Context: an optimization exercise on an open-source flow, tuned for small area, a short achievable clock period and few clock cycles per item. The choices shown serve that exercise and are no tape-out recipe.
Where RTL was checked, it was by simulation tests only, not by an equivalence proof against the original.
Not every run is shown, and edits may drop behaviour that the tests do not exercise.
No functional check of the RTL was part of runs 2 to 4.

==> constraint.sdc <==
create_clock -name core_clock -period 8.0 [get_ports {clk}]
set_input_delay 1.6000 -clock core_clock [delete_from_list [all_inputs] [get_ports {clk}]]
set_output_delay 1.6000 -clock core_clock [all_outputs]
set_load 0.01 [all_outputs]
==> design.v <==
module multiplicador (
    input  logic        clk,
    input  logic        rst_n,
    input  logic        iniciar,
    input  logic [15:0] operando_a,
    input  logic [15:0] operando_b,
    output logic [31:0] producto,
    output logic        terminado
);
    logic [15:0] b_temp;
    logic [4:0]  contador;
    logic        ocupado;
    always_ff @(posedge clk) begin
        if (!rst_n) begin
            terminado <= 0; ocupado <= 0; producto <= 0; b_temp <= 0; contador <= 0;
        end else begin
            if (iniciar && !ocupado) begin
                b_temp   <= operando_b;
                producto <= 0;
                ocupado  <= 1;
                terminado <= 0;
                contador <= 0;
            end else if (ocupado) begin
                if (contador == 16) begin
                    terminado <= 1;
                    ocupado   <= 0;
                end else begin
                    if (b_temp[0]) begin
                        producto <= producto + (32'(operando_a) << contador);
                    end
                    b_temp   <= b_temp >> 1;
                    contador <= contador + 1;
                end
            end
        end
    end
endmodule
module divisor (
    input  logic        clk,
    input  logic        rst_n,
    input  logic        iniciar,
    input  logic [15:0] dividendo,
    input  logic [15:0] divisor,
    output logic [31:0] cociente,
    output logic        terminado
);
    typedef enum logic [2:0] {REPOSO, INICIO, DESPLAZAR, VERIFICAR, CHECK_FIN, FIN} estados_t;
    estados_t estado;
    logic [31:0] reg_a;
    logic [15:0] reg_b;
    logic [4:0]  iteracion;
    logic [15:0] diferencia;
    assign diferencia = reg_a[31:16] - reg_b;
    always_ff @(posedge clk) begin
        if (!rst_n) begin
            terminado <= 0; cociente <= 0; estado <= REPOSO;
            reg_a <= 0; reg_b <= 0; iteracion <= 0;
        end else begin
            case (estado)
                REPOSO: begin
                    terminado <= 0;
                    if (iniciar) estado <= INICIO;
                end
                INICIO: begin
                    reg_a <= {16'b0, dividendo};
                    reg_b <= divisor;
                    iteracion <= 16;
                    estado <= DESPLAZAR;
                end
                DESPLAZAR: begin
                    reg_a <= reg_a << 1;
                    iteracion <= iteracion - 1;
                    estado <= VERIFICAR;
                end
                VERIFICAR: begin
                    if (reg_a[31:16] >= reg_b) begin
                        reg_a[31:16] <= reg_a[31:16] - reg_b;
                        reg_a[0] <= 1;  
                    end
                    estado <= CHECK_FIN;
                end
                CHECK_FIN: begin
                    if (iteracion == 0) estado <= FIN;
                    else estado <= DESPLAZAR;
                end
                FIN: begin
                    cociente <= reg_a;
                    terminado <= 1;
                    estado <= REPOSO;
                end
            endcase
        end
    end
endmodule
module raiz (
    input  logic        clk,
    input  logic        rst_n,
    input  logic        iniciar,
    input  logic [15:0] radicando,
    output logic [15:0] raiz_res,
    output logic        terminado
);
    logic [31:0] op_actual;
    logic [15:0] raiz_temp;
    logic [15:0] uno;
    logic        ocupado;
    always_ff @(posedge clk) begin
        if (!rst_n) begin
            terminado <= 0; ocupado <= 0; raiz_res <= 0;
        end else begin
            if (iniciar && !ocupado) begin
                op_actual <= radicando;
                raiz_temp <= 0;
                uno <= 1 << 14;  
                ocupado <= 1;
                terminado <= 0;
            end else if (ocupado) begin
                if (uno != 0) begin
                    if (op_actual >= (raiz_temp + uno)) begin
                        op_actual <= op_actual - (raiz_temp + uno);
                        raiz_temp <= (raiz_temp >> 1) + uno;
                    end else begin
                        raiz_temp <= raiz_temp >> 1;
                    end
                    uno <= uno >> 2;
                end else begin
                    raiz_res <= raiz_temp;
                    terminado <= 1;
                    ocupado <= 0;
                end
            end
        end
    end
endmodule
module bcd (
    input  logic        clk,
    input  logic        rst_n,
    input  logic        iniciar,
    input  logic [15:0] binario,
    output logic [19:0] bcd_salida,
    output logic        terminado
);
    logic [35:0] registro;
    logic [4:0]  contador;
    logic        ocupado;
    always_ff @(posedge clk) begin
        logic [35:0] temp;
        if (!rst_n) begin
            terminado <= 0; ocupado <= 0; contador <= 0; registro <= 0; bcd_salida <= 0;
        end else begin
            if (iniciar && !ocupado) begin
                registro <= {20'd0, binario};
                contador <= 0;
                ocupado  <= 1;
                terminado <= 0;
            end else if (ocupado) begin
                if (contador == 16) begin
                    bcd_salida <= registro[35:16];
                    terminado  <= 1;
                    ocupado    <= 0;
                end else begin
                    temp = registro;
                    if (temp[19:16] >= 5) temp[19:16] += 3;
                    if (temp[23:20] >= 5) temp[23:20] += 3;
                    if (temp[27:24] >= 5) temp[27:24] += 3;
                    if (temp[31:28] >= 5) temp[31:28] += 3;
                    if (temp[35:32] >= 5) temp[35:32] += 3;
                    registro <= temp << 1;
                    contador <= contador + 1;
                end
            end
        end
    end
endmodule
module unidad_math (
    input  logic        clk,
    input  logic        rst_n,
    input  logic        start,
    input  logic [1:0]  op,        
    input  logic [15:0] a,
    input  logic [15:0] b,
    output logic [31:0] result,
    output logic        done
);
    typedef enum logic [1:0] {IDLE, LAUNCH, GUARD, WAIT} st_t;
    st_t st;
    logic [1:0]  op_r;
    logic [15:0] a_r, b_r;
    logic        s_mult, s_div, s_raiz, s_bcd;
    logic [31:0] r_mult, r_div;
    logic [15:0] r_raiz;
    logic [19:0] r_bcd;
    logic        f_mult, f_div, f_raiz, f_bcd;
    multiplicador u_mult (.clk(clk), .rst_n(rst_n), .iniciar(s_mult), .operando_a(a_r), .operando_b(b_r), .producto(r_mult), .terminado(f_mult));
    divisor       u_div  (.clk(clk), .rst_n(rst_n), .iniciar(s_div),  .dividendo(a_r),  .divisor(b_r),    .cociente(r_div),  .terminado(f_div));
    raiz          u_raiz (.clk(clk), .rst_n(rst_n), .iniciar(s_raiz), .radicando(a_r),  .raiz_res(r_raiz), .terminado(f_raiz));
    bcd           u_conv (.clk(clk), .rst_n(rst_n), .iniciar(s_bcd),  .binario(a_r),    .bcd_salida(r_bcd), .terminado(f_bcd));
    always_ff @(posedge clk) begin
        if (!rst_n) begin
            st <= IDLE; done <= 0; result <= 0;
            op_r <= 0; a_r <= 0; b_r <= 0;
            s_mult <= 0; s_div <= 0; s_raiz <= 0; s_bcd <= 0;
        end else begin
            done <= 0;
            s_mult <= 0; s_div <= 0; s_raiz <= 0; s_bcd <= 0;
            case (st)
                IDLE: if (start) begin
                    op_r <= op; a_r <= a; b_r <= b; st <= LAUNCH;
                end
                LAUNCH: begin
                    case (op_r)
                        2'd0: s_mult <= 1;
                        2'd1: s_div  <= 1;
                        2'd2: s_raiz <= 1;
                        default: s_bcd <= 1;
                    endcase
                    st <= GUARD;
                end
                GUARD: st <= WAIT;
                default: begin
                    case (op_r)
                        2'd0: if (f_mult) begin result <= r_mult; done <= 1; st <= IDLE; end
                        2'd1: if (f_div)  begin result <= r_div;  done <= 1; st <= IDLE; end
                        2'd2: if (f_raiz) begin result <= {16'b0, r_raiz}; done <= 1; st <= IDLE; end
                        default: if (f_bcd) begin result <= {12'b0, r_bcd}; done <= 1; st <= IDLE; end
                    endcase
                end
            endcase
        end
    end
endmodule
==> config.mk <==
export PLATFORM = sky130hd
export DESIGN_NAME = unidad_math
export DESIGN_NICKNAME = unidad_math
export VERILOG_FILES = /design/flow/design.v
export SDC_FILE = /design/flow/constraint.sdc
export NUM_CORES = 4
export LEC_CHECK = 0
export CAP_MARGIN = 20
export CORE_MARGIN = 2
export CORE_UTILIZATION = 45
export PLACE_DENSITY = 0.6
export SLEW_MARGIN = 20
==> run.sh <==
#!/bin/bash
# synth_recipe.tcl (not shown) runs the flow's synth.tcl, then flattens the netlist and writes it again
# the make line also repeats each setting of config.mk as NAME=value (left out here)
make -C /OpenROAD-flow-scripts/flow DESIGN_CONFIG=/design/flow/config.mk WORK_HOME=/design/flow/orfs CLKGATE_MAP_FILE= SYNTH_SCRIPT=/design/flow/synth_recipe.tcl finish
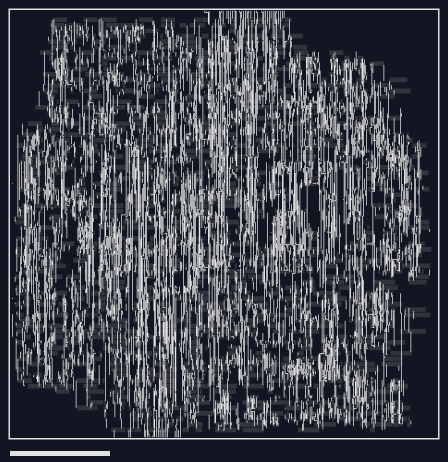
Run 1: met2 routing
The bar under the picture is 50 um long.
share of all routed wire: 45%
wire length on this layer: 26.6 mm
main direction: vertical

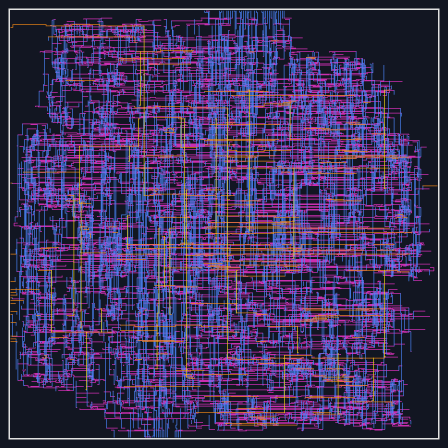
Run 1: metal layers overlaid
legend:
  magenta:
    layer: metal 1
    wire_length: 27.8 mm
  orange:
    layer: metal 3
    wire_length: 3,250 um
  blue:
    layer: metal 2
    wire_length: 26.6 mm
  yellow:
    layer: metal 4
    wire_length: 1,200 um

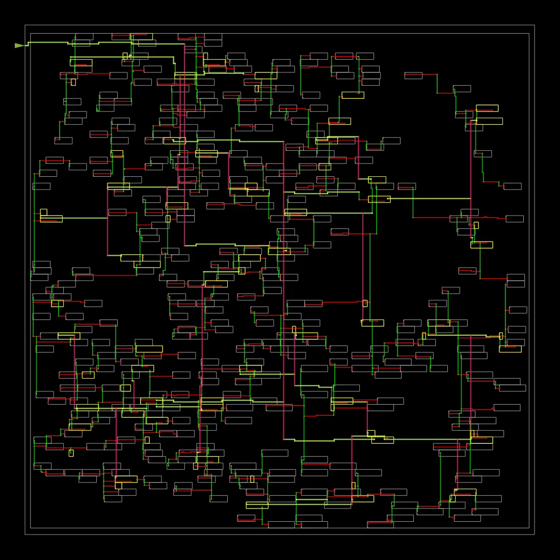
Run 1: clock wiring as the flow saved it
clock tree buffer count of the final layout: 56
clock buffers created by TritonCTS: 43

==> out/qor.log, run 1 <==
INFO  outcome        outcome=complete, no violations
INFO  critical_path  worst-r2r-cell-count=16
INFO  critical_path  worst-endpoint-required=8230ps
INFO  synthesis      avg_synthesized_cell_area=7.980um2
INFO  global_route   grt-ovfl-total=0
INFO  die            dieArea=45,350um2
INFO  global_route   met3_usage=3.530%
INFO  cells_and_area clk_share=6.340%
INFO  critical_path  critical_path.n_buffers_inverters=1
INFO  place          dpl-instance-area=20,720um2
INFO  cts            htree_num_levels=2
INFO  critical_path  worst_setup_ep=u_raiz.op_actual[19]
INFO  cts            cts-root-to-sink-buffers=3
INFO  cts            clk_pin_slew_worst_paths=60ps
INFO  cells_and_area largest_cell_class=multi-input gates
INFO  global_route   number_of_global_route_vias_before_repair=16,147
INFO  synthesis      synth_compound_gate_area_share=21.21%
INFO  synthesis      yosys-mux-area-fraction=3.611%
INFO  synthesis      netlist_top_cells_count=468 x sky130_fd_sc_hd__nand2_1, 311 x sky130_fd_sc_hd__a21oi_1, 298 x sky130_fd_sc_hd__dfxtp_1, 244 x sky130_fd_sc_hd__nor2_1, 125 x sky130_fd_sc_hd__clkbuf_1
INFO  die            fp-row-count=76
INFO  sta            setup_total_negative_slack=0ps
INFO  drt            drt-met1-wl=27,810um
INFO  worst_hold_path hold_path_depth=2
INFO  drt            wirelength=58,880um
INFO  cells_and_area largest_register_ffs=36
INFO  global_route   gr-usage-all-layers=25.82%
INFO  die            fp.dieH=213.0um
INFO  cells_and_area seqAreaFraction=34.54%
INFO  critical_path  worst_setup_path_startpoint=u_raiz.raiz_temp[2]
INFO  sta            clock-skew-final=21.47ps
INFO  sta            max_clock_freq=191.5MHz
INFO  synthesis      netlist_instances=2,462
INFO  sta            rsz_0062_raised_after_global_routing=no
INFO  cts            cts.repair.resized=0
INFO  critical_path  worstSetupPathType=reg -> reg
INFO  cells_and_area regMostFlops=u_conv.registro
INFO  cells_and_area ff_latch_area=7647um2
INFO  synthesis      synthSimpleGateAreaFrac=21.47%
INFO  sta            final_number_of_max_transition_violations=0
INFO  drt            drt_first_iter_violations=1,631
INFO  global_route   groute.layer.met2.usage=40.71%
INFO  synthesis      synthFlopType=sky130_fd_sc_hd__dfxtp_1
INFO  cells_and_area final_cells=3,070
INFO  place          port-buffer-count=69
INFO  die            fp.dieW=213.0um
INFO  drt            detail-route-antenna-nets=0
INFO  drt            met2_wirelength=26,610um
INFO  sta            layout_setup_ws=2777ps
INFO  critical_path  worst_setup_path_start_kind=register
INFO  place          detailedPlacementHpwl=41,090um
INFO  cells_and_area n_sequential_cell=354
INFO  drt            drtPass1Iterations=8
INFO  global_route   busiest_layer=met2
INFO  global_route   use_met1=37.25%
INFO  cells_and_area multi_input_comb_area=11,210um2
INFO  worst_hold_path holdCritPathClass=reg -> reg
INFO  cells_and_area multi_input_gate_count=1,894
INFO  cells_and_area nNonClkInverters=66
INFO  place          routabilityCongestion=0.8879
INFO  cells_and_area layout.filler_cells=4,144
INFO  cts            number_of_buffers_added_for_setup_after_cts=0
INFO  synthesis      netlist_top_cells_area=sky130_fd_sc_hd__dfxtp_1 30%, sky130_fd_sc_hd__nand2_1 8.9%, sky130_fd_sc_hd__edfxtp_1 8.6%, sky130_fd_sc_hd__a21oi_1 7.9%, sky130_fd_sc_hd__ha_1 6.7%
INFO  sta            worst_slew_pin_slew=1037ps
INFO  worst_hold_path worst_hold_path.endpoint=u_conv.registro[6]
INFO  drt            topRoutingLayerUsed=met4
INFO  cts            ctsHoldBuffers=0
INFO  drt            wire_per_inst=19.18um
INFO  die            taps=585
INFO  synthesis      yosysWarningCount=5
INFO  sta            hold_slack=452.0ps
INFO  sta            report.final.setup_viol=0
INFO  cts            tritoncts=built
INFO  drt            post_drt_via_cell_ratio=5.778
INFO  place          dp_cells=2,994
INFO  worst_hold_path hold_start=u_conv.registro[6]
INFO  synthesis      yosys.cell_count.top_type=sky130_fd_sc_hd__nand2_1
INFO  critical_path  max_stage_delay_on_crit_path=540ps
INFO  synthesis      xor_xnor_share_of_the_synthesized_area=3.611%
INFO  synthesis      adder_and_majority_gate_portion_of_the_synthesized_area=6.992%
INFO  sta            slew-limit-headroom=30.90%
INFO  cells_and_area nonClkBufAreaFrac=4.035%
INFO  sta            period_needed=5223ps
INFO  die            placeableCoreArea=43,080um2
INFO  critical_path  worstPathArrival=5460ps
INFO  cells_and_area most-common-layout-cells=466 x sky130_fd_sc_hd__nand2_1, 311 x sky130_fd_sc_hd__a21oi_1, 298 x sky130_fd_sc_hd__dfxtp_1, 243 x sky130_fd_sc_hd__nor2_1, 104 x sky130_fd_sc_hd__ha_1
INFO  sta            finalCritPeriodShare=65.29%
INFO  critical_path  cp_top_family=compound AO/OA/AOI/OAI gates
INFO  cts            insertion_delay=580ps
INFO  drt            route.vias.total=17,738
INFO  cells_and_area buffers_excl_clock=95
INFO  synthesis      synth-edff-count=56
Testbench counts for the RTL of run 1, summed over its fixed seeds: cycles 549,048, items 16,000.
Run 1, track usage over the die:
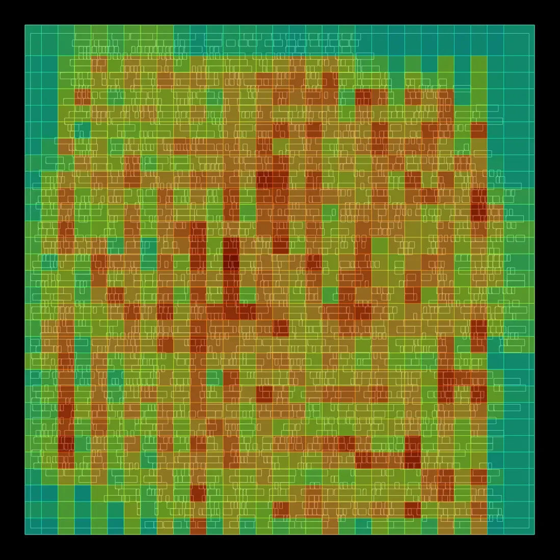

--- run 2 (diff from run 1) ---
==> design.v (replaced) <==
module unidad_math (
    input  logic        clk,
    input  logic        rst_n,
    input  logic        start,
    input  logic [1:0]  op,        
    input  logic [15:0] a,
    input  logic [15:0] b,
    output logic [31:0] result,
    output logic        done
);
    logic [31:0] R;       
    logic [15:0] A;       
    logic [1:0]  op_r;
    logic [3:0]  cnt;
    logic        busy;
    logic [16:0] m_sum;
    assign m_sum = {1'b0, R[31:16]} + (R[0] ? {1'b0, A} : 17'd0);
    logic [17:0] d_dif;
    logic        d_ge;
    assign d_dif = {1'b0, R[31:15]} - {2'b00, A};
    assign d_ge  = ~d_dif[17];
    logic [10:0] s_x;
    logic [10:0] s_dif;
    logic        s_ge;
    assign s_x   = {R[24:16], A[15:14]};
    assign s_dif = s_x - {1'b0, R[7:0], 2'b01};
    assign s_ge  = (s_x >= {1'b0, R[7:0], 2'b01});
    function automatic logic [19:0] dabble(input logic [19:0] d, input logic bit_in);
        logic [19:0] t;
        t = d;
        for (int k = 0; k < 5; k++)
            if (t[4*k +: 4] >= 4'd5) t[4*k +: 4] = t[4*k +: 4] + 4'd3;
        dabble = {t[18:0], bit_in};
    endfunction
    logic [19:0] b_d;
    always_comb begin
        b_d = R[19:0];
        for (int i = 0; i < 4; i++) b_d = dabble(b_d, A[15 - i]);
    end
    always_ff @(posedge clk) begin
        if (!rst_n) begin
            busy <= 1'b0;
            done <= 1'b0;
        end else begin
            done <= 1'b0;
            if (start) begin
                busy <= 1'b1;
                op_r <= op;
                case (op)
                    2'd0: begin R <= {16'd0, b}; A <= a; cnt <= 4'd15; end
                    2'd1: begin R <= {16'd0, a}; A <= b; cnt <= 4'd15; end
                    2'd2: begin R <= 32'd0;      A <= a; cnt <= 4'd7;  end
                    default: begin R <= 32'd0;   A <= a; cnt <= 4'd3;  end
                endcase
            end else if (busy) begin
                cnt <= cnt - 4'd1;
                if (cnt == 4'd0) begin
                    busy <= 1'b0;
                    done <= 1'b1;
                end
                case (op_r)
                    2'd0: R <= {m_sum, R[15:1]};
                    2'd1: R <= {(d_ge ? d_dif[15:0] : R[30:15]), R[14:0], d_ge};
                    2'd2: begin
                        R[26:16] <= (cnt == 4'd0) ? 11'd0 : (s_ge ? s_dif : s_x);
                        R[7:0]   <= {R[6:0], s_ge};
                        A        <= {A[13:0], 2'b00};
                    end
                    default: begin
                        R[19:0] <= b_d;
                        A       <= {A[11:0], 4'b0000};
                    end
                endcase
            end
        end
    end
    assign result = R;
endmodule
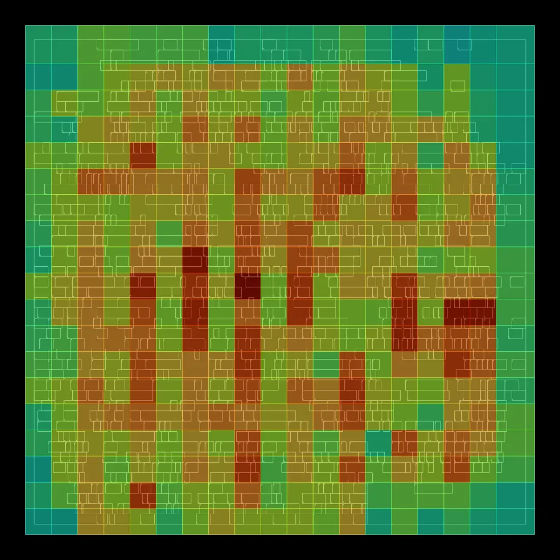
Run 2: track usage over the die
met3 Usage GRT: 3.477%
Total Routing Usage GR: 24.81%
met2 Resource Use GR: 37.61%
drt wl/cell: 18.41 um
GRT busiest layer: met2

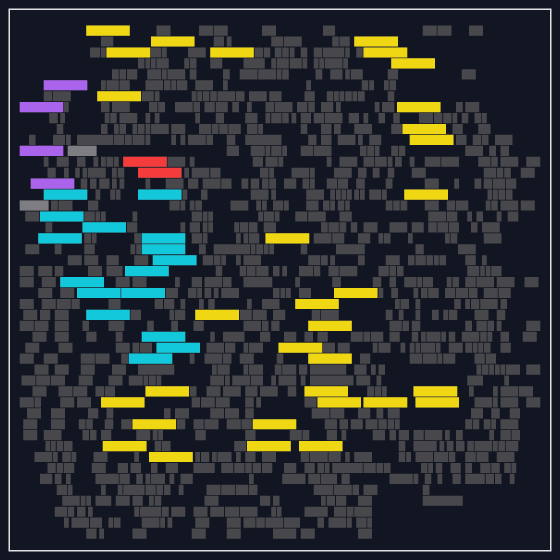
Run 2: register map, names as in the netlist
Other sequential cells in the stronger grey, the rest of the logic in the fainter grey.
legend:
  purple:
    name_in_the_netlist: `cnt`
    flops: 4
    where: north-west
  cyan:
    name_in_the_netlist: `A`
    flops: 16
    where: west
  yellow:
    name_in_the_netlist: `R`
    flops: 32
  red:
    name_in_the_netlist: `op_r`
    flops: 2
not coloured: 2

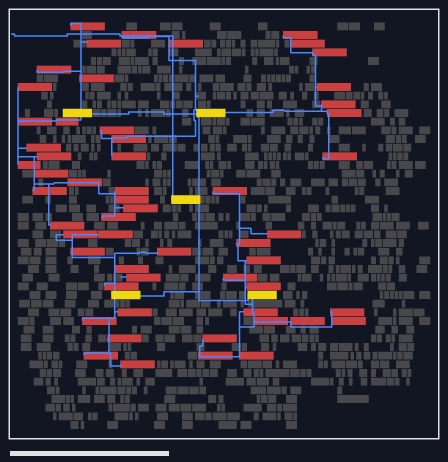
Run 2: clock distribution
The bar under the picture is 50 um long.
legend:
  blue:
    item: clock wires
    length: 907 um
  yellow:
    item: clock drivers
    count: 5
  red:
    item: flip-flops
    count: 56
flops lie: all over the die
routed clock nets: 6

==> run 2 against run 1 <==
Compared with the run above:
- critical endpoint is now R[5]
- sequential share of layout area down 15 points
- core utilization is 0.69 points higher
- still clean
- area after synthesis is 61% lower
- design area fell by 61%
==> out/qor.log, run 2 <==
INFO  die            placeableCoreArea=16,580um2 [-62%]
INFO  drt            route.vias.total=7,164 [-60%]
INFO  die            fp-row-count=47 [-38%]
INFO  sta            rsz_0062_raised_after_global_routing=no
INFO  worst_hold_path hold_start=busy
INFO  cells_and_area multi_input_gate_count=780 [-59%]
INFO  sta            final_number_of_max_transition_violations=0 [unchanged]
INFO  drt            drtPass1Iterations=5 [-3]
INFO  cts            htree_num_levels=2 [unchanged]
INFO  cts            clk_pin_slew_worst_paths=80ps [+20 ps]
INFO  drt            topRoutingLayerUsed=met4
INFO  sta            clock-skew-final=6.855ps [-14.62 ps]
INFO  synthesis      xor_xnor_share_of_the_synthesized_area=6.009% [+2.4 points]
INFO  critical_path  critical_path.n_buffers_inverters=4 [+3]
INFO  critical_path  cp_top_family=compound AO/OA/AOI/OAI gates
INFO  synthesis      adder_and_majority_gate_portion_of_the_synthesized_area=11.82% [+4.8 points]
INFO  drt            post_drt_via_cell_ratio=5.940 [+2.8%]
INFO  place          dpl-instance-area=8466um2 [-59%]
INFO  drt            met2_wirelength=9390um [-65%]
INFO  synthesis      yosys.cell_count.top_type=sky130_fd_sc_hd__nor2_1
INFO  synthesis      netlist_top_cells_count=95 x sky130_fd_sc_hd__nor2_1, 77 x sky130_fd_sc_hd__a21oi_1, 71 x sky130_fd_sc_hd__nand2_1, 69 x sky130_fd_sc_hd__ha_1, 63 x sky130_fd_sc_hd__inv_1
INFO  sta            layout_setup_ws=3567ps [+790.0 ps]
INFO  cells_and_area largest_register_ffs=32 [-11%]
INFO  sta            finalCritPeriodShare=55.41% [-9.9 points]
INFO  synthesis      netlist_top_cells_area=sky130_fd_sc_hd__edfxtp_1 21%, sky130_fd_sc_hd__ha_1 11%, sky130_fd_sc_hd__mux2i_1 5.9%, sky130_fd_sc_hd__a21oi_1 5.0%, sky130_fd_sc_hd__nor2_1 4.7%
INFO  critical_path  worst_setup_path_startpoint=R[0]
INFO  sta            report.final.setup_viol=0 [unchanged]
INFO  critical_path  worst-endpoint-required=8050ps [-180 ps]
INFO  synthesis      yosys-mux-area-fraction=7.728% [+4.1 points]
INFO  synthesis      yosysWarningCount=1 [-4]
INFO  cells_and_area multi_input_comb_area=5545um2 [-51%]
INFO  sta            setup_total_negative_slack=0ps [unchanged]
INFO  cts            insertion_delay=310ps [-270 ps]
INFO  synthesis      synth-edff-count=54 [-3.6%]
INFO  cts            number_of_buffers_added_for_setup_after_cts=0 [unchanged]
INFO  cells_and_area nNonClkInverters=67 [+1.5%]
INFO  cells_and_area layout.filler_cells=1,653 [-60%]
INFO  die            taps=220 [-62%]
INFO  cells_and_area layout_commonest_cell=sky130_fd_sc_hd__nor2_1
INFO  drt            drt_first_iter_violations=467 [-71%]
INFO  global_route   number_of_global_route_vias_before_repair=6,575 [-59%]
INFO  drt            drt-met1-wl=10,960um [-61%]
INFO  synthesis      synthSimpleGateAreaFrac=15.96% [-5.5 points]
INFO  critical_path  worstSetupPathType=reg -> reg
INFO  place          routabilityCongestion=0.8730 [-1.7%]
INFO  sta            worst_slew_pin_slew=1089ps [+52.81 ps]
INFO  critical_path  worstPathArrival=4480ps [-980 ps]
INFO  synthesis      netlist_instances=946 [-62%]
INFO  cells_and_area nClkBuffers=5 [-91%]
INFO  critical_path  max_stage_delay_on_crit_path=580ps [+40 ps]
INFO  cells_and_area clk_share=1.999% [-4.3 points]
INFO  cells_and_area most-common-layout-cells=95 x sky130_fd_sc_hd__nor2_1, 77 x sky130_fd_sc_hd__a21oi_1, 71 x sky130_fd_sc_hd__nand2_1, 69 x sky130_fd_sc_hd__ha_1, 68 x sky130_fd_sc_hd__clkdlybuf4s50_1
INFO  cells_and_area largest_cell_class=multi-input gates
INFO  cts            tritoncts.num_buffers=5 [-88%]
INFO  synthesis      synth_compound_gate_area_share=30.94% [+9.7 points]
INFO  drt            wirelength=22,210um [-62%]
INFO  worst_hold_path hold_path_depth=2 [unchanged]
INFO  cells_and_area final_cells=1,206 [-61%]
INFO  worst_hold_path holdCritPathClass=reg -> reg
INFO  drt            detail-route-antenna-nets=0 [unchanged]
INFO  die            fp.dieH=134.3um [-37%]
INFO  cts            cts-root-to-sink-buffers=2 [-1]
INFO  cts            tritoncts=built
INFO  cells_and_area seqAreaFraction=19.24% [-15 points]
INFO  global_route   grt-ovfl-total=0 [unchanged]
INFO  cells_and_area buffers_excl_clock=75 [-21%]
INFO  cells_and_area nonClkBufAreaFrac=8.459% [+4.4 points]
INFO  place          dp_cells=1,198 [-60%]
INFO  worst_hold_path worst_hold_path.endpoint=done
INFO  cts            ctsHoldBuffers=0 [unchanged]
INFO  critical_path  worst_setup_path_start_kind=register
INFO  sta            period_needed=4433ps [-790.0 ps]
INFO  die            dieArea=18,040um2 [-60%]
INFO  die            fp.dieW=134.3um [-37%]
INFO  cells_and_area regMostFlops=R
INFO  place          port-buffer-count=69 [unchanged]
INFO  outcome        outcome=complete, no violations
INFO  synthesis      avg_synthesized_cell_area=8.079um2 [+1.2%]
INFO  sta            slew-limit-headroom=26.82% [-4.1 points]
INFO  sta            max_clock_freq=225.6MHz [+18%]
INFO  global_route   use_met1=36.99% [-0.26 points]
INFO  sta            hold_slack=513.8ps [+61.78 ps]
INFO  critical_path  worst_setup_ep=R[5]
INFO  critical_path  worst-r2r-cell-count=20 [+4]
INFO  cells_and_area finish.net_count=1,093
Run 2, met2 routing:
The bar under the picture is 50 um long.
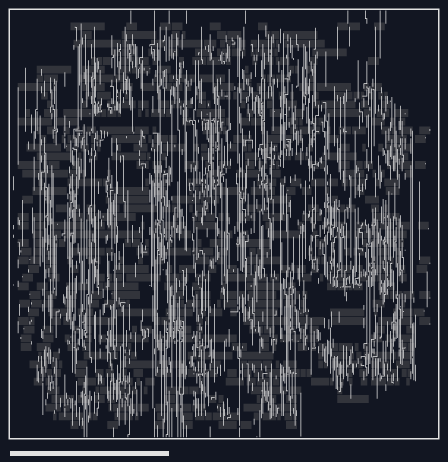

--- run 3 (diff from run 2) ---
--- a/config.mk
+++ b/config.mk
@@ -10,3 +10,4 @@
 export CORE_UTILIZATION = 45
 export PLACE_DENSITY = 0.6
+export SETUP_SLACK_MARGIN = 5
 export SLEW_MARGIN = 20
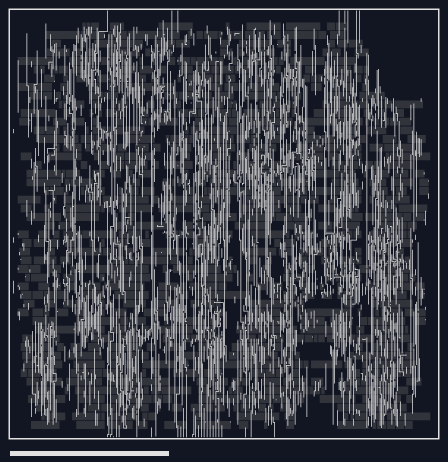
Run 3: met2 routing
The bar under the picture is 50 um long.
longest straight run: 67.5 um
main direction: vertical
nets with wire on the layer: 1,081

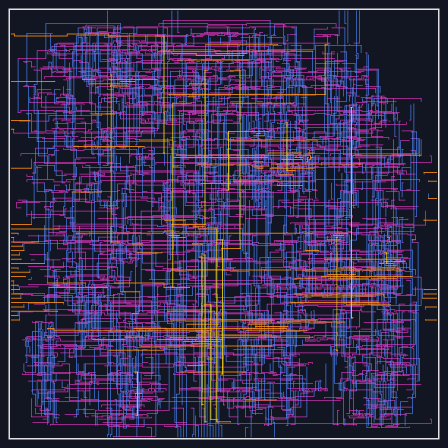
Run 3: metal layers overlaid
drt wl/cell: 19.94 um
Total Routing Usage GR: 28.73%
sum of routed wire length over all layers: 27,380 um
routed vias: 8,222

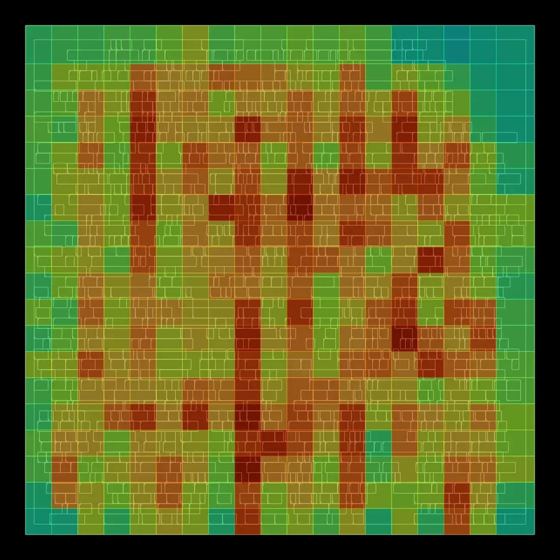
Run 3: track usage over the die
met1 capacity usage during global routing: 40.89%
post-layout utilization of the core: 67.18%
met3 Usage GRT: 4.460%
met2 Resource Use GR: 45.49%

==> run 3 against run 2 <==
Compared with the run above:
- core utilization grew 15 points
- register-to-register slack gained 690 ps
- sequential share of layout area shrank 4.3 points
- final cell count grew 14%
- first-iteration DRC count grew 37%
- clock-buffer cell count is the same
- clock skew grew 0.71 ps
- design area grew 29%
- synthesized cell count is the same
- critical path type unchanged
- highest routed layer unchanged
==> out/qor.log, run 3 <==
INFO  die            fp.dieH=134.3um [unchanged]
INFO  cts            tritoncts.num_buffers=5 [unchanged]
INFO  drt            met2_wirelength=12,380um [+32%]
INFO  cts            insertion_delay=310ps [about the same]
INFO  cells_and_area final_cells=1,373 [+14%]
INFO  drt            topRoutingLayerUsed=met4
INFO  synthesis      yosysWarningCount=1 [unchanged]
INFO  drt            drtPass1Iterations=7 [+2]
INFO  sta            layout_setup_ws=4253ps [+686.0 ps]
INFO  sta            worst_slew_pin_slew=950.7ps [-138.6 ps]
INFO  cts            tritoncts=built
INFO  sta            hold_slack=515.5ps [+1.749 ps]
INFO  cells_and_area layout.filler_cells=1,344 [-19%]
INFO  cells_and_area multi_input_comb_area=6636um2 [+20%]
INFO  sta            period_needed=3747ps [-686.0 ps]
INFO  cells_and_area largest_cell_class=multi-input gates
INFO  cells_and_area finish.net_count=1,260 [+15%]
INFO  global_route   busiest_layer=met2
INFO  sta            rsz_0062_raised_after_global_routing=yes
INFO  cells_and_area layout_commonest_cell=sky130_fd_sc_hd__buf_4
INFO  cells_and_area nClkBuffers=5 [unchanged]
INFO  sta            report.final.setup_viol=0 [unchanged]
INFO  critical_path  worstPathArrival=3880ps [-600 ps]
INFO  cells_and_area largest_register_ffs=32 [unchanged]
INFO  synthesis      synth-edff-count=54 [unchanged]
INFO  cells_and_area buffers_excl_clock=238 [+220%]
INFO  synthesis      netlist_instances=946 [unchanged]
INFO  die            fp.dieW=134.3um [unchanged]
INFO  worst_hold_path hold_start=busy
INFO  sta            finalCritPeriodShare=46.84% [-8.6 points]
INFO  cts            htree_num_levels=2 [unchanged]
INFO  critical_path  worst_setup_path_start_kind=register
INFO  synthesis      netlist_top_cells_count=95 x sky130_fd_sc_hd__nor2_1, 77 x sky130_fd_sc_hd__a21oi_1, 71 x sky130_fd_sc_hd__nand2_1, 69 x sky130_fd_sc_hd__ha_1, 63 x sky130_fd_sc_hd__inv_1
INFO  synthesis      yosys-mux-area-fraction=7.728% [unchanged]
INFO  sta            slew-limit-headroom=36.13% [+9.3 points]
INFO  cells_and_area regMostFlops=R
INFO  drt            drt_first_iter_violations=641 [+37%]
INFO  synthesis      avg_synthesized_cell_area=8.079um2 [unchanged]
INFO  synthesis      netlist_top_cells_area=sky130_fd_sc_hd__edfxtp_1 21%, sky130_fd_sc_hd__ha_1 11%, sky130_fd_sc_hd__mux2i_1 5.9%, sky130_fd_sc_hd__a21oi_1 5.0%, sky130_fd_sc_hd__nor2_1 4.7%
INFO  critical_path  max_stage_delay_on_crit_path=490ps [-90 ps]
INFO  cts            ctsHoldBuffers=0 [unchanged]
INFO  die            placeableCoreArea=16,580um2 [unchanged]
INFO  die            fp-row-count=47 [unchanged]
INFO  synthesis      synthSimpleGateAreaFrac=15.96% [unchanged]
INFO  place          dpl-instance-area=8796um2 [+3.9%]
INFO  place          dp_cells=1,198 [unchanged]
INFO  critical_path  worst-r2r-cell-count=18 [-10%]
INFO  drt            detail-route-antenna-nets=0 [unchanged]
INFO  worst_hold_path holdCritPathClass=reg -> reg
INFO  outcome        outcome=complete, no violations
INFO  worst_hold_path hold_path_depth=2 [unchanged]
INFO  synthesis      yosys.cell_count.top_type=sky130_fd_sc_hd__nor2_1
INFO  cts            cts-root-to-sink-buffers=2 [unchanged]
INFO  synthesis      xor_xnor_share_of_the_synthesized_area=6.009% [unchanged]
INFO  synthesis      synth_compound_gate_area_share=30.94% [unchanged]
INFO  cells_and_area clk_share=1.325% [-0.67 points]
INFO  synthesis      adder_and_majority_gate_portion_of_the_synthesized_area=11.82% [unchanged]
INFO  critical_path  cp_top_family=compound AO/OA/AOI/OAI gates
INFO  critical_path  worst-endpoint-required=8140ps [+90 ps]
INFO  cts            number_of_buffers_added_for_setup_after_cts=125 [+125]
INFO  place          routabilityCongestion=0.8635 [-1.1%]
INFO  cells_and_area nonClkBufAreaFrac=19.27% [+11 points]
INFO  global_route   grt-ovfl-total=0 [unchanged]
INFO  cells_and_area seqAreaFraction=14.91% [-4.3 points]
INFO  cells_and_area most-common-layout-cells=125 x sky130_fd_sc_hd__buf_4, 82 x sky130_fd_sc_hd__nor2_1, 66 x sky130_fd_sc_hd__nand2_1, 60 x sky130_fd_sc_hd__a21oi_1, 54 x sky130_fd_sc_hd__edfxtp_1
INFO  global_route   number_of_global_route_vias_before_repair=7,562 [+15%]
INFO  worst_hold_path worst_hold_path.endpoint=done
INFO  die            dieArea=18,040um2 [unchanged]
INFO  cells_and_area nNonClkInverters=67 [unchanged]
Run 3, clock distribution:
The bar under the picture is 50 um long.
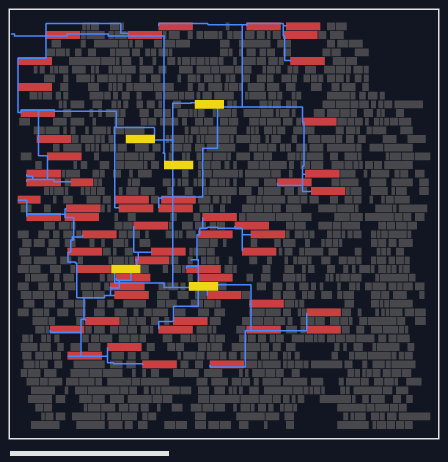

--- run 4 (diff from run 3) ---
==> design.v (replaced) <==
module unidad_math (
    input  logic        clk,
    input  logic        rst_n,
    input  logic        start,
    input  logic [1:0]  op,        
    input  logic [15:0] a,
    input  logic [15:0] b,
    output logic [31:0] result,
    output logic        done
);
    logic [31:0] R;       
    logic [15:0] A;       
    logic [1:0]  op_r;
    logic [2:0]  cnt;
    logic        busy;
    logic        sub;
    logic [18:0] X, P, Q, S1, S2, S3, cs_s, cs_c;
    assign sub = op_r[0];
    assign X   = sub ? {1'b0, R[31:14]} : {3'b000, R[31:16]};
    assign P   = {3'b000, A} ^ {19{sub}};
    assign Q   = {2'b00, A, 1'b0} ^ {19{sub}};
    assign S1  = X + P + {18'd0, sub};
    assign S2  = X + Q + {18'd0, sub};
    assign cs_s = X ^ P ^ Q;
    assign cs_c = {((X[17:0] & P[17:0]) | (X[17:0] & Q[17:0]) | (P[17:0] & Q[17:0])), sub};
    assign S3  = cs_s + cs_c + {18'd0, sub};
    logic [17:0] m_hi;
    always_comb
        case (R[1:0])
            2'd0: m_hi = X[17:0];
            2'd1: m_hi = S1[17:0];
            2'd2: m_hi = S2[17:0];
            default: m_hi = S3[17:0];
        endcase
    logic [1:0]  d_q;
    logic [15:0] d_r;
    always_comb begin
        if (!S3[18])      begin d_q = 2'd3; d_r = S3[15:0]; end
        else if (!S2[18]) begin d_q = 2'd2; d_r = S2[15:0]; end
        else if (!S1[18]) begin d_q = 2'd1; d_r = S1[15:0]; end
        else              begin d_q = 2'd0; d_r = X[15:0];  end
    end
    logic [10:0] s_x, s_t;
    logic [11:0] s_dif;
    logic        s_ge;
    assign s_x   = {R[24:16], A[15:14]};
    assign s_t   = {1'b0, R[7:0], 2'b01};
    assign s_dif = {1'b0, s_x} - {1'b0, s_t};
    assign s_ge  = ~s_dif[11];
    function automatic logic [19:0] dabble(input logic [19:0] d, input logic bit_in);
        logic [19:0] t;
        t = d;
        for (int k = 0; k < 5; k++)
            if (t[4*k +: 4] >= 4'd5) t[4*k +: 4] = t[4*k +: 4] + 4'd3;
        dabble = {t[18:0], bit_in};
    endfunction
    logic [19:0] b_d;
    always_comb begin
        b_d = R[19:0];
        for (int i = 0; i < 4; i++) b_d = dabble(b_d, A[15 - i]);
    end
    always_ff @(posedge clk) begin
        if (!rst_n) begin
            busy <= 1'b0;
            done <= 1'b0;
        end else begin
            done <= 1'b0;
            if (start) begin
                busy <= 1'b1;
                op_r <= op;
                case (op)
                    2'd0: begin R <= {16'd0, b}; A <= a; cnt <= 3'd7; end
                    2'd1: begin R <= {16'd0, a}; A <= b; cnt <= 3'd7; end
                    2'd2: begin R <= 32'd0;      A <= a; cnt <= 3'd7; end
                    default: begin R <= 32'd0;   A <= a; cnt <= 3'd3; end
                endcase
            end else if (busy) begin
                cnt <= cnt - 3'd1;
                if (cnt == 3'd0) begin
                    busy <= 1'b0;
                    done <= 1'b1;
                end
                case (op_r)
                    2'd0: R <= {m_hi, R[15:2]};
                    2'd1: R <= {d_r, R[13:0], d_q};
                    2'd2: begin
                        R[24:16] <= (cnt == 3'd0) ? 9'd0 : (s_ge ? s_dif[8:0] : s_x[8:0]);
                        R[7:0]   <= {R[6:0], s_ge};
                        A        <= {A[13:0], 2'b00};
                    end
                    default: begin
                        R[19:0] <= b_d;
                        A       <= {A[11:0], 4'b0000};
                    end
                endcase
            end
        end
    end
    assign result = R;
endmodule
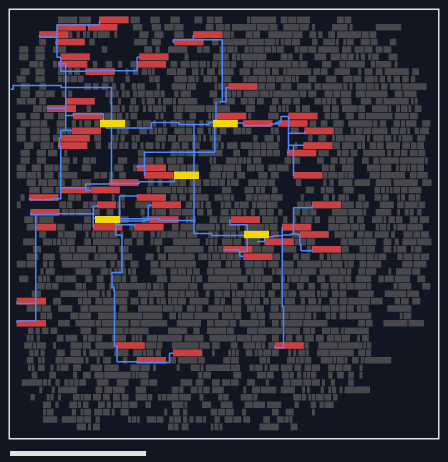
Run 4: clock distribution
The bar under the picture is 50 um long.
legend:
  blue:
    item: clock wires
    length: 974 um
  yellow:
    item: clock drivers
    count: 5
  red:
    item: flip-flops
    count: 55
routed clock nets: 6

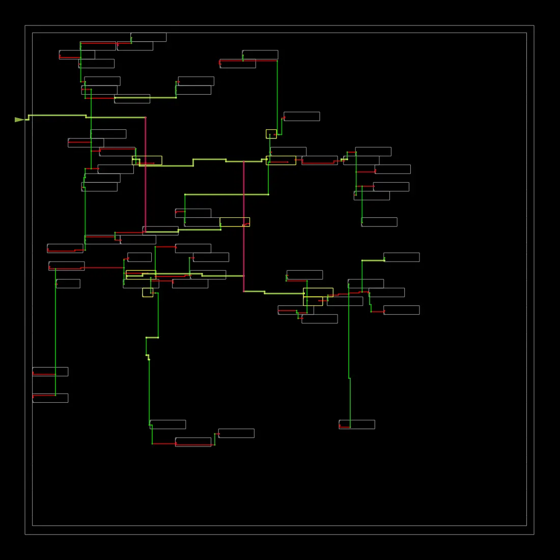
Run 4: clock wiring as the flow saved it
Worst Clk Skew: 12.65 ps
clock tree buffer count of the final layout: 5

==> run 4 against run 3 <==
Compared with the run above:
- still clean on timing, DRC and antenna
- clock-buffer cell count stayed put
- area after synthesis is 38% higher
- non-clock buffer count is 44 higher
- largest cell class unchanged
==> out/qor.log, run 4 <==
INFO  outcome        outcome=complete, no violations
INFO  sta            hold_slack=562.5ps [+47.01 ps]
INFO  synthesis      netlist_top_cells_area=sky130_fd_sc_hd__edfxtp_1 15%, sky130_fd_sc_hd__ha_1 11%, sky130_fd_sc_hd__mux2i_1 5.8%, sky130_fd_sc_hd__a21oi_1 4.8%, sky130_fd_sc_hd__nand2_1 4.2%
INFO  cts            tritoncts.num_buffers=5 [unchanged]
INFO  synthesis      avg_synthesized_cell_area=7.886um2 [-2.4%]
INFO  cells_and_area multi_input_comb_area=10,200um2 [+54%]
INFO  sta            rsz_0062_raised_after_global_routing=yes
INFO  worst_hold_path hold_start=cnt[0]
INFO  cells_and_area seqAreaFraction=10.70% [-4.2 points]
INFO  critical_path  max_stage_delay_on_crit_path=540ps [+50 ps]
INFO  cells_and_area largest_register_ffs=32 [unchanged]
INFO  sta            worst_slew_pin_slew=959.9ps [+9.148 ps]
INFO  worst_hold_path worst_hold_path.endpoint=cnt[0]
INFO  cts            ctsHoldBuffers=0 [unchanged]
INFO  cells_and_area nNonClkInverters=63 [-6.0%]
INFO  sta            layout_setup_ws=3848ps [-405.4 ps]
INFO  critical_path  cp_top_family=compound AO/OA/AOI/OAI gates
INFO  cells_and_area final_core_utilization=65.57% [-1.6 points]
INFO  drt            met2_wirelength=19,730um [+59%]
INFO  synthesis      adder_and_majority_gate_portion_of_the_synthesized_area=13.29% [+1.5 points]
INFO  cells_and_area layout_commonest_cell=sky130_fd_sc_hd__buf_4
INFO  drt            topRoutingLayerUsed=met4
INFO  cells_and_area layout.filler_cells=1,935 [+44%]
INFO  cells_and_area final_cells=1,876 [+37%]
INFO  global_route   gr-usage-all-layers=33.20% [+4.5 points]
INFO  place          routabilityCongestion=0.9844 [+14%]
INFO  sta            report.final.setup_viol=0 [unchanged]
INFO  drt            drt_first_iter_violations=1,553 [+140%]
INFO  cts            tritoncts=built
INFO  place          dpl-instance-area=11,880um2 [+35%]
INFO  synthesis      yosysWarningCount=1 [unchanged]
INFO  synthesis      xor_xnor_share_of_the_synthesized_area=6.614% [+0.61 points]
INFO  synthesis      synthSimpleGateAreaFrac=17.36% [+1.4 points]
INFO  die            fp.dieH=157.3um [+17%]
INFO  synthesis      netlist_instances=1,341 [+42%]
INFO  critical_path  worst-r2r-cell-count=15 [-3]
INFO  synthesis      yosys-mux-area-fraction=8.247% [+0.52 points]
INFO  cells_and_area buffers_excl_clock=282 [+18%]
INFO  synthesis      synth_compound_gate_area_share=33.86% [+2.9 points]
INFO  drt            wirelength=43,720um [+60%]
INFO  cells_and_area most-common-layout-cells=166 x sky130_fd_sc_hd__buf_4, 111 x sky130_fd_sc_hd__nand2_1, 81 x sky130_fd_sc_hd__a21oi_1, 77 x sky130_fd_sc_hd__nor2_1, 57 x sky130_fd_sc_hd__o21ai_0
INFO  sta            slew-limit-headroom=35.66% [-0.47 points]
INFO  global_route   grt-ovfl-total=0 [unchanged]
INFO  global_route   busiest_layer=met2
INFO  cts            number_of_buffers_added_for_setup_after_cts=135 [+8.0%]
INFO  drt            detail-route-antenna-nets=0 [unchanged]
INFO  cts            insertion_delay=320ps [about the same]
INFO  global_route   groute.layer.met2.usage=52.36% [+6.9 points]
INFO  global_route   met3_usage=4.653% [+0.19 points]
INFO  cts            htree_num_levels=2 [unchanged]
INFO  place          dp_cells=1,667 [+39%]
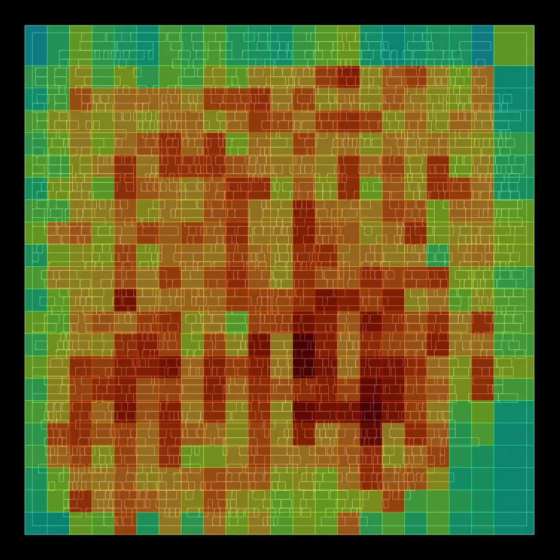
Run 4: track usage over the die
met1 capacity usage during global routing: 47.51%
drt wl/cell: 23.30 um

Run 4, met2 routing:
The bar under the picture is 50 um long.
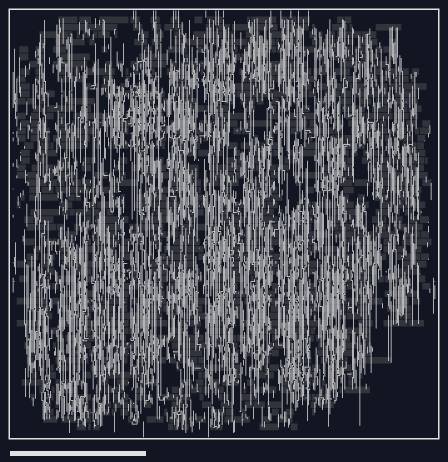

--- run 5 (diff from run 4) ---
==> design.v (replaced) <==
module unidad_math (
    input  logic        clk,
    input  logic        rst_n,
    input  logic        start,
    input  logic [1:0]  op,        
    input  logic [15:0] a,
    input  logic [15:0] b,
    output logic [31:0] result,
    output logic        done
);
    logic [31:0] R;       
    logic [15:0] A;       
    logic        f_mul, f_div, f_sq, f_bcd;    
    logic [2:0]  cnt;
    logic        busy;
    logic [18:0] X, P, Q2, Q3, S1, S2, S3, cs_s, cs_c;
    logic        sub;
    assign sub = f_div | f_sq;
    always_comb begin
        X = {3'b000, R[31:16]};
        if (f_div) X = {1'b0, R[31:14]};
        if (f_sq)  X = {8'd0, R[22:16], A[15:12]};
    end
    always_comb begin
        if (f_sq) begin
            P  = ~{8'd0, R[7:0], 3'b001};
            Q2 = ~{7'd0, R[7:0], 4'b0100};
            Q3 = ~{7'd0, R[7:0], 4'b1000};
        end else if (f_div) begin
            P  = {3'b111, A};
            Q2 = {2'b11, A, 1'b1};
            Q3 = {2'b11, A, 1'b1};
        end else begin
            P  = {3'b000, A & {16{R[0]}}};
            Q2 = {2'b00, A & {16{R[1]}}, 1'b0};
            Q3 = {2'b00, A & {16{R[1]}}, 1'b0};
        end
    end
    assign S1   = X + P  + {18'd0, sub};
    assign S2   = X + Q2 + {18'd0, sub};
    assign cs_s = X ^ P ^ Q3;
    assign cs_c = {((X[17:0] & P[17:0]) | (X[17:0] & Q3[17:0]) | (P[17:0] & Q3[17:0])), sub};
    assign S3   = cs_s + cs_c + {18'd0, sub};
    logic [1:0]  d_q;
    logic [15:0] d_r;
    always_comb begin
        if (!S3[18])      begin d_q = 2'd3; d_r = S3[15:0]; end
        else if (!S2[18]) begin d_q = 2'd2; d_r = S2[15:0]; end
        else if (!S1[18]) begin d_q = 2'd1; d_r = S1[15:0]; end
        else              begin d_q = 2'd0; d_r = X[15:0];  end
    end
    function automatic logic [3:0] add3(input logic [3:0] d);
        logic ge5;
        ge5 = d[3] | (d[2] & (d[1] | d[0]));
        add3 = {ge5,
                (d[2] & ~d[1] & ~d[0]) | (d[3] & d[0]),
                (~d[2] & d[1]) | (d[1] & d[0]) | (d[3] & ~d[0]),
                d[0] ^ ge5};
    endfunction
    function automatic logic [19:0] dabble(input logic [19:0] d, input logic bit_in);
        dabble = {d[18:16], add3(d[15:12]), add3(d[11:8]), add3(d[7:4]), add3(d[3:0]), bit_in};
    endfunction
    logic [19:0] b_d;
    always_comb begin
        b_d = R[19:0];
        for (int i = 0; i < 4; i++) b_d = dabble(b_d, A[15 - i]);
    end
    logic [1:0] l_dq, l_dr;
    always_comb begin
        l_dq = 2'd0; l_dr = a[15:14];
        if (b[15:2] == 14'd0)
            case (b[1:0])
                2'd0: begin l_dq = 2'd3;              l_dr = a[15:14]; end
                2'd1: begin l_dq = a[15:14];          l_dr = 2'd0; end
                2'd2: begin l_dq = {1'b0, a[15]};     l_dr = {1'b0, a[14]}; end
                default: begin l_dq = {1'b0, &a[15:14]}; l_dr = &a[15:14] ? 2'd0 : a[15:14]; end
            endcase
    end
    logic [1:0] l_sq;
    logic [2:0] l_sr;
    always_comb begin
        if (a[15:12] >= 4'd9)      begin l_sq = 2'd3; l_sr = 3'(a[15:12] - 4'd9); end
        else if (a[15:12] >= 4'd4) begin l_sq = 2'd2; l_sr = 3'(a[15:12] - 4'd4); end
        else if (a[15:12] >= 4'd1) begin l_sq = 2'd1; l_sr = 3'(a[15:12] - 4'd1); end
        else                       begin l_sq = 2'd0; l_sr = 3'd0; end
    end
    logic [3:0] l_b;
    assign l_b = add3({1'b0, a[15:13]});
    always_ff @(posedge clk) begin
        if (!rst_n) begin
            busy <= 1'b0;
            done <= 1'b0;
        end else begin
            done <= busy && !start && cnt == 3'd0;
            if (start)              busy <= 1'b1;
            else if (cnt == 3'd0)   busy <= 1'b0;
        end
    end
    always_ff @(posedge clk) begin
        cnt <= cnt - 3'd1;
        if (start) begin
            f_mul <= op == 2'd0;
            f_div <= op == 2'd1;
            f_sq  <= op == 2'd2;
            f_bcd <= op == 2'd3;
            case (op)
                2'd0: begin R <= {16'd0, b};                    A <= a;               cnt <= 3'd7; end
                2'd1: begin R <= {14'd0, l_dr, a[13:0], l_dq};  A <= ~b;              cnt <= 3'd6; end
                2'd2: begin R <= {13'd0, l_sr, 14'd0, l_sq};    A <= {a[11:0], 4'd0}; cnt <= 3'd2; end
                default: begin R <= {27'd0, l_b, a[12]};        A <= {a[11:0], 4'd0}; cnt <= 3'd2; end
            endcase
        end else begin
            if (f_mul)      R <= {S3[17:0], R[15:2]};
            else if (f_div) R <= {d_r, R[13:0], d_q};
            else if (f_sq)  R <= {9'd0, (cnt == 3'd0) ? 7'd0 : d_r[6:0], 8'd0, R[5:0], d_q};
            else            R <= {12'd0, b_d};
            if (f_sq | f_bcd) A <= {A[11:0], 4'd0};
        end
    end
    assign result = R;
endmodule
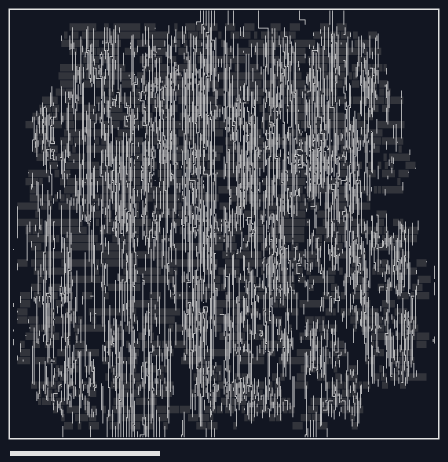
Run 5: met2 routing
The bar under the picture is 50 um long.
sum of routed wire length over all layers: 31,850 um
routed vias: 9,781
met2 Resource Use GR: 46.76%

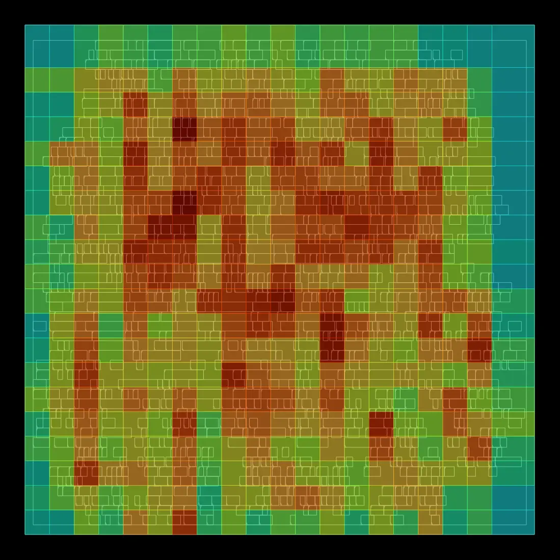
Run 5: track usage over the die
met3 Usage GRT: 4.762%
Total Routing Usage GR: 30.32%
met1 capacity usage during global routing: 43.58%

==> run 5 against run 4 <==
Compared with the run above:
- global-route usage fell by 2.9 points
- highest routed layer unchanged
- worst setup slack improved by 150 ps
- clock skew fell by 1.0 ps
- synthesized cell count fell by 10%
- first-iteration DRC count fell by 41%
- maximum frequency rose by 3.7%
- still clean on timing, DRC and antenna
==> out/qor.log, run 5 <==
INFO  outcome        outcome=complete, no violations
INFO  cells_and_area area_growth=29.65%
INFO  cells_and_area seqAreaFraction=12.40% [+1.7 points]
INFO  die            initial_core_util=46.21%
INFO  cells_and_area nNonClkInverters=60 [-4.8%]
INFO  critical_path  critical_path.reg2reg.endpoint=R[0]
INFO  sta            setup_total_negative_slack=0ps
INFO  cells_and_area regMostFlops=R
INFO  synthesis      yosysUniqueCellTypes=83
INFO  critical_path  worstSetupEndpointType=register
INFO  synthesis      yosys-mux-area-fraction=6.888% [-1.4 points]
INFO  synthesis      yosysTopAreaCellShare=8.513%
INFO  critical_path  reg2reg_slack=4000ps
INFO  synthesis      synthSimpleGateAreaFrac=22.36% [+5.0 points]
INFO  cells_and_area largest_register_ffs=32 [unchanged]
INFO  die            fp.dieH=143.1um [-9.1%]
INFO  synthesis      netlist_instances=1,201 [-10%]
INFO  worst_hold_path hold_start=busy
INFO  drt            drt_first_iter_violations=919 [-41%]
INFO  cells_and_area buffers_excl_clock=156 [-45%]
INFO  place          routabilityCongestion=0.9373 [-4.8%]
INFO  global_route   global_route_wire_length_before_repair=48,420um
INFO  sta            worst_slew_pin_slew=1114ps [+153.9 ps]
INFO  critical_path  critical-path-top-cell-by-count=sky130_fd_sc_hd__a21oi_4
INFO  global_route   antenna_found_initial=0
INFO  cells_and_area clk_share=2.651%
INFO  cells_and_area final_core_utilization=59.91% [-5.7 points]
INFO  drt            topRoutingLayerUsed=met4
INFO  synthesis      xor_xnor_share_of_the_synthesized_area=5.249% [-1.4 points]
INFO  drt            drt-met1-wl=14,210um
INFO  cts            htree_num_levels=3 [+1]
INFO  die            placeableCoreArea=18,830um2
INFO  synthesis      adder_and_majority_gate_portion_of_the_synthesized_area=12.63% [-0.66 points]
INFO  synthesis      ys_seq_area_share=15.42%
INFO  place          detailedPlacementHpwl=22,300um
INFO  critical_path  critical_path.n_buffers_inverters=3
INFO  synthesis      yosysWarningCount=1 [unchanged]
INFO  sta            hold_viol=0
INFO  sta            max_clock_freq=249.7MHz
INFO  cells_and_area finish.net_count=1,411
INFO  cts            clk_pin_slew_worst_paths=60ps
INFO  global_route   busiest_layer=met2
INFO  place          dpl-instance-area=9530um2 [-20%]
INFO  cts            insertion_delay=340ps [+20 ps]
INFO  cells_and_area layout.filler_cells=1,692 [-13%]
INFO  worst_hold_path worst_hold_path.endpoint=done
INFO  sta            layout_setup_ws=3996ps [+148.2 ps]
INFO  cts            tritoncts=built
INFO  critical_path  cp_top_family=compound AO/OA/AOI/OAI gates
INFO  drt            drc=0
INFO  place          port-buffer-count=69
INFO  critical_path  worst-r2r-cell-count=16 [+1]
INFO  cells_and_area largest_cell_class=multi-input gates
INFO  job            maxCapViolations=0
INFO  synthesis      synthFlopType=sky130_fd_sc_hd__dfxtp_1
INFO  cts            cts.sinks=57
INFO  cells_and_area multi_input_area_share=66.80%
INFO  sta            clock-skew-final=11.62ps [-1.025 ps]
INFO  critical_path  highest_fanout_seen_on_the_critical_path=6
INFO  sta            report.final.setup_viol=0 [unchanged]
INFO  global_route   grt-ovfl-total=0 [unchanged]
INFO  synthesis      synth_compound_gate_area_share=31.52% [-2.3 points]
INFO  cells_and_area final_cells=1,564 [-17%]
INFO  drt            met2_wirelength=14,110um [-28%]
INFO  place          dp_cells=1,463 [-12%]
INFO  cells_and_area layout_commonest_cell=sky130_fd_sc_hd__nand2_1
INFO  synthesis      netlist_top_cells_area=sky130_fd_sc_hd__dfxtp_1 8.5%, sky130_fd_sc_hd__ha_1 7.9%, sky130_fd_sc_hd__a21oi_1 7.1%, sky130_fd_sc_hd__edfxtp_1 6.9%, sky130_fd_sc_hd__nand2_1 5.4%
INFO  synthesis      avg_synthesized_cell_area=7.245um2 [-8.1%]
INFO  synthesis      yosys.cell_count.top_type=sky130_fd_sc_hd__nand2_1
INFO  synthesis      ys_seq_elements=57
INFO  cells_and_area multi_input_comb_area=7536um2 [-26%]
INFO  drt            drtPass1Iterations=6
INFO  sta            slew-limit-headroom=24.80% [-11 points]
INFO  synthesis      syn_nets=1,313
INFO  critical_path  worst_setup_ep=R[0]
INFO  cts            number_of_buffers_added_for_setup_after_cts=42 [-69%]
INFO  place          preCtsSetupSlack=2893ps
INFO  sta            rsz_0062_raised_after_global_routing=yes
INFO  critical_path  worst_setup_path_startpoint=f_div
INFO  cells_and_area antennaDiodeCount=0
INFO  sta            hold_slack=432.4ps [-130.1 ps]
INFO  drt            detail-route-antenna-nets=0 [unchanged]
INFO  critical_path  max_stage_delay_on_crit_path=510ps [-30 ps]
INFO  cts            tritoncts.num_buffers=9 [+4]
INFO  cts            ctsHoldBuffers=0 [unchanged]
INFO  critical_path  worst_setup_path_start_kind=register
INFO  die            dieArea=20,460um2
INFO  drt            wire_per_inst=20.37um [-13%]
INFO  cells_and_area nClkBuffers=11 [+6]
INFO  cells_and_area most-common-layout-cells=120 x sky130_fd_sc_hd__nand2_1, 113 x sky130_fd_sc_hd__a21oi_1, 98 x sky130_fd_sc_hd__nor2_1, 73 x sky130_fd_sc_hd__buf_4, 66 x sky130_fd_sc_hd__o21ai_0
Testbench counts for the RTL of run 5, summed over its fixed seeds: cycles 134,524, items 16,000.
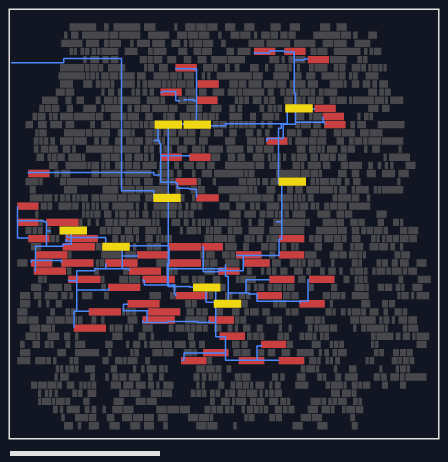
Run 5: clock distribution
The bar under the picture is 50 um long.
legend:
  yellow:
    item: clock drivers
    count: 9
  red:
    item: flip-flops
    count: 57
  blue:
    item: clock wires
    length: 957 um
routed clock nets: 10

Run 5, clock wiring as the flow saved it:
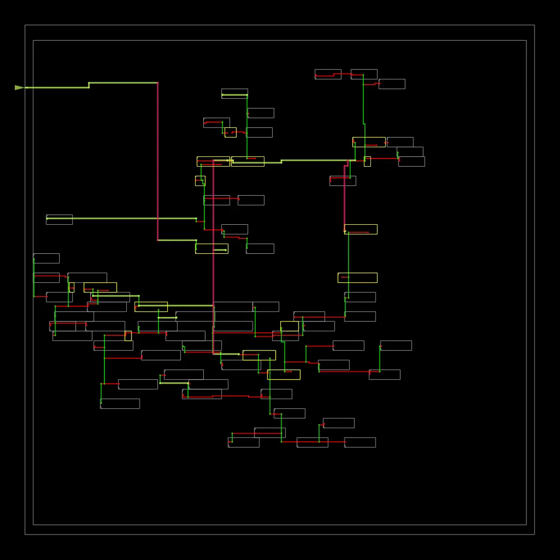

--- run 6 (diff from run 5) ---
--- a/config.mk
+++ b/config.mk
@@ -10,4 +10,4 @@
 export CORE_UTILIZATION = 45
 export PLACE_DENSITY = 0.6
-export SETUP_SLACK_MARGIN = 5
+export SETUP_SLACK_MARGIN = 3
 export SLEW_MARGIN = 20
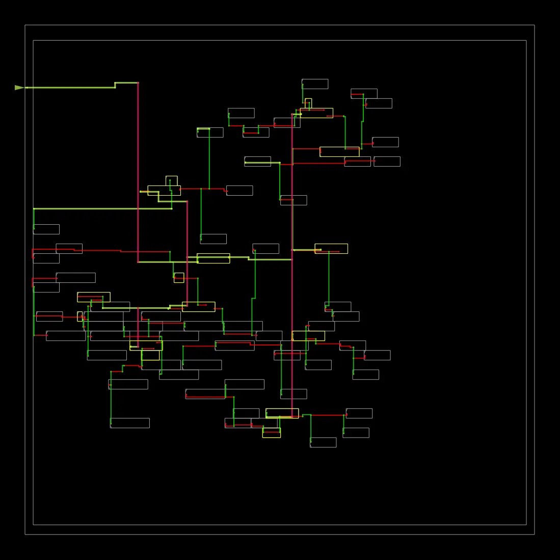
Run 6: clock wiring as the flow saved it
clock buffers created by TritonCTS: 9
worst skew pair latency: 340 ps
Clock Sinks: 57
total number of sequential cells: 57

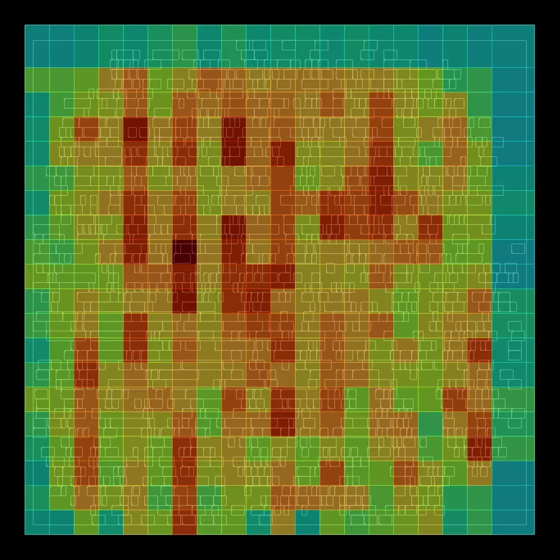
Run 6: track usage over the die
GRT busiest layer: met1
met1 capacity usage during global routing: 43.92%
Total Routing Usage GR: 28.88%

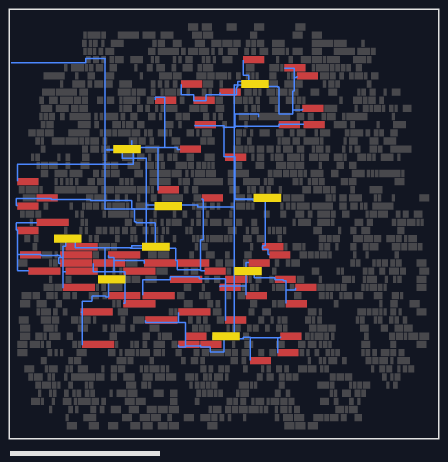
Run 6: clock distribution
The bar under the picture is 50 um long.
legend:
  yellow:
    item: clock drivers
    count: 9
  red:
    item: flip-flops
    count: 57
  blue:
    item: clock wires
    length: 1,080 um
routed clock nets: 10

==> run 6 against run 5 <==
Compared with the run above:
- routed wire length decreased by 7.7%
- design area decreased by 12%
==> out/qor.log, run 6 <==
INFO  outcome        outcome=complete, no violations
INFO  cells_and_area multi_input_area_share=69.39% [+2.6 points]
INFO  critical_path  worst_setup_path_start_kind=register
INFO  synthesis      synthSimpleGateAreaFrac=22.36% [unchanged]
INFO  drt            drt-met1-wl=14,090um [-0.84%]
INFO  cells_and_area layout.filler_cells=1,873 [+11%]
INFO  synthesis      avg_synthesized_cell_area=7.245um2 [unchanged]
INFO  cells_and_area nClkBuffers=12 [+1]
INFO  synthesis      yosysTopAreaCellShare=8.513% [unchanged]
INFO  cells_and_area seqAreaFraction=13.58% [+1.2 points]
INFO  drt            detail-route-antenna-nets=0 [unchanged]
INFO  drt            drc=0 [unchanged]
INFO  cells_and_area finish.net_count=1,337 [-5.2%]
INFO  cells_and_area clk_share=3.113% [+0.46 points]
INFO  drt            drtPass1Iterations=7 [+1]
INFO  drt            drt_first_iter_violations=840 [-8.6%]
INFO  cells_and_area final_core_utilization=52.51% [-7.4 points]
INFO  global_route   grt-ovfl-total=0 [unchanged]
INFO  synthesis      xor_xnor_share_of_the_synthesized_area=5.249% [unchanged]
INFO  critical_path  critical_path.reg2reg.endpoint=R[24]
INFO  sta            clock-skew-final=8.861ps [-2.759 ps]
INFO  critical_path  worst_setup_path_startpoint=f_div
INFO  place          routabilityCongestion=0.9072 [-3.2%]
INFO  cells_and_area largest_register_ffs=32 [unchanged]
INFO  synthesis      yosys-mux-area-fraction=6.888% [unchanged]
INFO  cells_and_area layout_commonest_cell=sky130_fd_sc_hd__nand2_1
INFO  die            placeableCoreArea=18,830um2 [unchanged]
INFO  cts            clk_pin_slew_worst_paths=60ps [about the same]
INFO  sta            rsz_0062_raised_after_global_routing=no
INFO  cts            tritoncts=built
INFO  worst_hold_path hold_start=busy
INFO  cells_and_area antennaDiodeCount=0 [unchanged]
INFO  cells_and_area area_growth=13.63%
INFO  critical_path  worst-r2r-cell-count=15 [-1]
INFO  sta            hold_slack=443.1ps [+10.66 ps]
INFO  critical_path  critical_path.n_buffers_inverters=3 [unchanged]
INFO  critical_path  cp_top_family=compound AO/OA/AOI/OAI gates
INFO  sta            max_clock_freq=212.9MHz [-15%]
INFO  sta            report.final.setup_viol=0 [unchanged]
INFO  critical_path  highest_fanout_seen_on_the_critical_path=33 [+27]
INFO  place          dp_cells=1,467 [+0.27%]
INFO  die            dieArea=20,460um2 [unchanged]
INFO  sta            worst_slew_pin_slew=983.1ps [-130.7 ps]
INFO  sta            hold_viol=0 [unchanged]
INFO  synthesis      adder_and_majority_gate_portion_of_the_synthesized_area=12.63% [unchanged]
INFO  job            maxCapViolations=0 [unchanged]
INFO  place          dpl-instance-area=9487um2 [-0.46%]
INFO  synthesis      yosys.cell_count.top_type=sky130_fd_sc_hd__nand2_1
INFO  synthesis      syn_nets=1,313 [unchanged]
INFO  critical_path  worst_setup_ep=R[24]
INFO  drt            wirelength=29,390um [-7.7%]
INFO  die            fp.dieH=143.1um [unchanged]
INFO  sta            setup_total_negative_slack=0ps [unchanged]
INFO  global_route   global_route_wire_length_before_repair=46,300um [-4.4%]
INFO  drt            route.vias.total=9,127 [-6.7%]
INFO  global_route   met3_usage=3.421% [-1.3 points]
Run 6, met2 routing:
The bar under the picture is 50 um long.
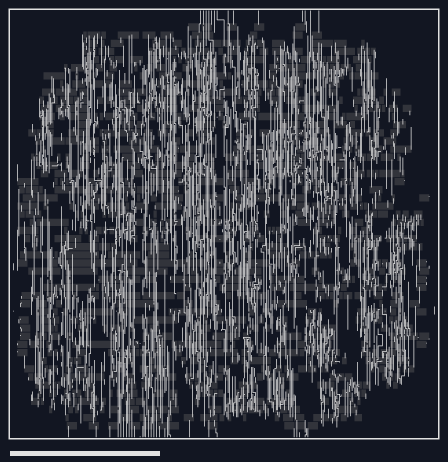

--- run 7 (diff from run 6) ---
--- a/config.mk
+++ b/config.mk
@@ -10,4 +10,4 @@
 export CORE_UTILIZATION = 45
 export PLACE_DENSITY = 0.6
-export SETUP_SLACK_MARGIN = 3
+export SETUP_SLACK_MARGIN = 4
 export SLEW_MARGIN = 20
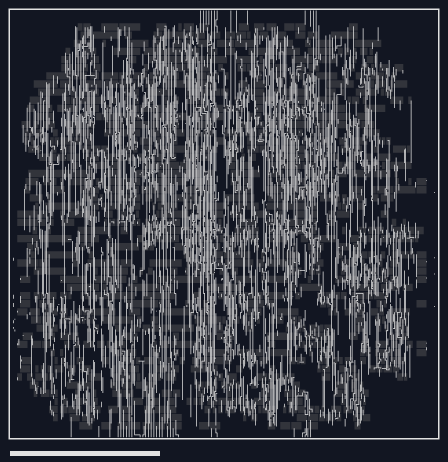
Run 7: met2 routing
The bar under the picture is 50 um long.
routed vias: 9,640
sum of routed wire length over all layers: 31,660 um

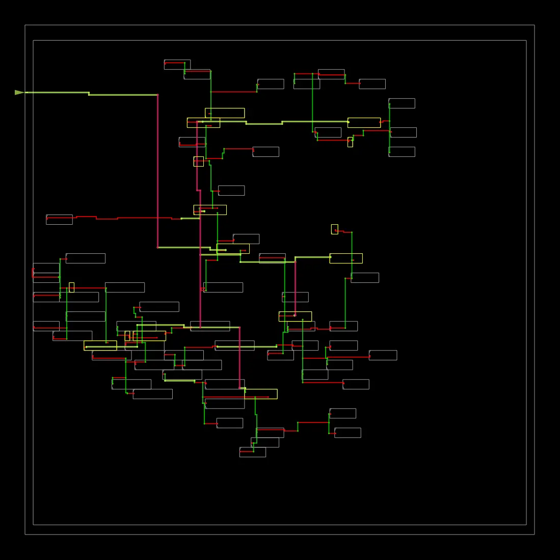
Run 7: clock wiring as the flow saved it
clock tree buffer count of the final layout: 11
Worst Clk Skew: 5.422 ps

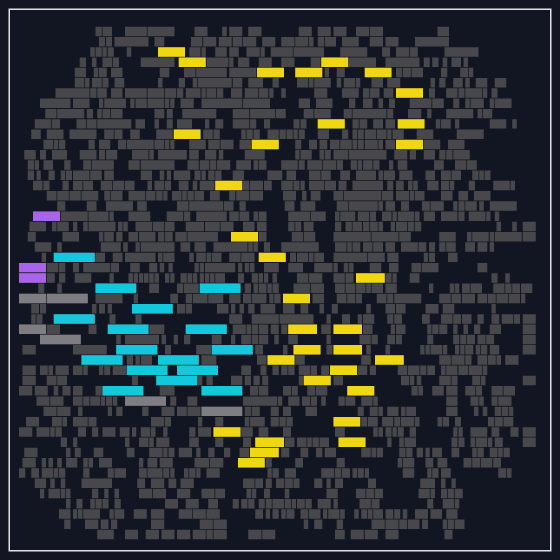
Run 7: register map, names as in the netlist
Other sequential cells in the stronger grey, the rest of the logic in the fainter grey.
legend:
  purple:
    name_in_the_netlist: `cnt`
    flops: 3
  cyan:
    name_in_the_netlist: `A`
    flops: 16
  yellow:
    name_in_the_netlist: `R`
    flops: 32

==> run 7 against run 6 <==
Compared with the run above:
- still clean
- worst setup slack better by 640 ps
- register-to-register slack better by 640 ps
- critical path depth is the same
- worst hold slack worse by 9.1 ps
- core utilization increased by 5.2 points
==> out/qor.log, run 7 <==
INFO  cts            tritoncts.num_buffers=9 [unchanged]
INFO  synthesis      adder_and_majority_gate_portion_of_the_synthesized_area=12.63% [unchanged]
INFO  cts            tritoncts=built
INFO  cells_and_area largest_register_ffs=32 [unchanged]
INFO  sta            hold_slack=434.0ps [-9.067 ps]
INFO  cells_and_area multi_input_area_share=68.20% [-1.2 points]
INFO  critical_path  highest_fanout_seen_on_the_critical_path=8 [-76%]
INFO  critical_path  worst_setup_path_startpoint=f_div
INFO  cts            clk_pin_slew_worst_paths=60ps [about the same]
INFO  cts            cts.sinks=57 [unchanged]
INFO  global_route   global_route_wire_length_before_repair=48,020um [+3.7%]
INFO  cells_and_area seqAreaFraction=12.42% [-1.2 points]
INFO  worst_hold_path hold_start=busy
INFO  global_route   grt-ovfl-total=0 [unchanged]
INFO  cells_and_area final_core_utilization=57.75% [+5.2 points]
INFO  cells_and_area n_sequential_cell=57 [unchanged]
INFO  die            dieArea=20,460um2 [unchanged]
INFO  outcome        outcome=complete, no violations
INFO  synthesis      yosysTopAreaCellShare=8.513% [unchanged]
INFO  sta            worst_slew_pin_slew=837.6ps [-145.5 ps]
INFO  global_route   met3_usage=5.768% [+2.3 points]
INFO  cells_and_area layout_commonest_cell=sky130_fd_sc_hd__nand2_1
INFO  synthesis      yosys.cell_count.top_type=sky130_fd_sc_hd__nand2_1
INFO  critical_path  worst-r2r-cell-count=15 [unchanged]
INFO  drt            drc=0 [unchanged]
INFO  sta            max_clock_freq=246.8MHz [+16%]
INFO  drt            drtPass1Iterations=5 [-2]
INFO  place          routabilityCongestion=0.9310 [+2.6%]
INFO  die            placeableCoreArea=18,830um2 [unchanged]
INFO  global_route   use_met1=45.00% [+1.1 points]
INFO  synthesis      xor_xnor_share_of_the_synthesized_area=5.249% [unchanged]
INFO  drt            drt-met1-wl=14,320um [+1.6%]
INFO  cells_and_area finish.net_count=1,389 [+3.9%]
INFO  job            maxCapViolations=0 [unchanged]
INFO  place          dp_cells=1,467 [unchanged]
INFO  cells_and_area clk_share=2.566% [-0.55 points]
INFO  sta            setup_total_negative_slack=0ps [unchanged]
INFO  global_route   busiest_layer=met1
INFO  sta            hold_viol=0 [unchanged]
INFO  synthesis      avg_synthesized_cell_area=7.245um2 [unchanged]
INFO  drt            detail-route-antenna-nets=0 [unchanged]
INFO  critical_path  worst_setup_ep=R[23]
INFO  sta            report.final.setup_viol=0 [unchanged]
INFO  die            fp.dieH=143.1um [unchanged]
INFO  cts            insertion_delay=340ps [about the same]
Run 7, metal layers overlaid:
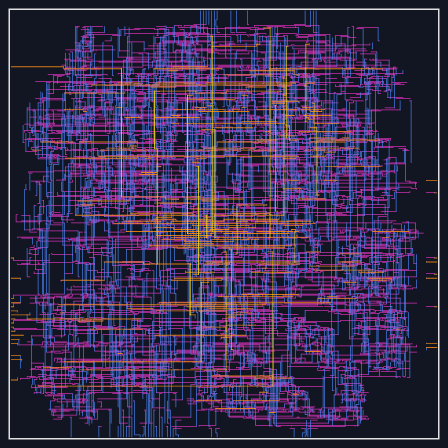

--- run 8 (diff from run 7) ---
==> flow/run.sh (new file) <==
#!/bin/bash
# The standard layout, with the port buffers as plain buf_4 cells instead of
# the delay-cell buffers buffer_ports picks by default.
set -euo pipefail
export BUFFER_PORTS_ARGS="-buffer_cell sky130_fd_sc_hd__buf_4"
bash standard.sh > standard.log 2>&1
==> standard.sh (new file) <==
#!/bin/bash
# synth_recipe.tcl (not shown) runs the flow's synth.tcl, then flattens the netlist and writes it again
# the make line also repeats each setting of config.mk as NAME=value (left out here)
make -C /OpenROAD-flow-scripts/flow DESIGN_CONFIG=/design/flow/config.mk WORK_HOME=/design/flow/orfs CLKGATE_MAP_FILE= SYNTH_SCRIPT=/design/flow/synth_recipe.tcl "${@:-finish}"
removed: run.sh
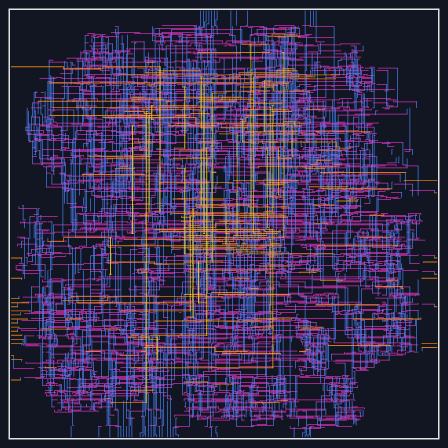
Run 8: metal layers overlaid
legend:
  orange:
    layer: metal 3
    wire_length: 2,660 um
  blue:
    layer: metal 2
    wire_length: 13,400 um
  magenta:
    layer: metal 1
    wire_length: 14,000 um
  yellow:
    layer: metal 4
    wire_length: 1,010 um

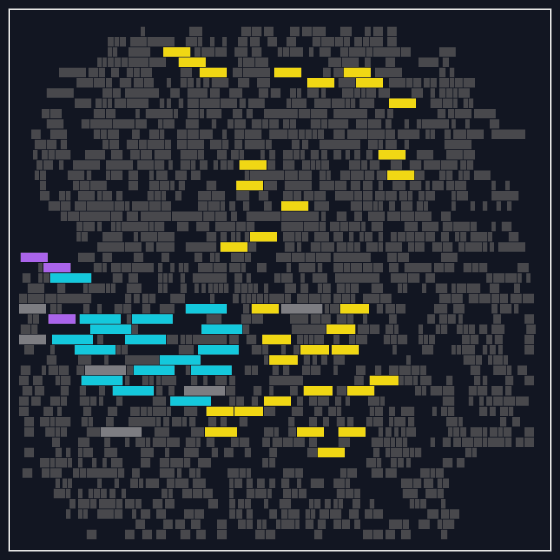
Run 8: register map, names as in the netlist
Other sequential cells in the stronger grey, the rest of the logic in the fainter grey.
legend:
  cyan:
    name_in_the_netlist: `A`
    flops: 16
  purple:
    name_in_the_netlist: `cnt`
    flops: 3
  yellow:
    name_in_the_netlist: `R`
    flops: 32

==> run 8 against run 7 <==
Compared with the run above:
- synthesized cell count is the same
- sequential cell count stayed put
- still clean
- clock skew increased by 2.4 ps
==> out/qor.log, run 8 <==
INFO  outcome        outcome=complete, no violations
INFO  cts            number_of_buffers_added_for_setup_after_cts=11
INFO  cells_and_area buffers_excl_clock=124
INFO  drt            drc=0 [unchanged]
INFO  critical_path  critical-path-top-cell-by-count=sky130_fd_sc_hd__a21o_1
INFO  cells_and_area nClkBuffers=13 [+2]
INFO  synthesis      xor_xnor_share_of_the_synthesized_area=5.249% [unchanged]
INFO  place          dp_cells=1,462 [-0.34%]
INFO  cells_and_area seqAreaFraction=13.00% [+0.59 points]
INFO  place          routabilityCongestion=0.9656 [+3.7%]
INFO  cells_and_area largest_register_ffs=32 [unchanged]
INFO  critical_path  worst_setup_path_startpoint=f_div
INFO  synthesis      yosysTopAreaCellShare=8.513% [unchanged]
INFO  cts            clk_pin_slew_worst_paths=50ps [about the same]
INFO  cells_and_area layout_commonest_cell=sky130_fd_sc_hd__nand2_1
INFO  drt            drt-met1-wl=13,970um [-2.4%]
INFO  cells_and_area finish.net_count=1,377 [-0.86%]
INFO  synthesis      adder_and_majority_gate_portion_of_the_synthesized_area=12.63% [unchanged]
INFO  worst_hold_path hold_start=busy
INFO  synthesis      yosys-mux-area-fraction=6.888%
INFO  global_route   global_route_wire_length_before_repair=46,190um [-3.8%]
INFO  die            placeableCoreArea=18,830um2 [unchanged]
INFO  global_route   antenna_found_initial=0
INFO  synthesis      synth-edff-count=20
INFO  synthesis      netlist_instances=1,201
INFO  cells_and_area final_core_utilization=55.34% [-2.4 points]
INFO  global_route   gr-usage-all-layers=29.02%
INFO  drt            topRoutingLayerUsed=met4
INFO  drt            detail-route-antenna-nets=0 [unchanged]
INFO  sta            max_clock_freq=246.1MHz [-0.26%]
INFO  job            maxCapViolations=0 [unchanged]
INFO  worst_hold_path hold_path_depth=2
INFO  cells_and_area n_sequential_cell=57 [unchanged]
INFO  drt            route.vias.total=9,512 [-1.3%]
INFO  cts            cts.sinks=57 [unchanged]
INFO  global_route   grt_start_max_net_pins=64
INFO  global_route   groute.layer.met2.usage=42.51%
INFO  sta            worst_slew_pin_slew=860.1ps [+22.54 ps]
INFO  global_route   use_met1=43.34% [-1.7 points]
INFO  critical_path  reg2reg_slack=3940ps
INFO  critical_path  worstSetupEndpointType=register
INFO  critical_path  highest_fanout_seen_on_the_critical_path=9 [+1]
INFO  cells_and_area clk_share=2.810% [+0.24 points]
INFO  critical_path  worst_setup_ep=R[0]
INFO  global_route   grt-ovfl-total=0 [unchanged]
INFO  die            dieArea=20,460um2 [unchanged]
INFO  sta            clock-skew-final=7.844ps [+2.422 ps]
INFO  drt            wirelength=31,050um [-1.9%]
INFO  drt            met2_wirelength=13,410um
INFO  drt            post_drt_via_cell_ratio=6.217
INFO  die            fp.dieH=143.1um [unchanged]
INFO  sta            report.final.setup_viol=0 [unchanged]
INFO  sta            setup_total_negative_slack=0ps [unchanged]
INFO  cells_and_area ff_latch_area=1355um2
INFO  cts            tritoncts=built
INFO  critical_path  worst_r2r_startpoint=f_div
INFO  drt            drtPass1Iterations=8 [+3]
INFO  synthesis      yosys.cell_count.top_type=sky130_fd_sc_hd__nand2_1
INFO  cells_and_area multi_input_area_share=69.01% [+0.81 points]
INFO  synthesis      avg_synthesized_cell_area=7.245um2 [unchanged]
INFO  critical_path  worst-r2r-cell-count=14 [-1]
INFO  synthesis      synthFlopType=sky130_fd_sc_hd__dfxtp_1
INFO  sta            hold_viol=0 [unchanged]
INFO  cts            insertion_delay=330ps [about the same]
INFO  global_route   met3_usage=4.561% [-1.2 points]
INFO  critical_path  cp_top_family=compound AO/OA/AOI/OAI gates
INFO  global_route   busiest_layer=met1
INFO  cts            tritoncts.num_buffers=9 [unchanged]
INFO  sta            hold_slack=434.7ps [+0.6440 ps]
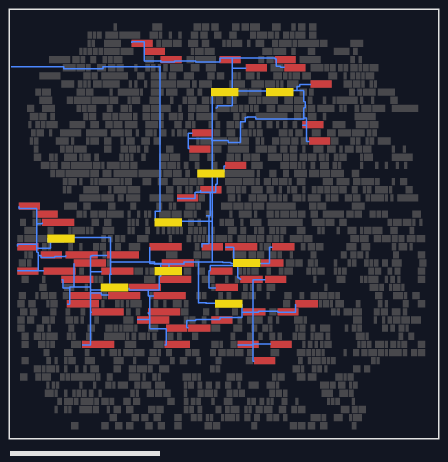
Run 8: clock distribution
The bar under the picture is 50 um long.
legend:
  red:
    item: flip-flops
    count: 57
  yellow:
    item: clock drivers
    count: 9
  blue:
    item: clock wires
    length: 904 um
routed clock nets: 10

Run 8, met2 routing:
The bar under the picture is 50 um long.
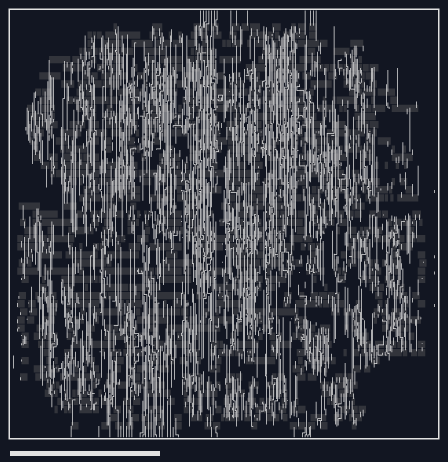

--- run 9 (diff from run 8) ---
--- a/config.mk
+++ b/config.mk
@@ -10,4 +10,4 @@
 export CORE_UTILIZATION = 45
 export PLACE_DENSITY = 0.6
-export SETUP_SLACK_MARGIN = 4
+export SETUP_SLACK_MARGIN = 3.5
 export SLEW_MARGIN = 20
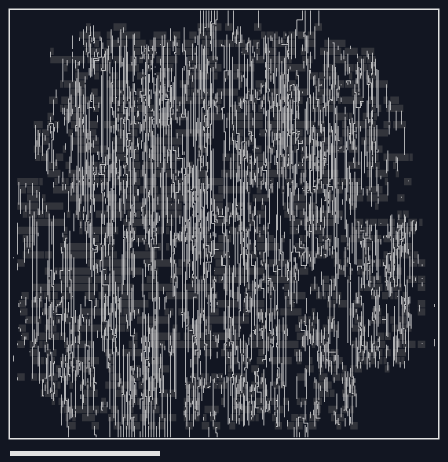
Run 9: met2 routing
The bar under the picture is 50 um long.
share of all routed wire: 44%
main direction: vertical
longest straight run: 69.0 um

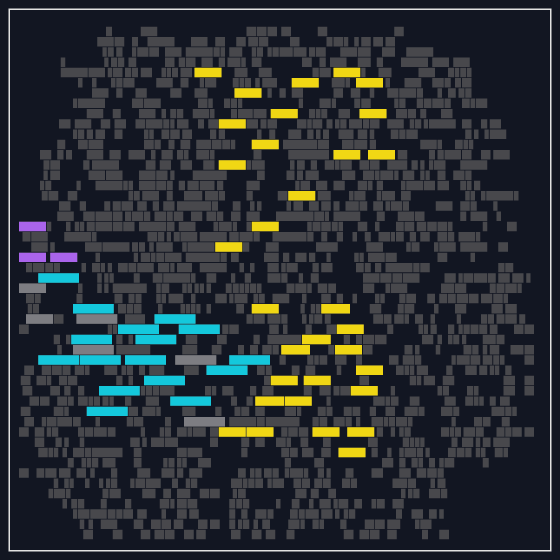
Run 9: register map, names as in the netlist
Other sequential cells in the stronger grey, the rest of the logic in the fainter grey.
legend:
  purple:
    name_in_the_netlist: `cnt`
    flops: 3
  cyan:
    name_in_the_netlist: `A`
    flops: 16
  yellow:
    name_in_the_netlist: `R`
    flops: 32

==> run 9 against run 8 <==
Compared with the run above:
- still clean on timing, DRC and antenna
- worst setup slack got worse by 270 ps
- critical endpoint unchanged
- highest routed layer unchanged
- register-to-register slack got worse by 270 ps
- clock-buffer cell count decreased by 3
- clock skew up 3.1 ps
- core utilization shrank 3.6 points
- maximum frequency decreased by 6.2%
- global-route usage is 0.79 points lower
- sequential share of layout area rose by 0.81 points
- worst hold slack worse by 0.97 ps
- die area is the same
==> out/qor.log, run 9 <==
INFO  outcome        outcome=complete, no violations
INFO  critical_path  worstSetupEndpointType=register
INFO  cts            tritoncts=built
INFO  critical_path  reg2reg_slack=3670ps [-270 ps]
INFO  cells_and_area nClkBuffers=10 [-3]
INFO  synthesis      yosysTopAreaCellShare=8.513% [unchanged]
INFO  global_route   grt_start_max_net_pins=64 [unchanged]
INFO  critical_path  highest_fanout_seen_on_the_critical_path=35 [+26]
INFO  synthesis      adder_and_majority_gate_portion_of_the_synthesized_area=12.63% [unchanged]
INFO  cts            insertion_delay=340ps [about the same]
INFO  synthesis      yosys.cell_count.top_type=sky130_fd_sc_hd__nand2_1
INFO  cells_and_area largest_register_ffs=32 [unchanged]
INFO  critical_path  worst_setup_path_startpoint=f_div
INFO  cells_and_area n_sequential_cell=57 [unchanged]
INFO  global_route   global_route_wire_length_before_repair=45,190um [-2.2%]
INFO  global_route   use_met1=41.82% [-1.5 points]
INFO  sta            hold_slack=433.7ps [-0.9740 ps]
INFO  critical_path  worst_r2r_startpoint=f_div
INFO  critical_path  critical-path-top-cell-by-count=sky130_fd_sc_hd__a21o_1
INFO  drt            detail-route-antenna-nets=0 [unchanged]
INFO  critical_path  worst_setup_ep=R[0]
INFO  drt            topRoutingLayerUsed=met4
INFO  cells_and_area final_core_utilization=51.74% [-3.6 points]
INFO  sta            worst_slew_pin_slew=1043ps [+182.7 ps]
INFO  cells_and_area reg.largest.list=R x32, A x16, cnt x3
INFO  cells_and_area nNonClkInverters=60
INFO  place          routabilityCongestion=0.9371 [-3.0%]
INFO  synthesis      yosys-mux-area-fraction=6.888% [unchanged]
INFO  cts            cts.sinks=57 [unchanged]
INFO  die            fp.dieW=143.1um
INFO  critical_path  worst-r2r-cell-count=14 [unchanged]
INFO  cells_and_area antennaDiodeCount=0
INFO  critical_path  cp_cell_sequence=buf_12, or2_2, a21o_1, fa_1, fa_1, a211oi_2, o21ai_0, a21oi_2, o21ai_1, a21o_1, a21o_1, or3_1, o211ai_1, a22oi_1
INFO  global_route   grt-ovfl-total=0 [unchanged]
INFO  sta            clock-skew-final=10.96ps [+3.120 ps]
INFO  synthesis      netlist_instances=1,201 [unchanged]
INFO  place          dp_cells=1,461 [-0.068%]
INFO  sta            max_clock_freq=230.8MHz [-6.2%]
INFO  drt            drtPass1Iterations=5 [-3]
INFO  drt            drt-met1-wl=13,760um [-1.5%]
INFO  synthesis      xor_xnor_share_of_the_synthesized_area=5.249% [unchanged]
INFO  cts            number_of_buffers_added_for_setup_after_cts=7 [-4]
INFO  critical_path  critical_path.reg2reg.endpoint=R[0]
INFO  synthesis      synthFlopType=sky130_fd_sc_hd__dfxtp_1
INFO  critical_path  cp_top_family=compound AO/OA/AOI/OAI gates
INFO  global_route   met3_usage=3.152% [-1.4 points]
INFO  worst_hold_path hold_path_depth=2 [unchanged]
INFO  cts            tritoncts.num_buffers=9 [unchanged]
INFO  drt            drc=0 [unchanged]
INFO  die            fp.dieH=143.1um [unchanged]
INFO  global_route   busiest_layer=met2
INFO  cells_and_area seqAreaFraction=13.82% [+0.81 points]
INFO  cells_and_area fin_area=9743um2
INFO  place          preCtsSetupSlack=2674ps
INFO  die            ioPinCount=70
INFO  drt            post_drt_via_cell_ratio=6.148 [-1.1%]
INFO  cells_and_area buffers_excl_clock=83 [-33%]
INFO  cells_and_area drive_gt1_share=12.12%
INFO  drt            met2_wirelength=12,890um [-3.9%]
INFO  global_route   groute.layer.met2.usage=43.89% [+1.4 points]
INFO  job            maxCapViolations=0 [unchanged]
INFO  cells_and_area regMostFlops=R
INFO  cells_and_area ff_latch_area=1346um2 [-0.65%]
INFO  sta            report.final.setup_viol=0 [unchanged]
INFO  synthesis      avg_synthesized_cell_area=7.245um2 [unchanged]
INFO  cells_and_area multi_input_area_share=70.73% [+1.7 points]
INFO  cts            clk_pin_slew_worst_paths=60ps [about the same]
INFO  sta            hold_viol=0 [unchanged]
INFO  die            placeableCoreArea=18,830um2 [unchanged]
INFO  cells_and_area layout_commonest_cell=sky130_fd_sc_hd__nand2_1
INFO  synthesis      synth-edff-count=20 [unchanged]
INFO  synthesis      synthSimpleGateAreaFrac=22.36%
INFO  cells_and_area finish.net_count=1,336 [-3.0%]
INFO  cells_and_area clk_share=3.018% [+0.21 points]
INFO  global_route   antenna_found_initial=0 [unchanged]
INFO  worst_hold_path hold_start=busy
INFO  global_route   number_of_global_route_vias_before_repair=8,146
INFO  sta            setup_total_negative_slack=0ps [unchanged]
INFO  die            dieArea=20,460um2 [unchanged]
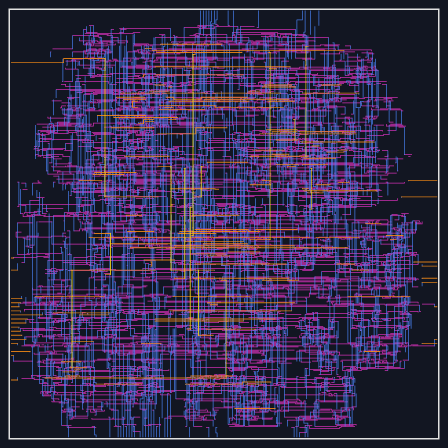
Run 9: metal layers overlaid
sum of routed wire length over all layers: 29,140 um
routed vias: 9,155
Total Routing Usage GR: 28.23%

Run 9, clock distribution:
The bar under the picture is 50 um long.
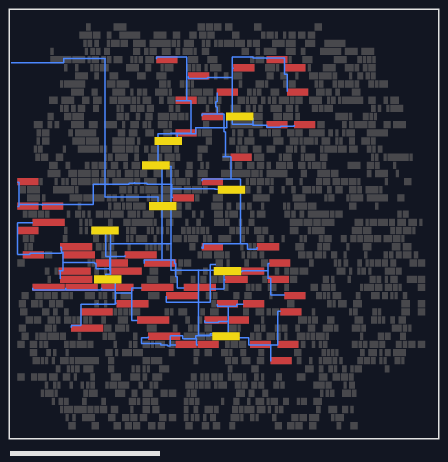

--- run 10 (diff from run 9) ---
--- a/config.mk
+++ b/config.mk
@@ -10,4 +10,4 @@
 export CORE_UTILIZATION = 45
 export PLACE_DENSITY = 0.6
-export SETUP_SLACK_MARGIN = 3.5
+export SETUP_SLACK_MARGIN = 4.5
 export SLEW_MARGIN = 20
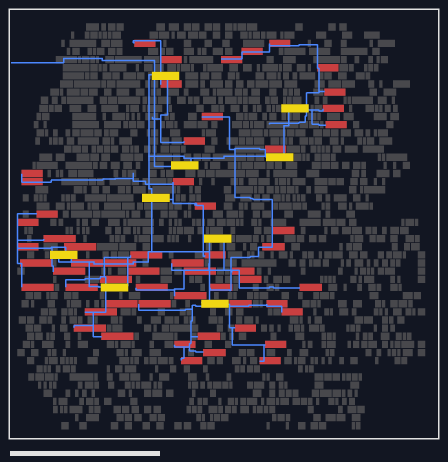
Run 10: clock distribution
The bar under the picture is 50 um long.
legend:
  blue:
    item: clock wires
    length: 1,080 um
  yellow:
    item: clock drivers
    count: 9
  red:
    item: flip-flops
    count: 57
routed clock nets: 10

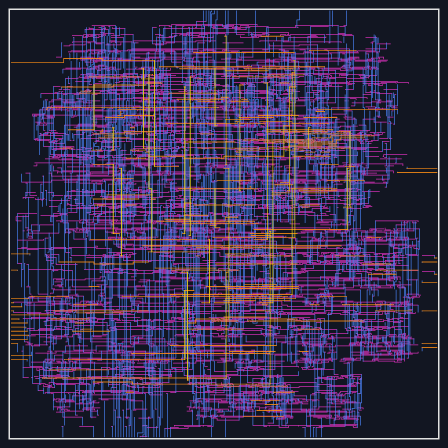
Run 10: metal layers overlaid
legend:
  blue:
    layer: metal 2
    wire_length: 13,800 um
  orange:
    layer: metal 3
    wire_length: 2,660 um
  yellow:
    layer: metal 4
    wire_length: 938 um
  magenta:
    layer: metal 1
    wire_length: 14,000 um

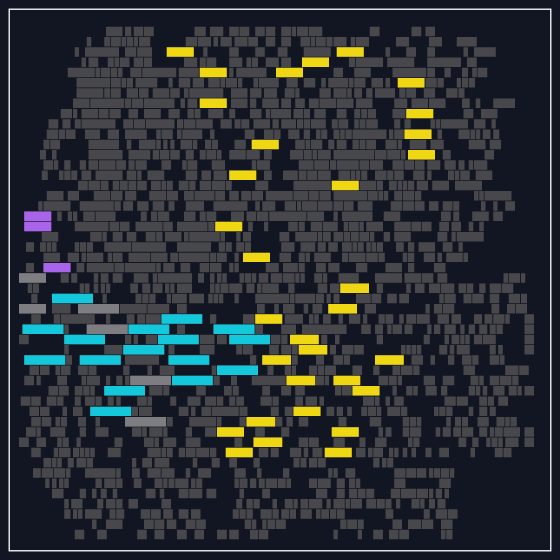
Run 10: register map, names as in the netlist
Other sequential cells in the stronger grey, the rest of the logic in the fainter grey.
legend:
  purple:
    name_in_the_netlist: `cnt`
    flops: 3
  cyan:
    name_in_the_netlist: `A`
    flops: 16
  yellow:
    name_in_the_netlist: `R`
    flops: 32
not coloured: 6

==> run 10 against run 9 <==
Compared with the run above:
- worst hold slack lost 1.8 ps
- global-route usage is 1.6 points higher
- area after synthesis unchanged
- clock-buffer cell count increased by 1
- maximum frequency up 10%
- still clean
- via count rose by 5.2%
- routed wire length increased by 7.8%
==> out/qor.log, run 10 <==
INFO  outcome        outcome=complete, no violations
INFO  cells_and_area n_sequential_cell=57 [unchanged]
INFO  worst_hold_path hold_start=busy
INFO  drt            post_drt_via_cell_ratio=6.221 [+1.2%]
INFO  synthesis      yosysTopAreaCellShare=8.513% [unchanged]
INFO  sta            max_clock_freq=254.3MHz [+10%]
INFO  synthesis      synth-edff-count=20 [unchanged]
INFO  cts            insertion_delay=350ps [about the same]
INFO  global_route   groute.layer.met2.usage=45.30% [+1.4 points]
INFO  synthesis      yosys.cell_count.top_type=sky130_fd_sc_hd__nand2_1
INFO  drt            drtPass1Iterations=5 [unchanged]
INFO  cells_and_area reg.largest.list=R x32, A x16, cnt x3
INFO  drt            detail-route-antenna-nets=0 [unchanged]
INFO  cells_and_area regMostFlops=R
INFO  cells_and_area fin_area=10,860um2 [+11%]
INFO  die            placeableCoreArea=18,830um2 [unchanged]
INFO  die            fp.dieH=143.1um [unchanged]
INFO  cells_and_area drive_gt1_share=23.29% [+11 points]
INFO  job            maxCapViolations=0 [unchanged]
INFO  critical_path  worst-r2r-cell-count=19 [+5]
INFO  global_route   use_met1=42.02% [+0.20 points]
INFO  die            dieArea=20,460um2 [unchanged]
INFO  cells_and_area ff_latch_area=1353um2 [+0.46%]
INFO  drt            met2_wirelength=13,820um [+7.2%]
INFO  sta            clock-skew-final=10.60ps [-0.3597 ps]
INFO  die            fp.dieW=143.1um [unchanged]
INFO  sta            hold_viol=0 [unchanged]
INFO  cells_and_area final_core_utilization=57.67% [+5.9 points]
INFO  synthesis      avg_synthesized_cell_area=7.245um2 [unchanged]
INFO  cells_and_area layout_commonest_cell=sky130_fd_sc_hd__buf_4
INFO  cts            clk_pin_slew_worst_paths=60ps [about the same]
INFO  sta            worst_slew_pin_slew=1020ps [-22.73 ps]
INFO  worst_hold_path hold_path_depth=2 [unchanged]
INFO  synthesis      synthSimpleGateAreaFrac=22.36% [unchanged]
INFO  cells_and_area nNonClkInverters=60 [unchanged]
INFO  place          preCtsSetupSlack=2912ps [+238.2 ps]
INFO  cells_and_area multi_input_area_share=68.78% [-2.0 points]
INFO  global_route   grt-ovfl-total=0 [unchanged]
INFO  place          dp_cells=1,461 [unchanged]
INFO  synthesis      yosys-mux-area-fraction=6.888% [unchanged]
INFO  critical_path  worstSetupEndpointType=register
INFO  cells_and_area finish.net_count=1,395 [+4.4%]
INFO  cts            cts.sinks=57 [unchanged]
Run 10, clock wiring as the flow saved it:
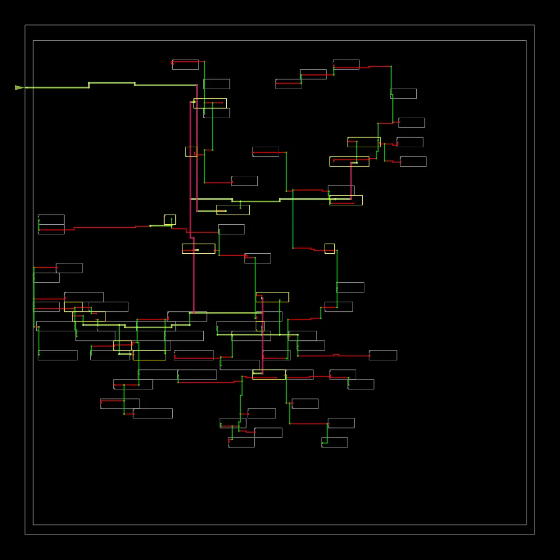

--- run 11 (diff from run 10) ---
--- a/config.mk
+++ b/config.mk
@@ -6,8 +6,9 @@
 export NUM_CORES = 4
 export LEC_CHECK = 0
+export ABC_AREA = 1
 export CAP_MARGIN = 20
 export CORE_MARGIN = 2
 export CORE_UTILIZATION = 45
 export PLACE_DENSITY = 0.6
-export SETUP_SLACK_MARGIN = 4.5
+export SETUP_SLACK_MARGIN = 4
 export SLEW_MARGIN = 20
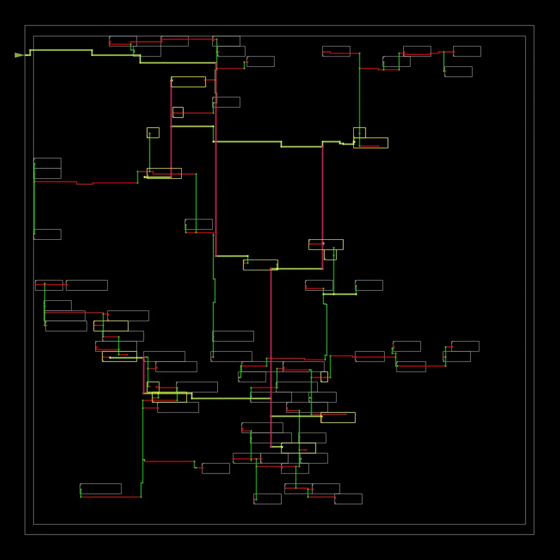
Run 11: clock wiring as the flow saved it
worst skew pair latency: 350 ps
Worst Clk Skew: 8.845 ps

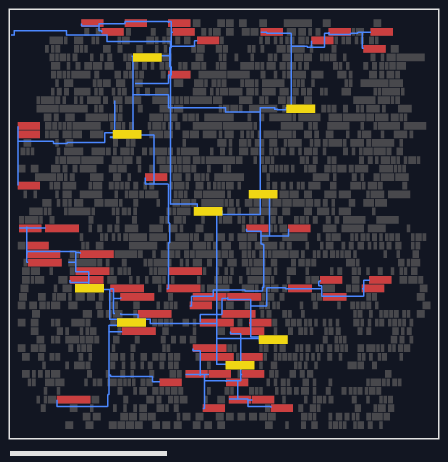
Run 11: clock distribution
The bar under the picture is 50 um long.

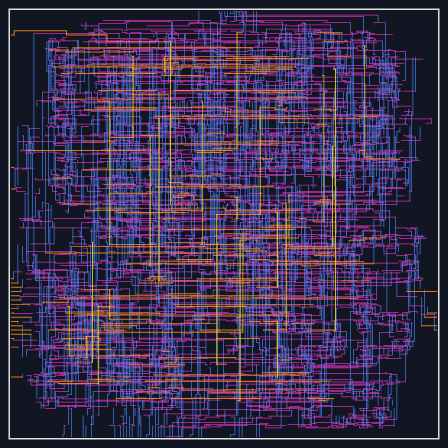
Run 11: metal layers overlaid
legend:
  orange:
    layer: metal 3
    wire_length: 3,000 um
  blue:
    layer: metal 2
    wire_length: 13,100 um
  magenta:
    layer: metal 1
    wire_length: 13,800 um
  yellow:
    layer: metal 4
    wire_length: 860 um

==> run 11 against run 10 <==
Compared with the run above:
- die area down 9.5%
- sequential cell count unchanged
- maximum frequency about the same
- worst setup slack better by 3.6 ps
- critical path type unchanged
==> out/qor.log, run 11 <==
INFO  outcome        outcome=complete, no violations
INFO  drt            met2_wirelength=13,140um [-5.0%]
INFO  worst_hold_path hold_path_depth=1 [-1]
INFO  place          detailedPlacementHpwl=23,530um
INFO  drt            detail-route-antenna-nets=0 [unchanged]
INFO  cells_and_area nNonClkInverters=187 [+210%]
INFO  synthesis      yosys-mux-area-fraction=0.1434% [-6.7 points]
INFO  cells_and_area ff_latch_area=1344um2 [-0.65%]
INFO  synthesis      synthSimpleGateAreaFrac=25.93% [+3.6 points]
INFO  synthesis      yosys.cell_count.top_type=sky130_fd_sc_hd__nand2_1
INFO  critical_path  worst_r2r_startpoint=f_div
INFO  cells_and_area reg.largest.list=R x32, A x16, cnt x3
INFO  die            fp.dieW=136.1um [-4.8%]
INFO  die            dieArea=18,530um2 [-9.5%]
INFO  cells_and_area n_sequential_cell=57 [unchanged]
INFO  job            maxCapViolations=0 [unchanged]
INFO  cts            clk_pin_slew_worst_paths=60ps [about the same]
INFO  cells_and_area drive_gt1_share=21.38% [-1.9 points]
INFO  die            fp.dieH=136.1um [-4.8%]
INFO  synthesis      yosysTopAreaCellShare=13.24% [+4.7 points]
INFO  sta            worst_slew_pin_slew=1150ps [+130.1 ps]
INFO  drt            drtPass1Iterations=5 [unchanged]
INFO  cells_and_area finish.net_count=1,426 [+2.2%]
INFO  synthesis      yosysUniqueCellTypes=64
INFO  synthesis      synth-edff-count=20 [unchanged]
INFO  cts            cts.sinks=57 [unchanged]
INFO  sta            slew-limit-headroom=23.04%
INFO  synthesis      avg_synthesized_cell_area=6.433um2 [-11%]
INFO  die            ioPinCount=70
INFO  critical_path  worst-r2r-cell-count=22 [+3]
INFO  synthesis      netlist_area=7855um2
INFO  critical_path  worstSetupEndpointType=register
INFO  cells_and_area regMostFlops=R
INFO  global_route   use_met1=47.53% [+5.5 points]
INFO  sta            report.final.setup_viol=0
INFO  worst_hold_path hold_start=cnt[0]
INFO  cells_and_area layout_commonest_cell=sky130_fd_sc_hd__nand2_1
INFO  die            placeableCoreArea=17,180um2 [-8.8%]
INFO  sta            hold_viol=0 [unchanged]
INFO  cells_and_area final_core_utilization=56.88% [-0.79 points]
INFO  drt            post_drt_via_cell_ratio=5.852 [-5.9%]
INFO  place          dp_cells=1,480 [+1.3%]
INFO  cells_and_area nClkBuffers=10
INFO  global_route   gr-usage-all-layers=32.64%
INFO  sta            max_clock_freq=254.6MHz [about the same]
INFO  global_route   groute.layer.met2.usage=47.77% [+2.5 points]
INFO  place          preCtsSetupSlack=2883ps [-29.33 ps]
INFO  cells_and_area multi_input_area_share=62.65% [-6.1 points]
Run 11, track usage over the die:
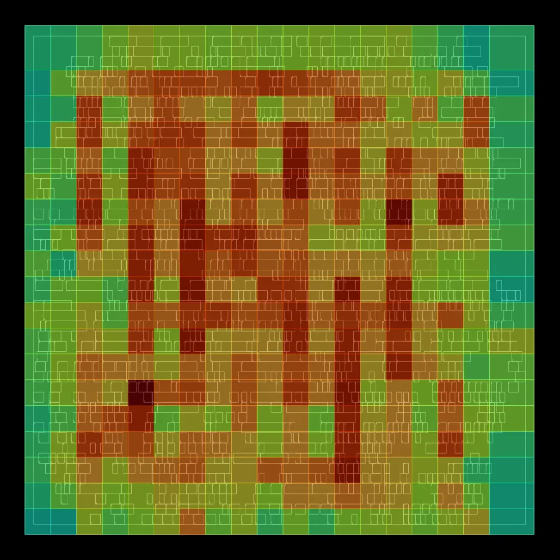

--- run 12 (diff from run 11) ---
--- a/config.mk
+++ b/config.mk
@@ -6,9 +6,8 @@
 export NUM_CORES = 4
 export LEC_CHECK = 0
-export ABC_AREA = 1
 export CAP_MARGIN = 20
 export CORE_MARGIN = 2
-export CORE_UTILIZATION = 45
-export PLACE_DENSITY = 0.6
+export CORE_UTILIZATION = 65
+export PLACE_DENSITY = 0.75
 export SETUP_SLACK_MARGIN = 4
 export SLEW_MARGIN = 20
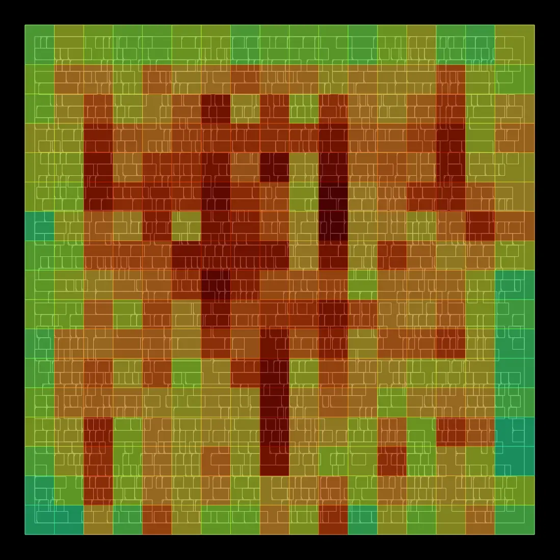
Run 12: track usage over the die
post-layout utilization of the core: 75.79%
met2 Resource Use GR: 59.14%

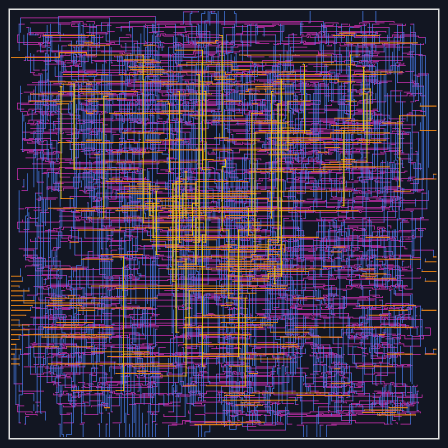
Run 12: metal layers overlaid
drt wl/cell: 20.24 um
routed vias: 9,595
Total Routing Usage GR: 39.91%

==> run 12 against run 11 <==
Compared with the run above:
- highest routed layer unchanged
- die area shrank 23%
- maximum frequency decreased by 2.2%
- clock skew shrank 2.4 ps
- register-to-register slack worse by 90 ps
- core utilization is 19 points higher
- sequential share of layout area is 0.14 points lower
- critical path depth is 7 lower
- first-iteration DRC count up 32%
- routed wire length down 6.8%
==> out/qor.log, run 12 <==
INFO  synthesis      ys_seq_elements=57
INFO  critical_path  worst-r2r-cell-count=15 [-32%]
INFO  global_route   use_met1=58.21% [+11 points]
INFO  sta            hold_viol=0 [unchanged]
INFO  synthesis      netlist_area=8701um2 [+11%]
INFO  sta            worst_slew_pin_slew=902.4ps [-247.8 ps]
INFO  die            initial_core_util=66.23%
INFO  global_route   number_of_global_route_vias_before_repair=8,646
INFO  drt            post_drt_via_cell_ratio=6.771 [+16%]
INFO  synthesis      yosysTopAreaCellShare=8.513% [-4.7 points]
INFO  synthesis      adder_and_majority_gate_portion_of_the_synthesized_area=12.63%
INFO  cells_and_area most-common-layout-cells=124 x sky130_fd_sc_hd__nand2_1, 119 x sky130_fd_sc_hd__a21oi_1, 100 x sky130_fd_sc_hd__nor2_1, 89 x sky130_fd_sc_hd__buf_4, 76 x sky130_fd_sc_hd__o21ai_0
INFO  cts            htree_num_levels=3
INFO  synthesis      yosys-mux-area-fraction=6.888% [+6.7 points]
INFO  cts            cts_root_buffer=sky130_fd_sc_hd__clkbuf_16
INFO  cells_and_area nonClkBufAreaFrac=7.891%
INFO  cells_and_area n_sequential_cell=57 [unchanged]
INFO  cells_and_area largest_cell_class=multi-input gates
INFO  cells_and_area reg.largest.list=R x32, A x16, cnt x3
INFO  cts            clk_pin_slew_worst_paths=60ps [about the same]
INFO  critical_path  highest_fanout_seen_on_the_critical_path=13
INFO  sta            final_number_of_max_transition_violations=0
INFO  synthesis      synthFlopType=sky130_fd_sc_hd__dfxtp_1
INFO  cells_and_area drive_gt1_share=15.87% [-5.5 points]
INFO  sta            setup_total_negative_slack=0ps
INFO  synthesis      netlist_top_cells_count=126 x sky130_fd_sc_hd__nand2_1, 123 x sky130_fd_sc_hd__a21oi_1, 113 x sky130_fd_sc_hd__nor2_1, 91 x sky130_fd_sc_hd__o21ai_0, 57 x sky130_fd_sc_hd__inv_1
INFO  synthesis      synth-edff-count=20 [unchanged]
INFO  cells_and_area antennaDiodeCount=0
INFO  outcome        outcome=complete, no violations
INFO  sta            clock-skew-final=6.403ps [-2.441 ps]
INFO  place          dp_cells=1,378 [-6.9%]
INFO  job            maxCapViolations=0 [unchanged]
INFO  synthesis      yosysUniqueCellTypes=83 [+30%]
INFO  synthesis      synthSimpleGateAreaFrac=22.36% [-3.6 points]
INFO  die            fp.dieW=119.7um [-12%]
INFO  global_route   met3_usage=6.511%
INFO  critical_path  cp_top_family=compound AO/OA/AOI/OAI gates
INFO  critical_path  worst_setup_path_startpoint=f_div
INFO  place          preCtsSetupSlack=2805ps [-77.92 ps]
INFO  critical_path  critical_path.reg2reg.endpoint=R[0]
INFO  sta            finalCritPeriodShare=50.21%
INFO  cells_and_area layout_commonest_cell=sky130_fd_sc_hd__nand2_1
INFO  cts            insertion_delay=340ps [about the same]
INFO  cells_and_area multi_input_gate_count=1,013
INFO  cts            cts-root-to-sink-buffers=2
INFO  cells_and_area ff_latch_area=1355um2 [+0.84%]
INFO  critical_path  worstSetupPathType=reg -> reg
INFO  global_route   antenna_found_initial=0
INFO  die            fp.dieH=119.7um [-12%]
INFO  sta            max_clock_freq=248.9MHz [-2.2%]
INFO  die            placeableCoreArea=13,140um2 [-24%]
INFO  critical_path  critical_path_stages=15
INFO  critical_path  worstSetupEndpointType=register
INFO  cells_and_area buffers_excl_clock=95
INFO  drt            detail-route-antenna-nets=0 [unchanged]
INFO  cells_and_area nClkBuffers=10 [unchanged]
INFO  global_route   global_route_wire_length_before_repair=45,510um
INFO  die            dieArea=14,330um2 [-23%]
INFO  sta            slew-limit-headroom=39.84% [+17 points]
INFO  sta            report.final.setup_viol=0 [unchanged]
INFO  global_route   grt-ovfl-total=0
INFO  synthesis      avg_synthesized_cell_area=7.245um2 [+13%]
INFO  cts            cts.sinks=57 [unchanged]
INFO  global_route   grt_start_max_net_pins=64
INFO  synthesis      syn_nets=1,313
INFO  place          detailedPlacementHpwl=20,760um [-12%]
INFO  cells_and_area nNonClkInverters=60 [-68%]
INFO  synthesis      yosys.cell_count.top_type=sky130_fd_sc_hd__nand2_1
INFO  cts            tritoncts=built
INFO  critical_path  worstPathArrival=4200ps
INFO  cells_and_area area_growth=14.44%
INFO  synthesis      synth_compound_gate_area_share=31.52%
INFO  die            fp-row-count=42
INFO  drt            met2_wirelength=12,400um [-5.6%]
INFO  die            ioPinCount=70 [unchanged]
INFO  critical_path  worst_r2r_startpoint=f_div
INFO  critical_path  worst_setup_ep=R[0]
INFO  worst_hold_path hold_path_depth=2 [+1]
INFO  cells_and_area regMostFlops=R
INFO  cells_and_area multi_input_area_share=71.09% [+8.4 points]
INFO  worst_hold_path hold_start=busy
INFO  drt            met3WireLength=3072um
INFO  cells_and_area largest_register_ffs=32
INFO  cts            ctsHoldBuffers=0
INFO  synthesis      netlist_instances=1,201
INFO  global_route   busiest_layer=met2
INFO  cells_and_area finish.net_count=1,348 [-5.5%]
INFO  drt            drtPass1Iterations=6 [+1]
INFO  drt            drt_first_iter_violations=1,297
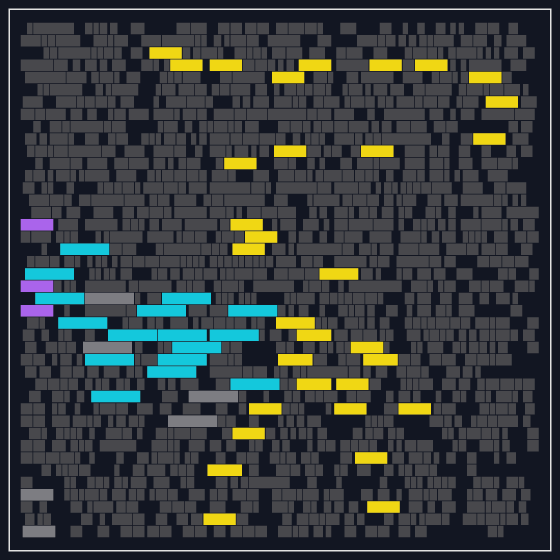
Run 12: register map, names as in the netlist
Other sequential cells in the stronger grey, the rest of the logic in the fainter grey.
legend:
  purple:
    name_in_the_netlist: `cnt`
    flops: 3
  cyan:
    name_in_the_netlist: `A`
    flops: 16
  yellow:
    name_in_the_netlist: `R`
    flops: 32
not coloured: 6

Run 12, clock wiring as the flow saved it:
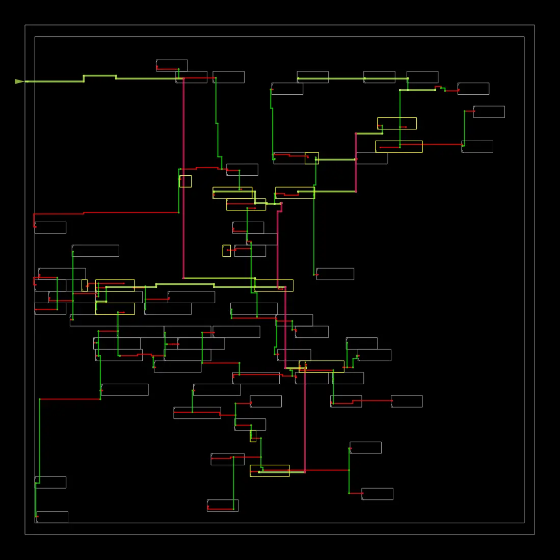

--- run 13 (diff from run 12) ---
--- a/config.mk
+++ b/config.mk
@@ -6,8 +6,9 @@
 export NUM_CORES = 4
 export LEC_CHECK = 0
+export ABC_AREA = 1
 export CAP_MARGIN = 20
 export CORE_MARGIN = 2
-export CORE_UTILIZATION = 65
-export PLACE_DENSITY = 0.75
+export CORE_UTILIZATION = 70
+export PLACE_DENSITY = 0.8
 export SETUP_SLACK_MARGIN = 4
 export SLEW_MARGIN = 20
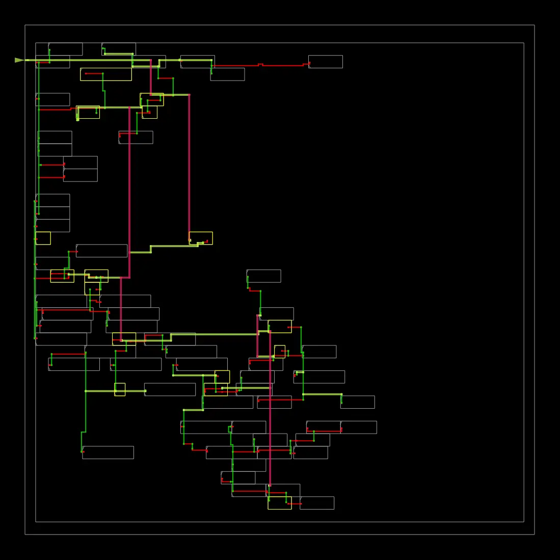
Run 13: clock wiring as the flow saved it
clock tree buffer count of the final layout: 9
worst skew pair latency: 360 ps
Worst Clk Skew: 14.32 ps

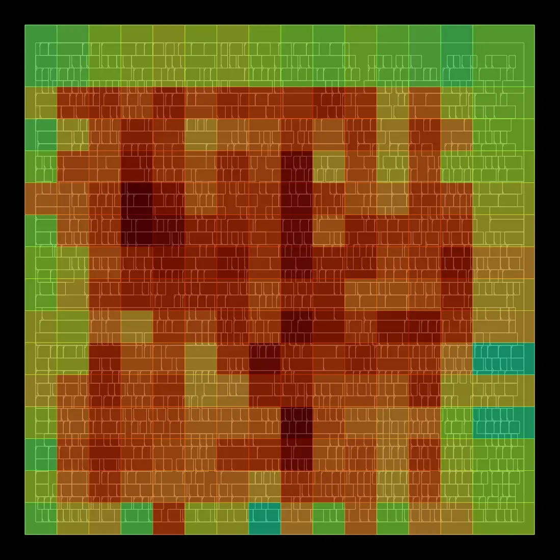
Run 13: track usage over the die
post-layout utilization of the core: 84.54%
met3 Usage GRT: 19.68%
met1 capacity usage during global routing: 64.18%
met2 Resource Use GR: 70.25%

==> run 13 against run 12 <==
Compared with the run above:
- still clean on timing, DRC and antenna
- core utilization up 8.8 points
- clock skew up 7.9 ps
- routed wire length grew 5.1%
- sequential cell count unchanged
- global-route usage increased by 8.4 points
- first-iteration DRC count grew 15%
- via count grew 0.90%
- die area decreased by 16%
- synthesized cell count grew 1.7%
- highest routed layer unchanged
==> out/qor.log, run 13 <==
INFO  outcome        outcome=complete, no violations
INFO  synthesis      synthFlopType=sky130_fd_sc_hd__dfxtp_1
INFO  drt            detail-route-antenna-nets=0 [unchanged]
INFO  synthesis      netlist_instances=1,221 [+1.7%]
INFO  cells_and_area antennaDiodeCount=0 [unchanged]
INFO  die            fp-row-count=38 [-9.5%]
INFO  place          dp_cells=1,394 [+1.2%]
INFO  synthesis      yosysUniqueCellTypes=64 [-23%]
INFO  critical_path  worstPathArrival=4230ps [+30 ps]
INFO  cells_and_area buffers_excl_clock=89 [-6.3%]
INFO  critical_path  critical_path_stages=22 [+7]
INFO  critical_path  worstSetupPathType=reg -> reg
INFO  die            placeableCoreArea=10,890um2 [-17%]
INFO  critical_path  worst_setup_ep=R[20]
INFO  cts            cts-root-to-sink-buffers=2 [unchanged]
INFO  synthesis      netlist_area=7855um2 [-9.7%]
INFO  die            dieArea=12,080um2 [-16%]
INFO  synthesis      yosysTopAreaCellShare=13.24% [+4.7 points]
INFO  die            initial_core_util=72.14% [+5.9 points]
INFO  cells_and_area reg.largest.list=R x32, A x16, cnt x3
INFO  cells_and_area multi_input_area_share=65.33% [-5.8 points]
INFO  sta            hold_viol=0 [unchanged]
INFO  global_route   antenna_found_initial=0 [unchanged]
INFO  drt            met3WireLength=5403um [+76%]
INFO  synthesis      adder_and_majority_gate_portion_of_the_synthesized_area=13.86% [+1.2 points]
INFO  critical_path  worst_setup_path_startpoint=f_div
INFO  synthesis      avg_synthesized_cell_area=6.433um2 [-11%]
INFO  critical_path  worstSetupEndpointType=register
INFO  cells_and_area most-common-layout-cells=277 x sky130_fd_sc_hd__nand2_1, 150 x sky130_fd_sc_hd__inv_1, 125 x sky130_fd_sc_hd__a21oi_1, 85 x sky130_fd_sc_hd__buf_4, 75 x sky130_fd_sc_hd__nand3_1
INFO  cells_and_area regMostFlops=R
INFO  cells_and_area nNonClkInverters=187 [+210%]
INFO  worst_hold_path hold_start=busy
INFO  global_route   busiest_layer=met2
INFO  sta            finalCritPeriodShare=50.14% [-0.078 points]
INFO  job            maxCapViolations=0 [unchanged]
INFO  die            ioPinCount=70 [unchanged]
INFO  global_route   grt-ovfl-total=0 [unchanged]
INFO  synthesis      syn_nets=1,333 [+1.5%]
INFO  sta            setup_total_negative_slack=0ps [unchanged]
INFO  sta            max_clock_freq=249.3MHz [+0.16%]
INFO  drt            drtPass1Iterations=10 [+4]
INFO  critical_path  highest_fanout_seen_on_the_critical_path=14 [+1]
INFO  cells_and_area largest_register_ffs=32 [unchanged]
INFO  global_route   gr-usage-all-layers=48.28% [+8.4 points]
INFO  cells_and_area area_growth=17.19%
INFO  cells_and_area nonClkBufAreaFrac=7.761% [-0.13 points]
INFO  cts            cts_root_buffer=sky130_fd_sc_hd__clkbuf_8
INFO  drt            post_drt_via_cell_ratio=6.765 [about the same]
INFO  cells_and_area layout_commonest_cell=sky130_fd_sc_hd__nand2_1
INFO  synthesis      netlist_top_cells_count=277 x sky130_fd_sc_hd__nand2_1, 153 x sky130_fd_sc_hd__inv_1, 143 x sky130_fd_sc_hd__a21oi_1, 76 x sky130_fd_sc_hd__nand3_1, 69 x sky130_fd_sc_hd__o21ai_0
INFO  critical_path  cp_top_family=simple AND/OR/NAND/NOR gates
INFO  place          detailedPlacementHpwl=22,320um [+7.5%]
INFO  synthesis      ys_seq_elements=57 [unchanged]
INFO  synthesis      synth_compound_gate_area_share=27.56% [-4.0 points]
INFO  die            fp.dieH=109.9um [-8.2%]
INFO  global_route   grt_start_max_net_pins=59 [-7.8%]
INFO  cells_and_area n_sequential_cell=57 [unchanged]
INFO  cells_and_area finish.net_count=1,398 [+3.7%]
INFO  cells_and_area multi_input_gate_count=942 [-7.0%]
INFO  drt            drt_first_iter_violations=1,488 [+15%]
INFO  synthesis      yosys-mux-area-fraction=0.1434% [-6.7 points]
INFO  cts            clk_pin_slew_worst_paths=80ps [+20 ps]
INFO  cts            tritoncts=built
INFO  global_route   number_of_global_route_vias_before_repair=8,321 [-3.8%]
INFO  synthesis      synthSimpleGateAreaFrac=25.93% [+3.6 points]
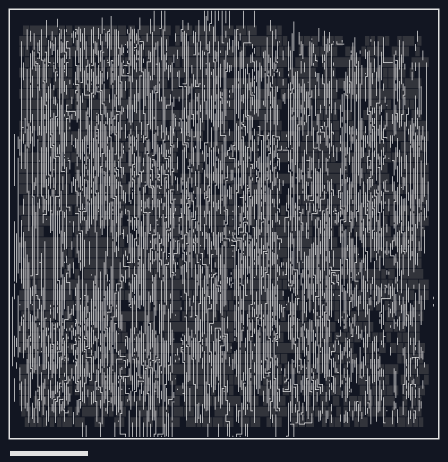
Run 13: met2 routing
The bar under the picture is 20 um long.
main direction: vertical
nets with wire on the layer: 1,199

==> what the ideal ports hide <==
How much do the figures lean on ideal ports? The routed layouts below were timed once more, with nothing changed but the port constraints.
Step 1: set_driving_cell puts a clkbuf_16 on clk and a buf_2 on each other input, an assumption about the parent block.
Step 2 also shifts input and output timing later by t, the mid clock arrival at the registers, as if the neighbouring blocks saw the same clock.
a / b / c = ideal / step 1 / step 2; a / b = the first two.
run | t, ns | slack for setup (ns) | hold slack, ns | cell pins on the clock port's net
run 1 | 0.625 | 2.777 / 2.777 / 2.777 | 0.452 / 0.452 / 0.452 | 1
run 2 | 0.349 | 3.567 / 3.567 / 3.567 | 0.514 / 0.514 / 0.514 | 1
run 3 | 0.342 | 4.253 / 4.253 / 4.253 | 0.516 / 0.516 / 0.516 | 1
run 4 | 0.356 | 3.848 / 3.848 / 3.848 | 0.563 / 0.563 / 0.563 | 1
run 5 | 0.371 | 3.996 / 3.996 / 3.996 | 0.432 / 0.432 / 0.432 | 1
run 6 | 0.382 | 3.304 / 3.304 / 3.304 | 0.443 / 0.443 / 0.443 | 1
run 7 | 0.384 | 3.948 / 3.948 / 3.948 | 0.434 / 0.434 / 0.434 | 1
run 8 | 0.372 | 3.937 / 3.937 / 3.937 | 0.435 / 0.435 / 0.435 | 1
run 9 | 0.373 | 3.667 / 3.667 / 3.667 | 0.434 / 0.434 / 0.434 | 1
run 10 | 0.382 | 4.068 / 4.068 / 4.068 | 0.432 / 0.432 / 0.432 | 1
run 11 | 0.395 | 4.072 / 4.072 / 4.072 | 0.435 / 0.435 / 0.435 | 1
run 12 | 0.382 | 3.983 / 3.983 / 3.983 | 0.430 / 0.430 / 0.430 | 1
run 13 | 0.389 | 3.989 / 3.989 / 3.989 | 0.444 / 0.444 / 0.444 | 1
After both steps setup and hold are still met in every run listed.
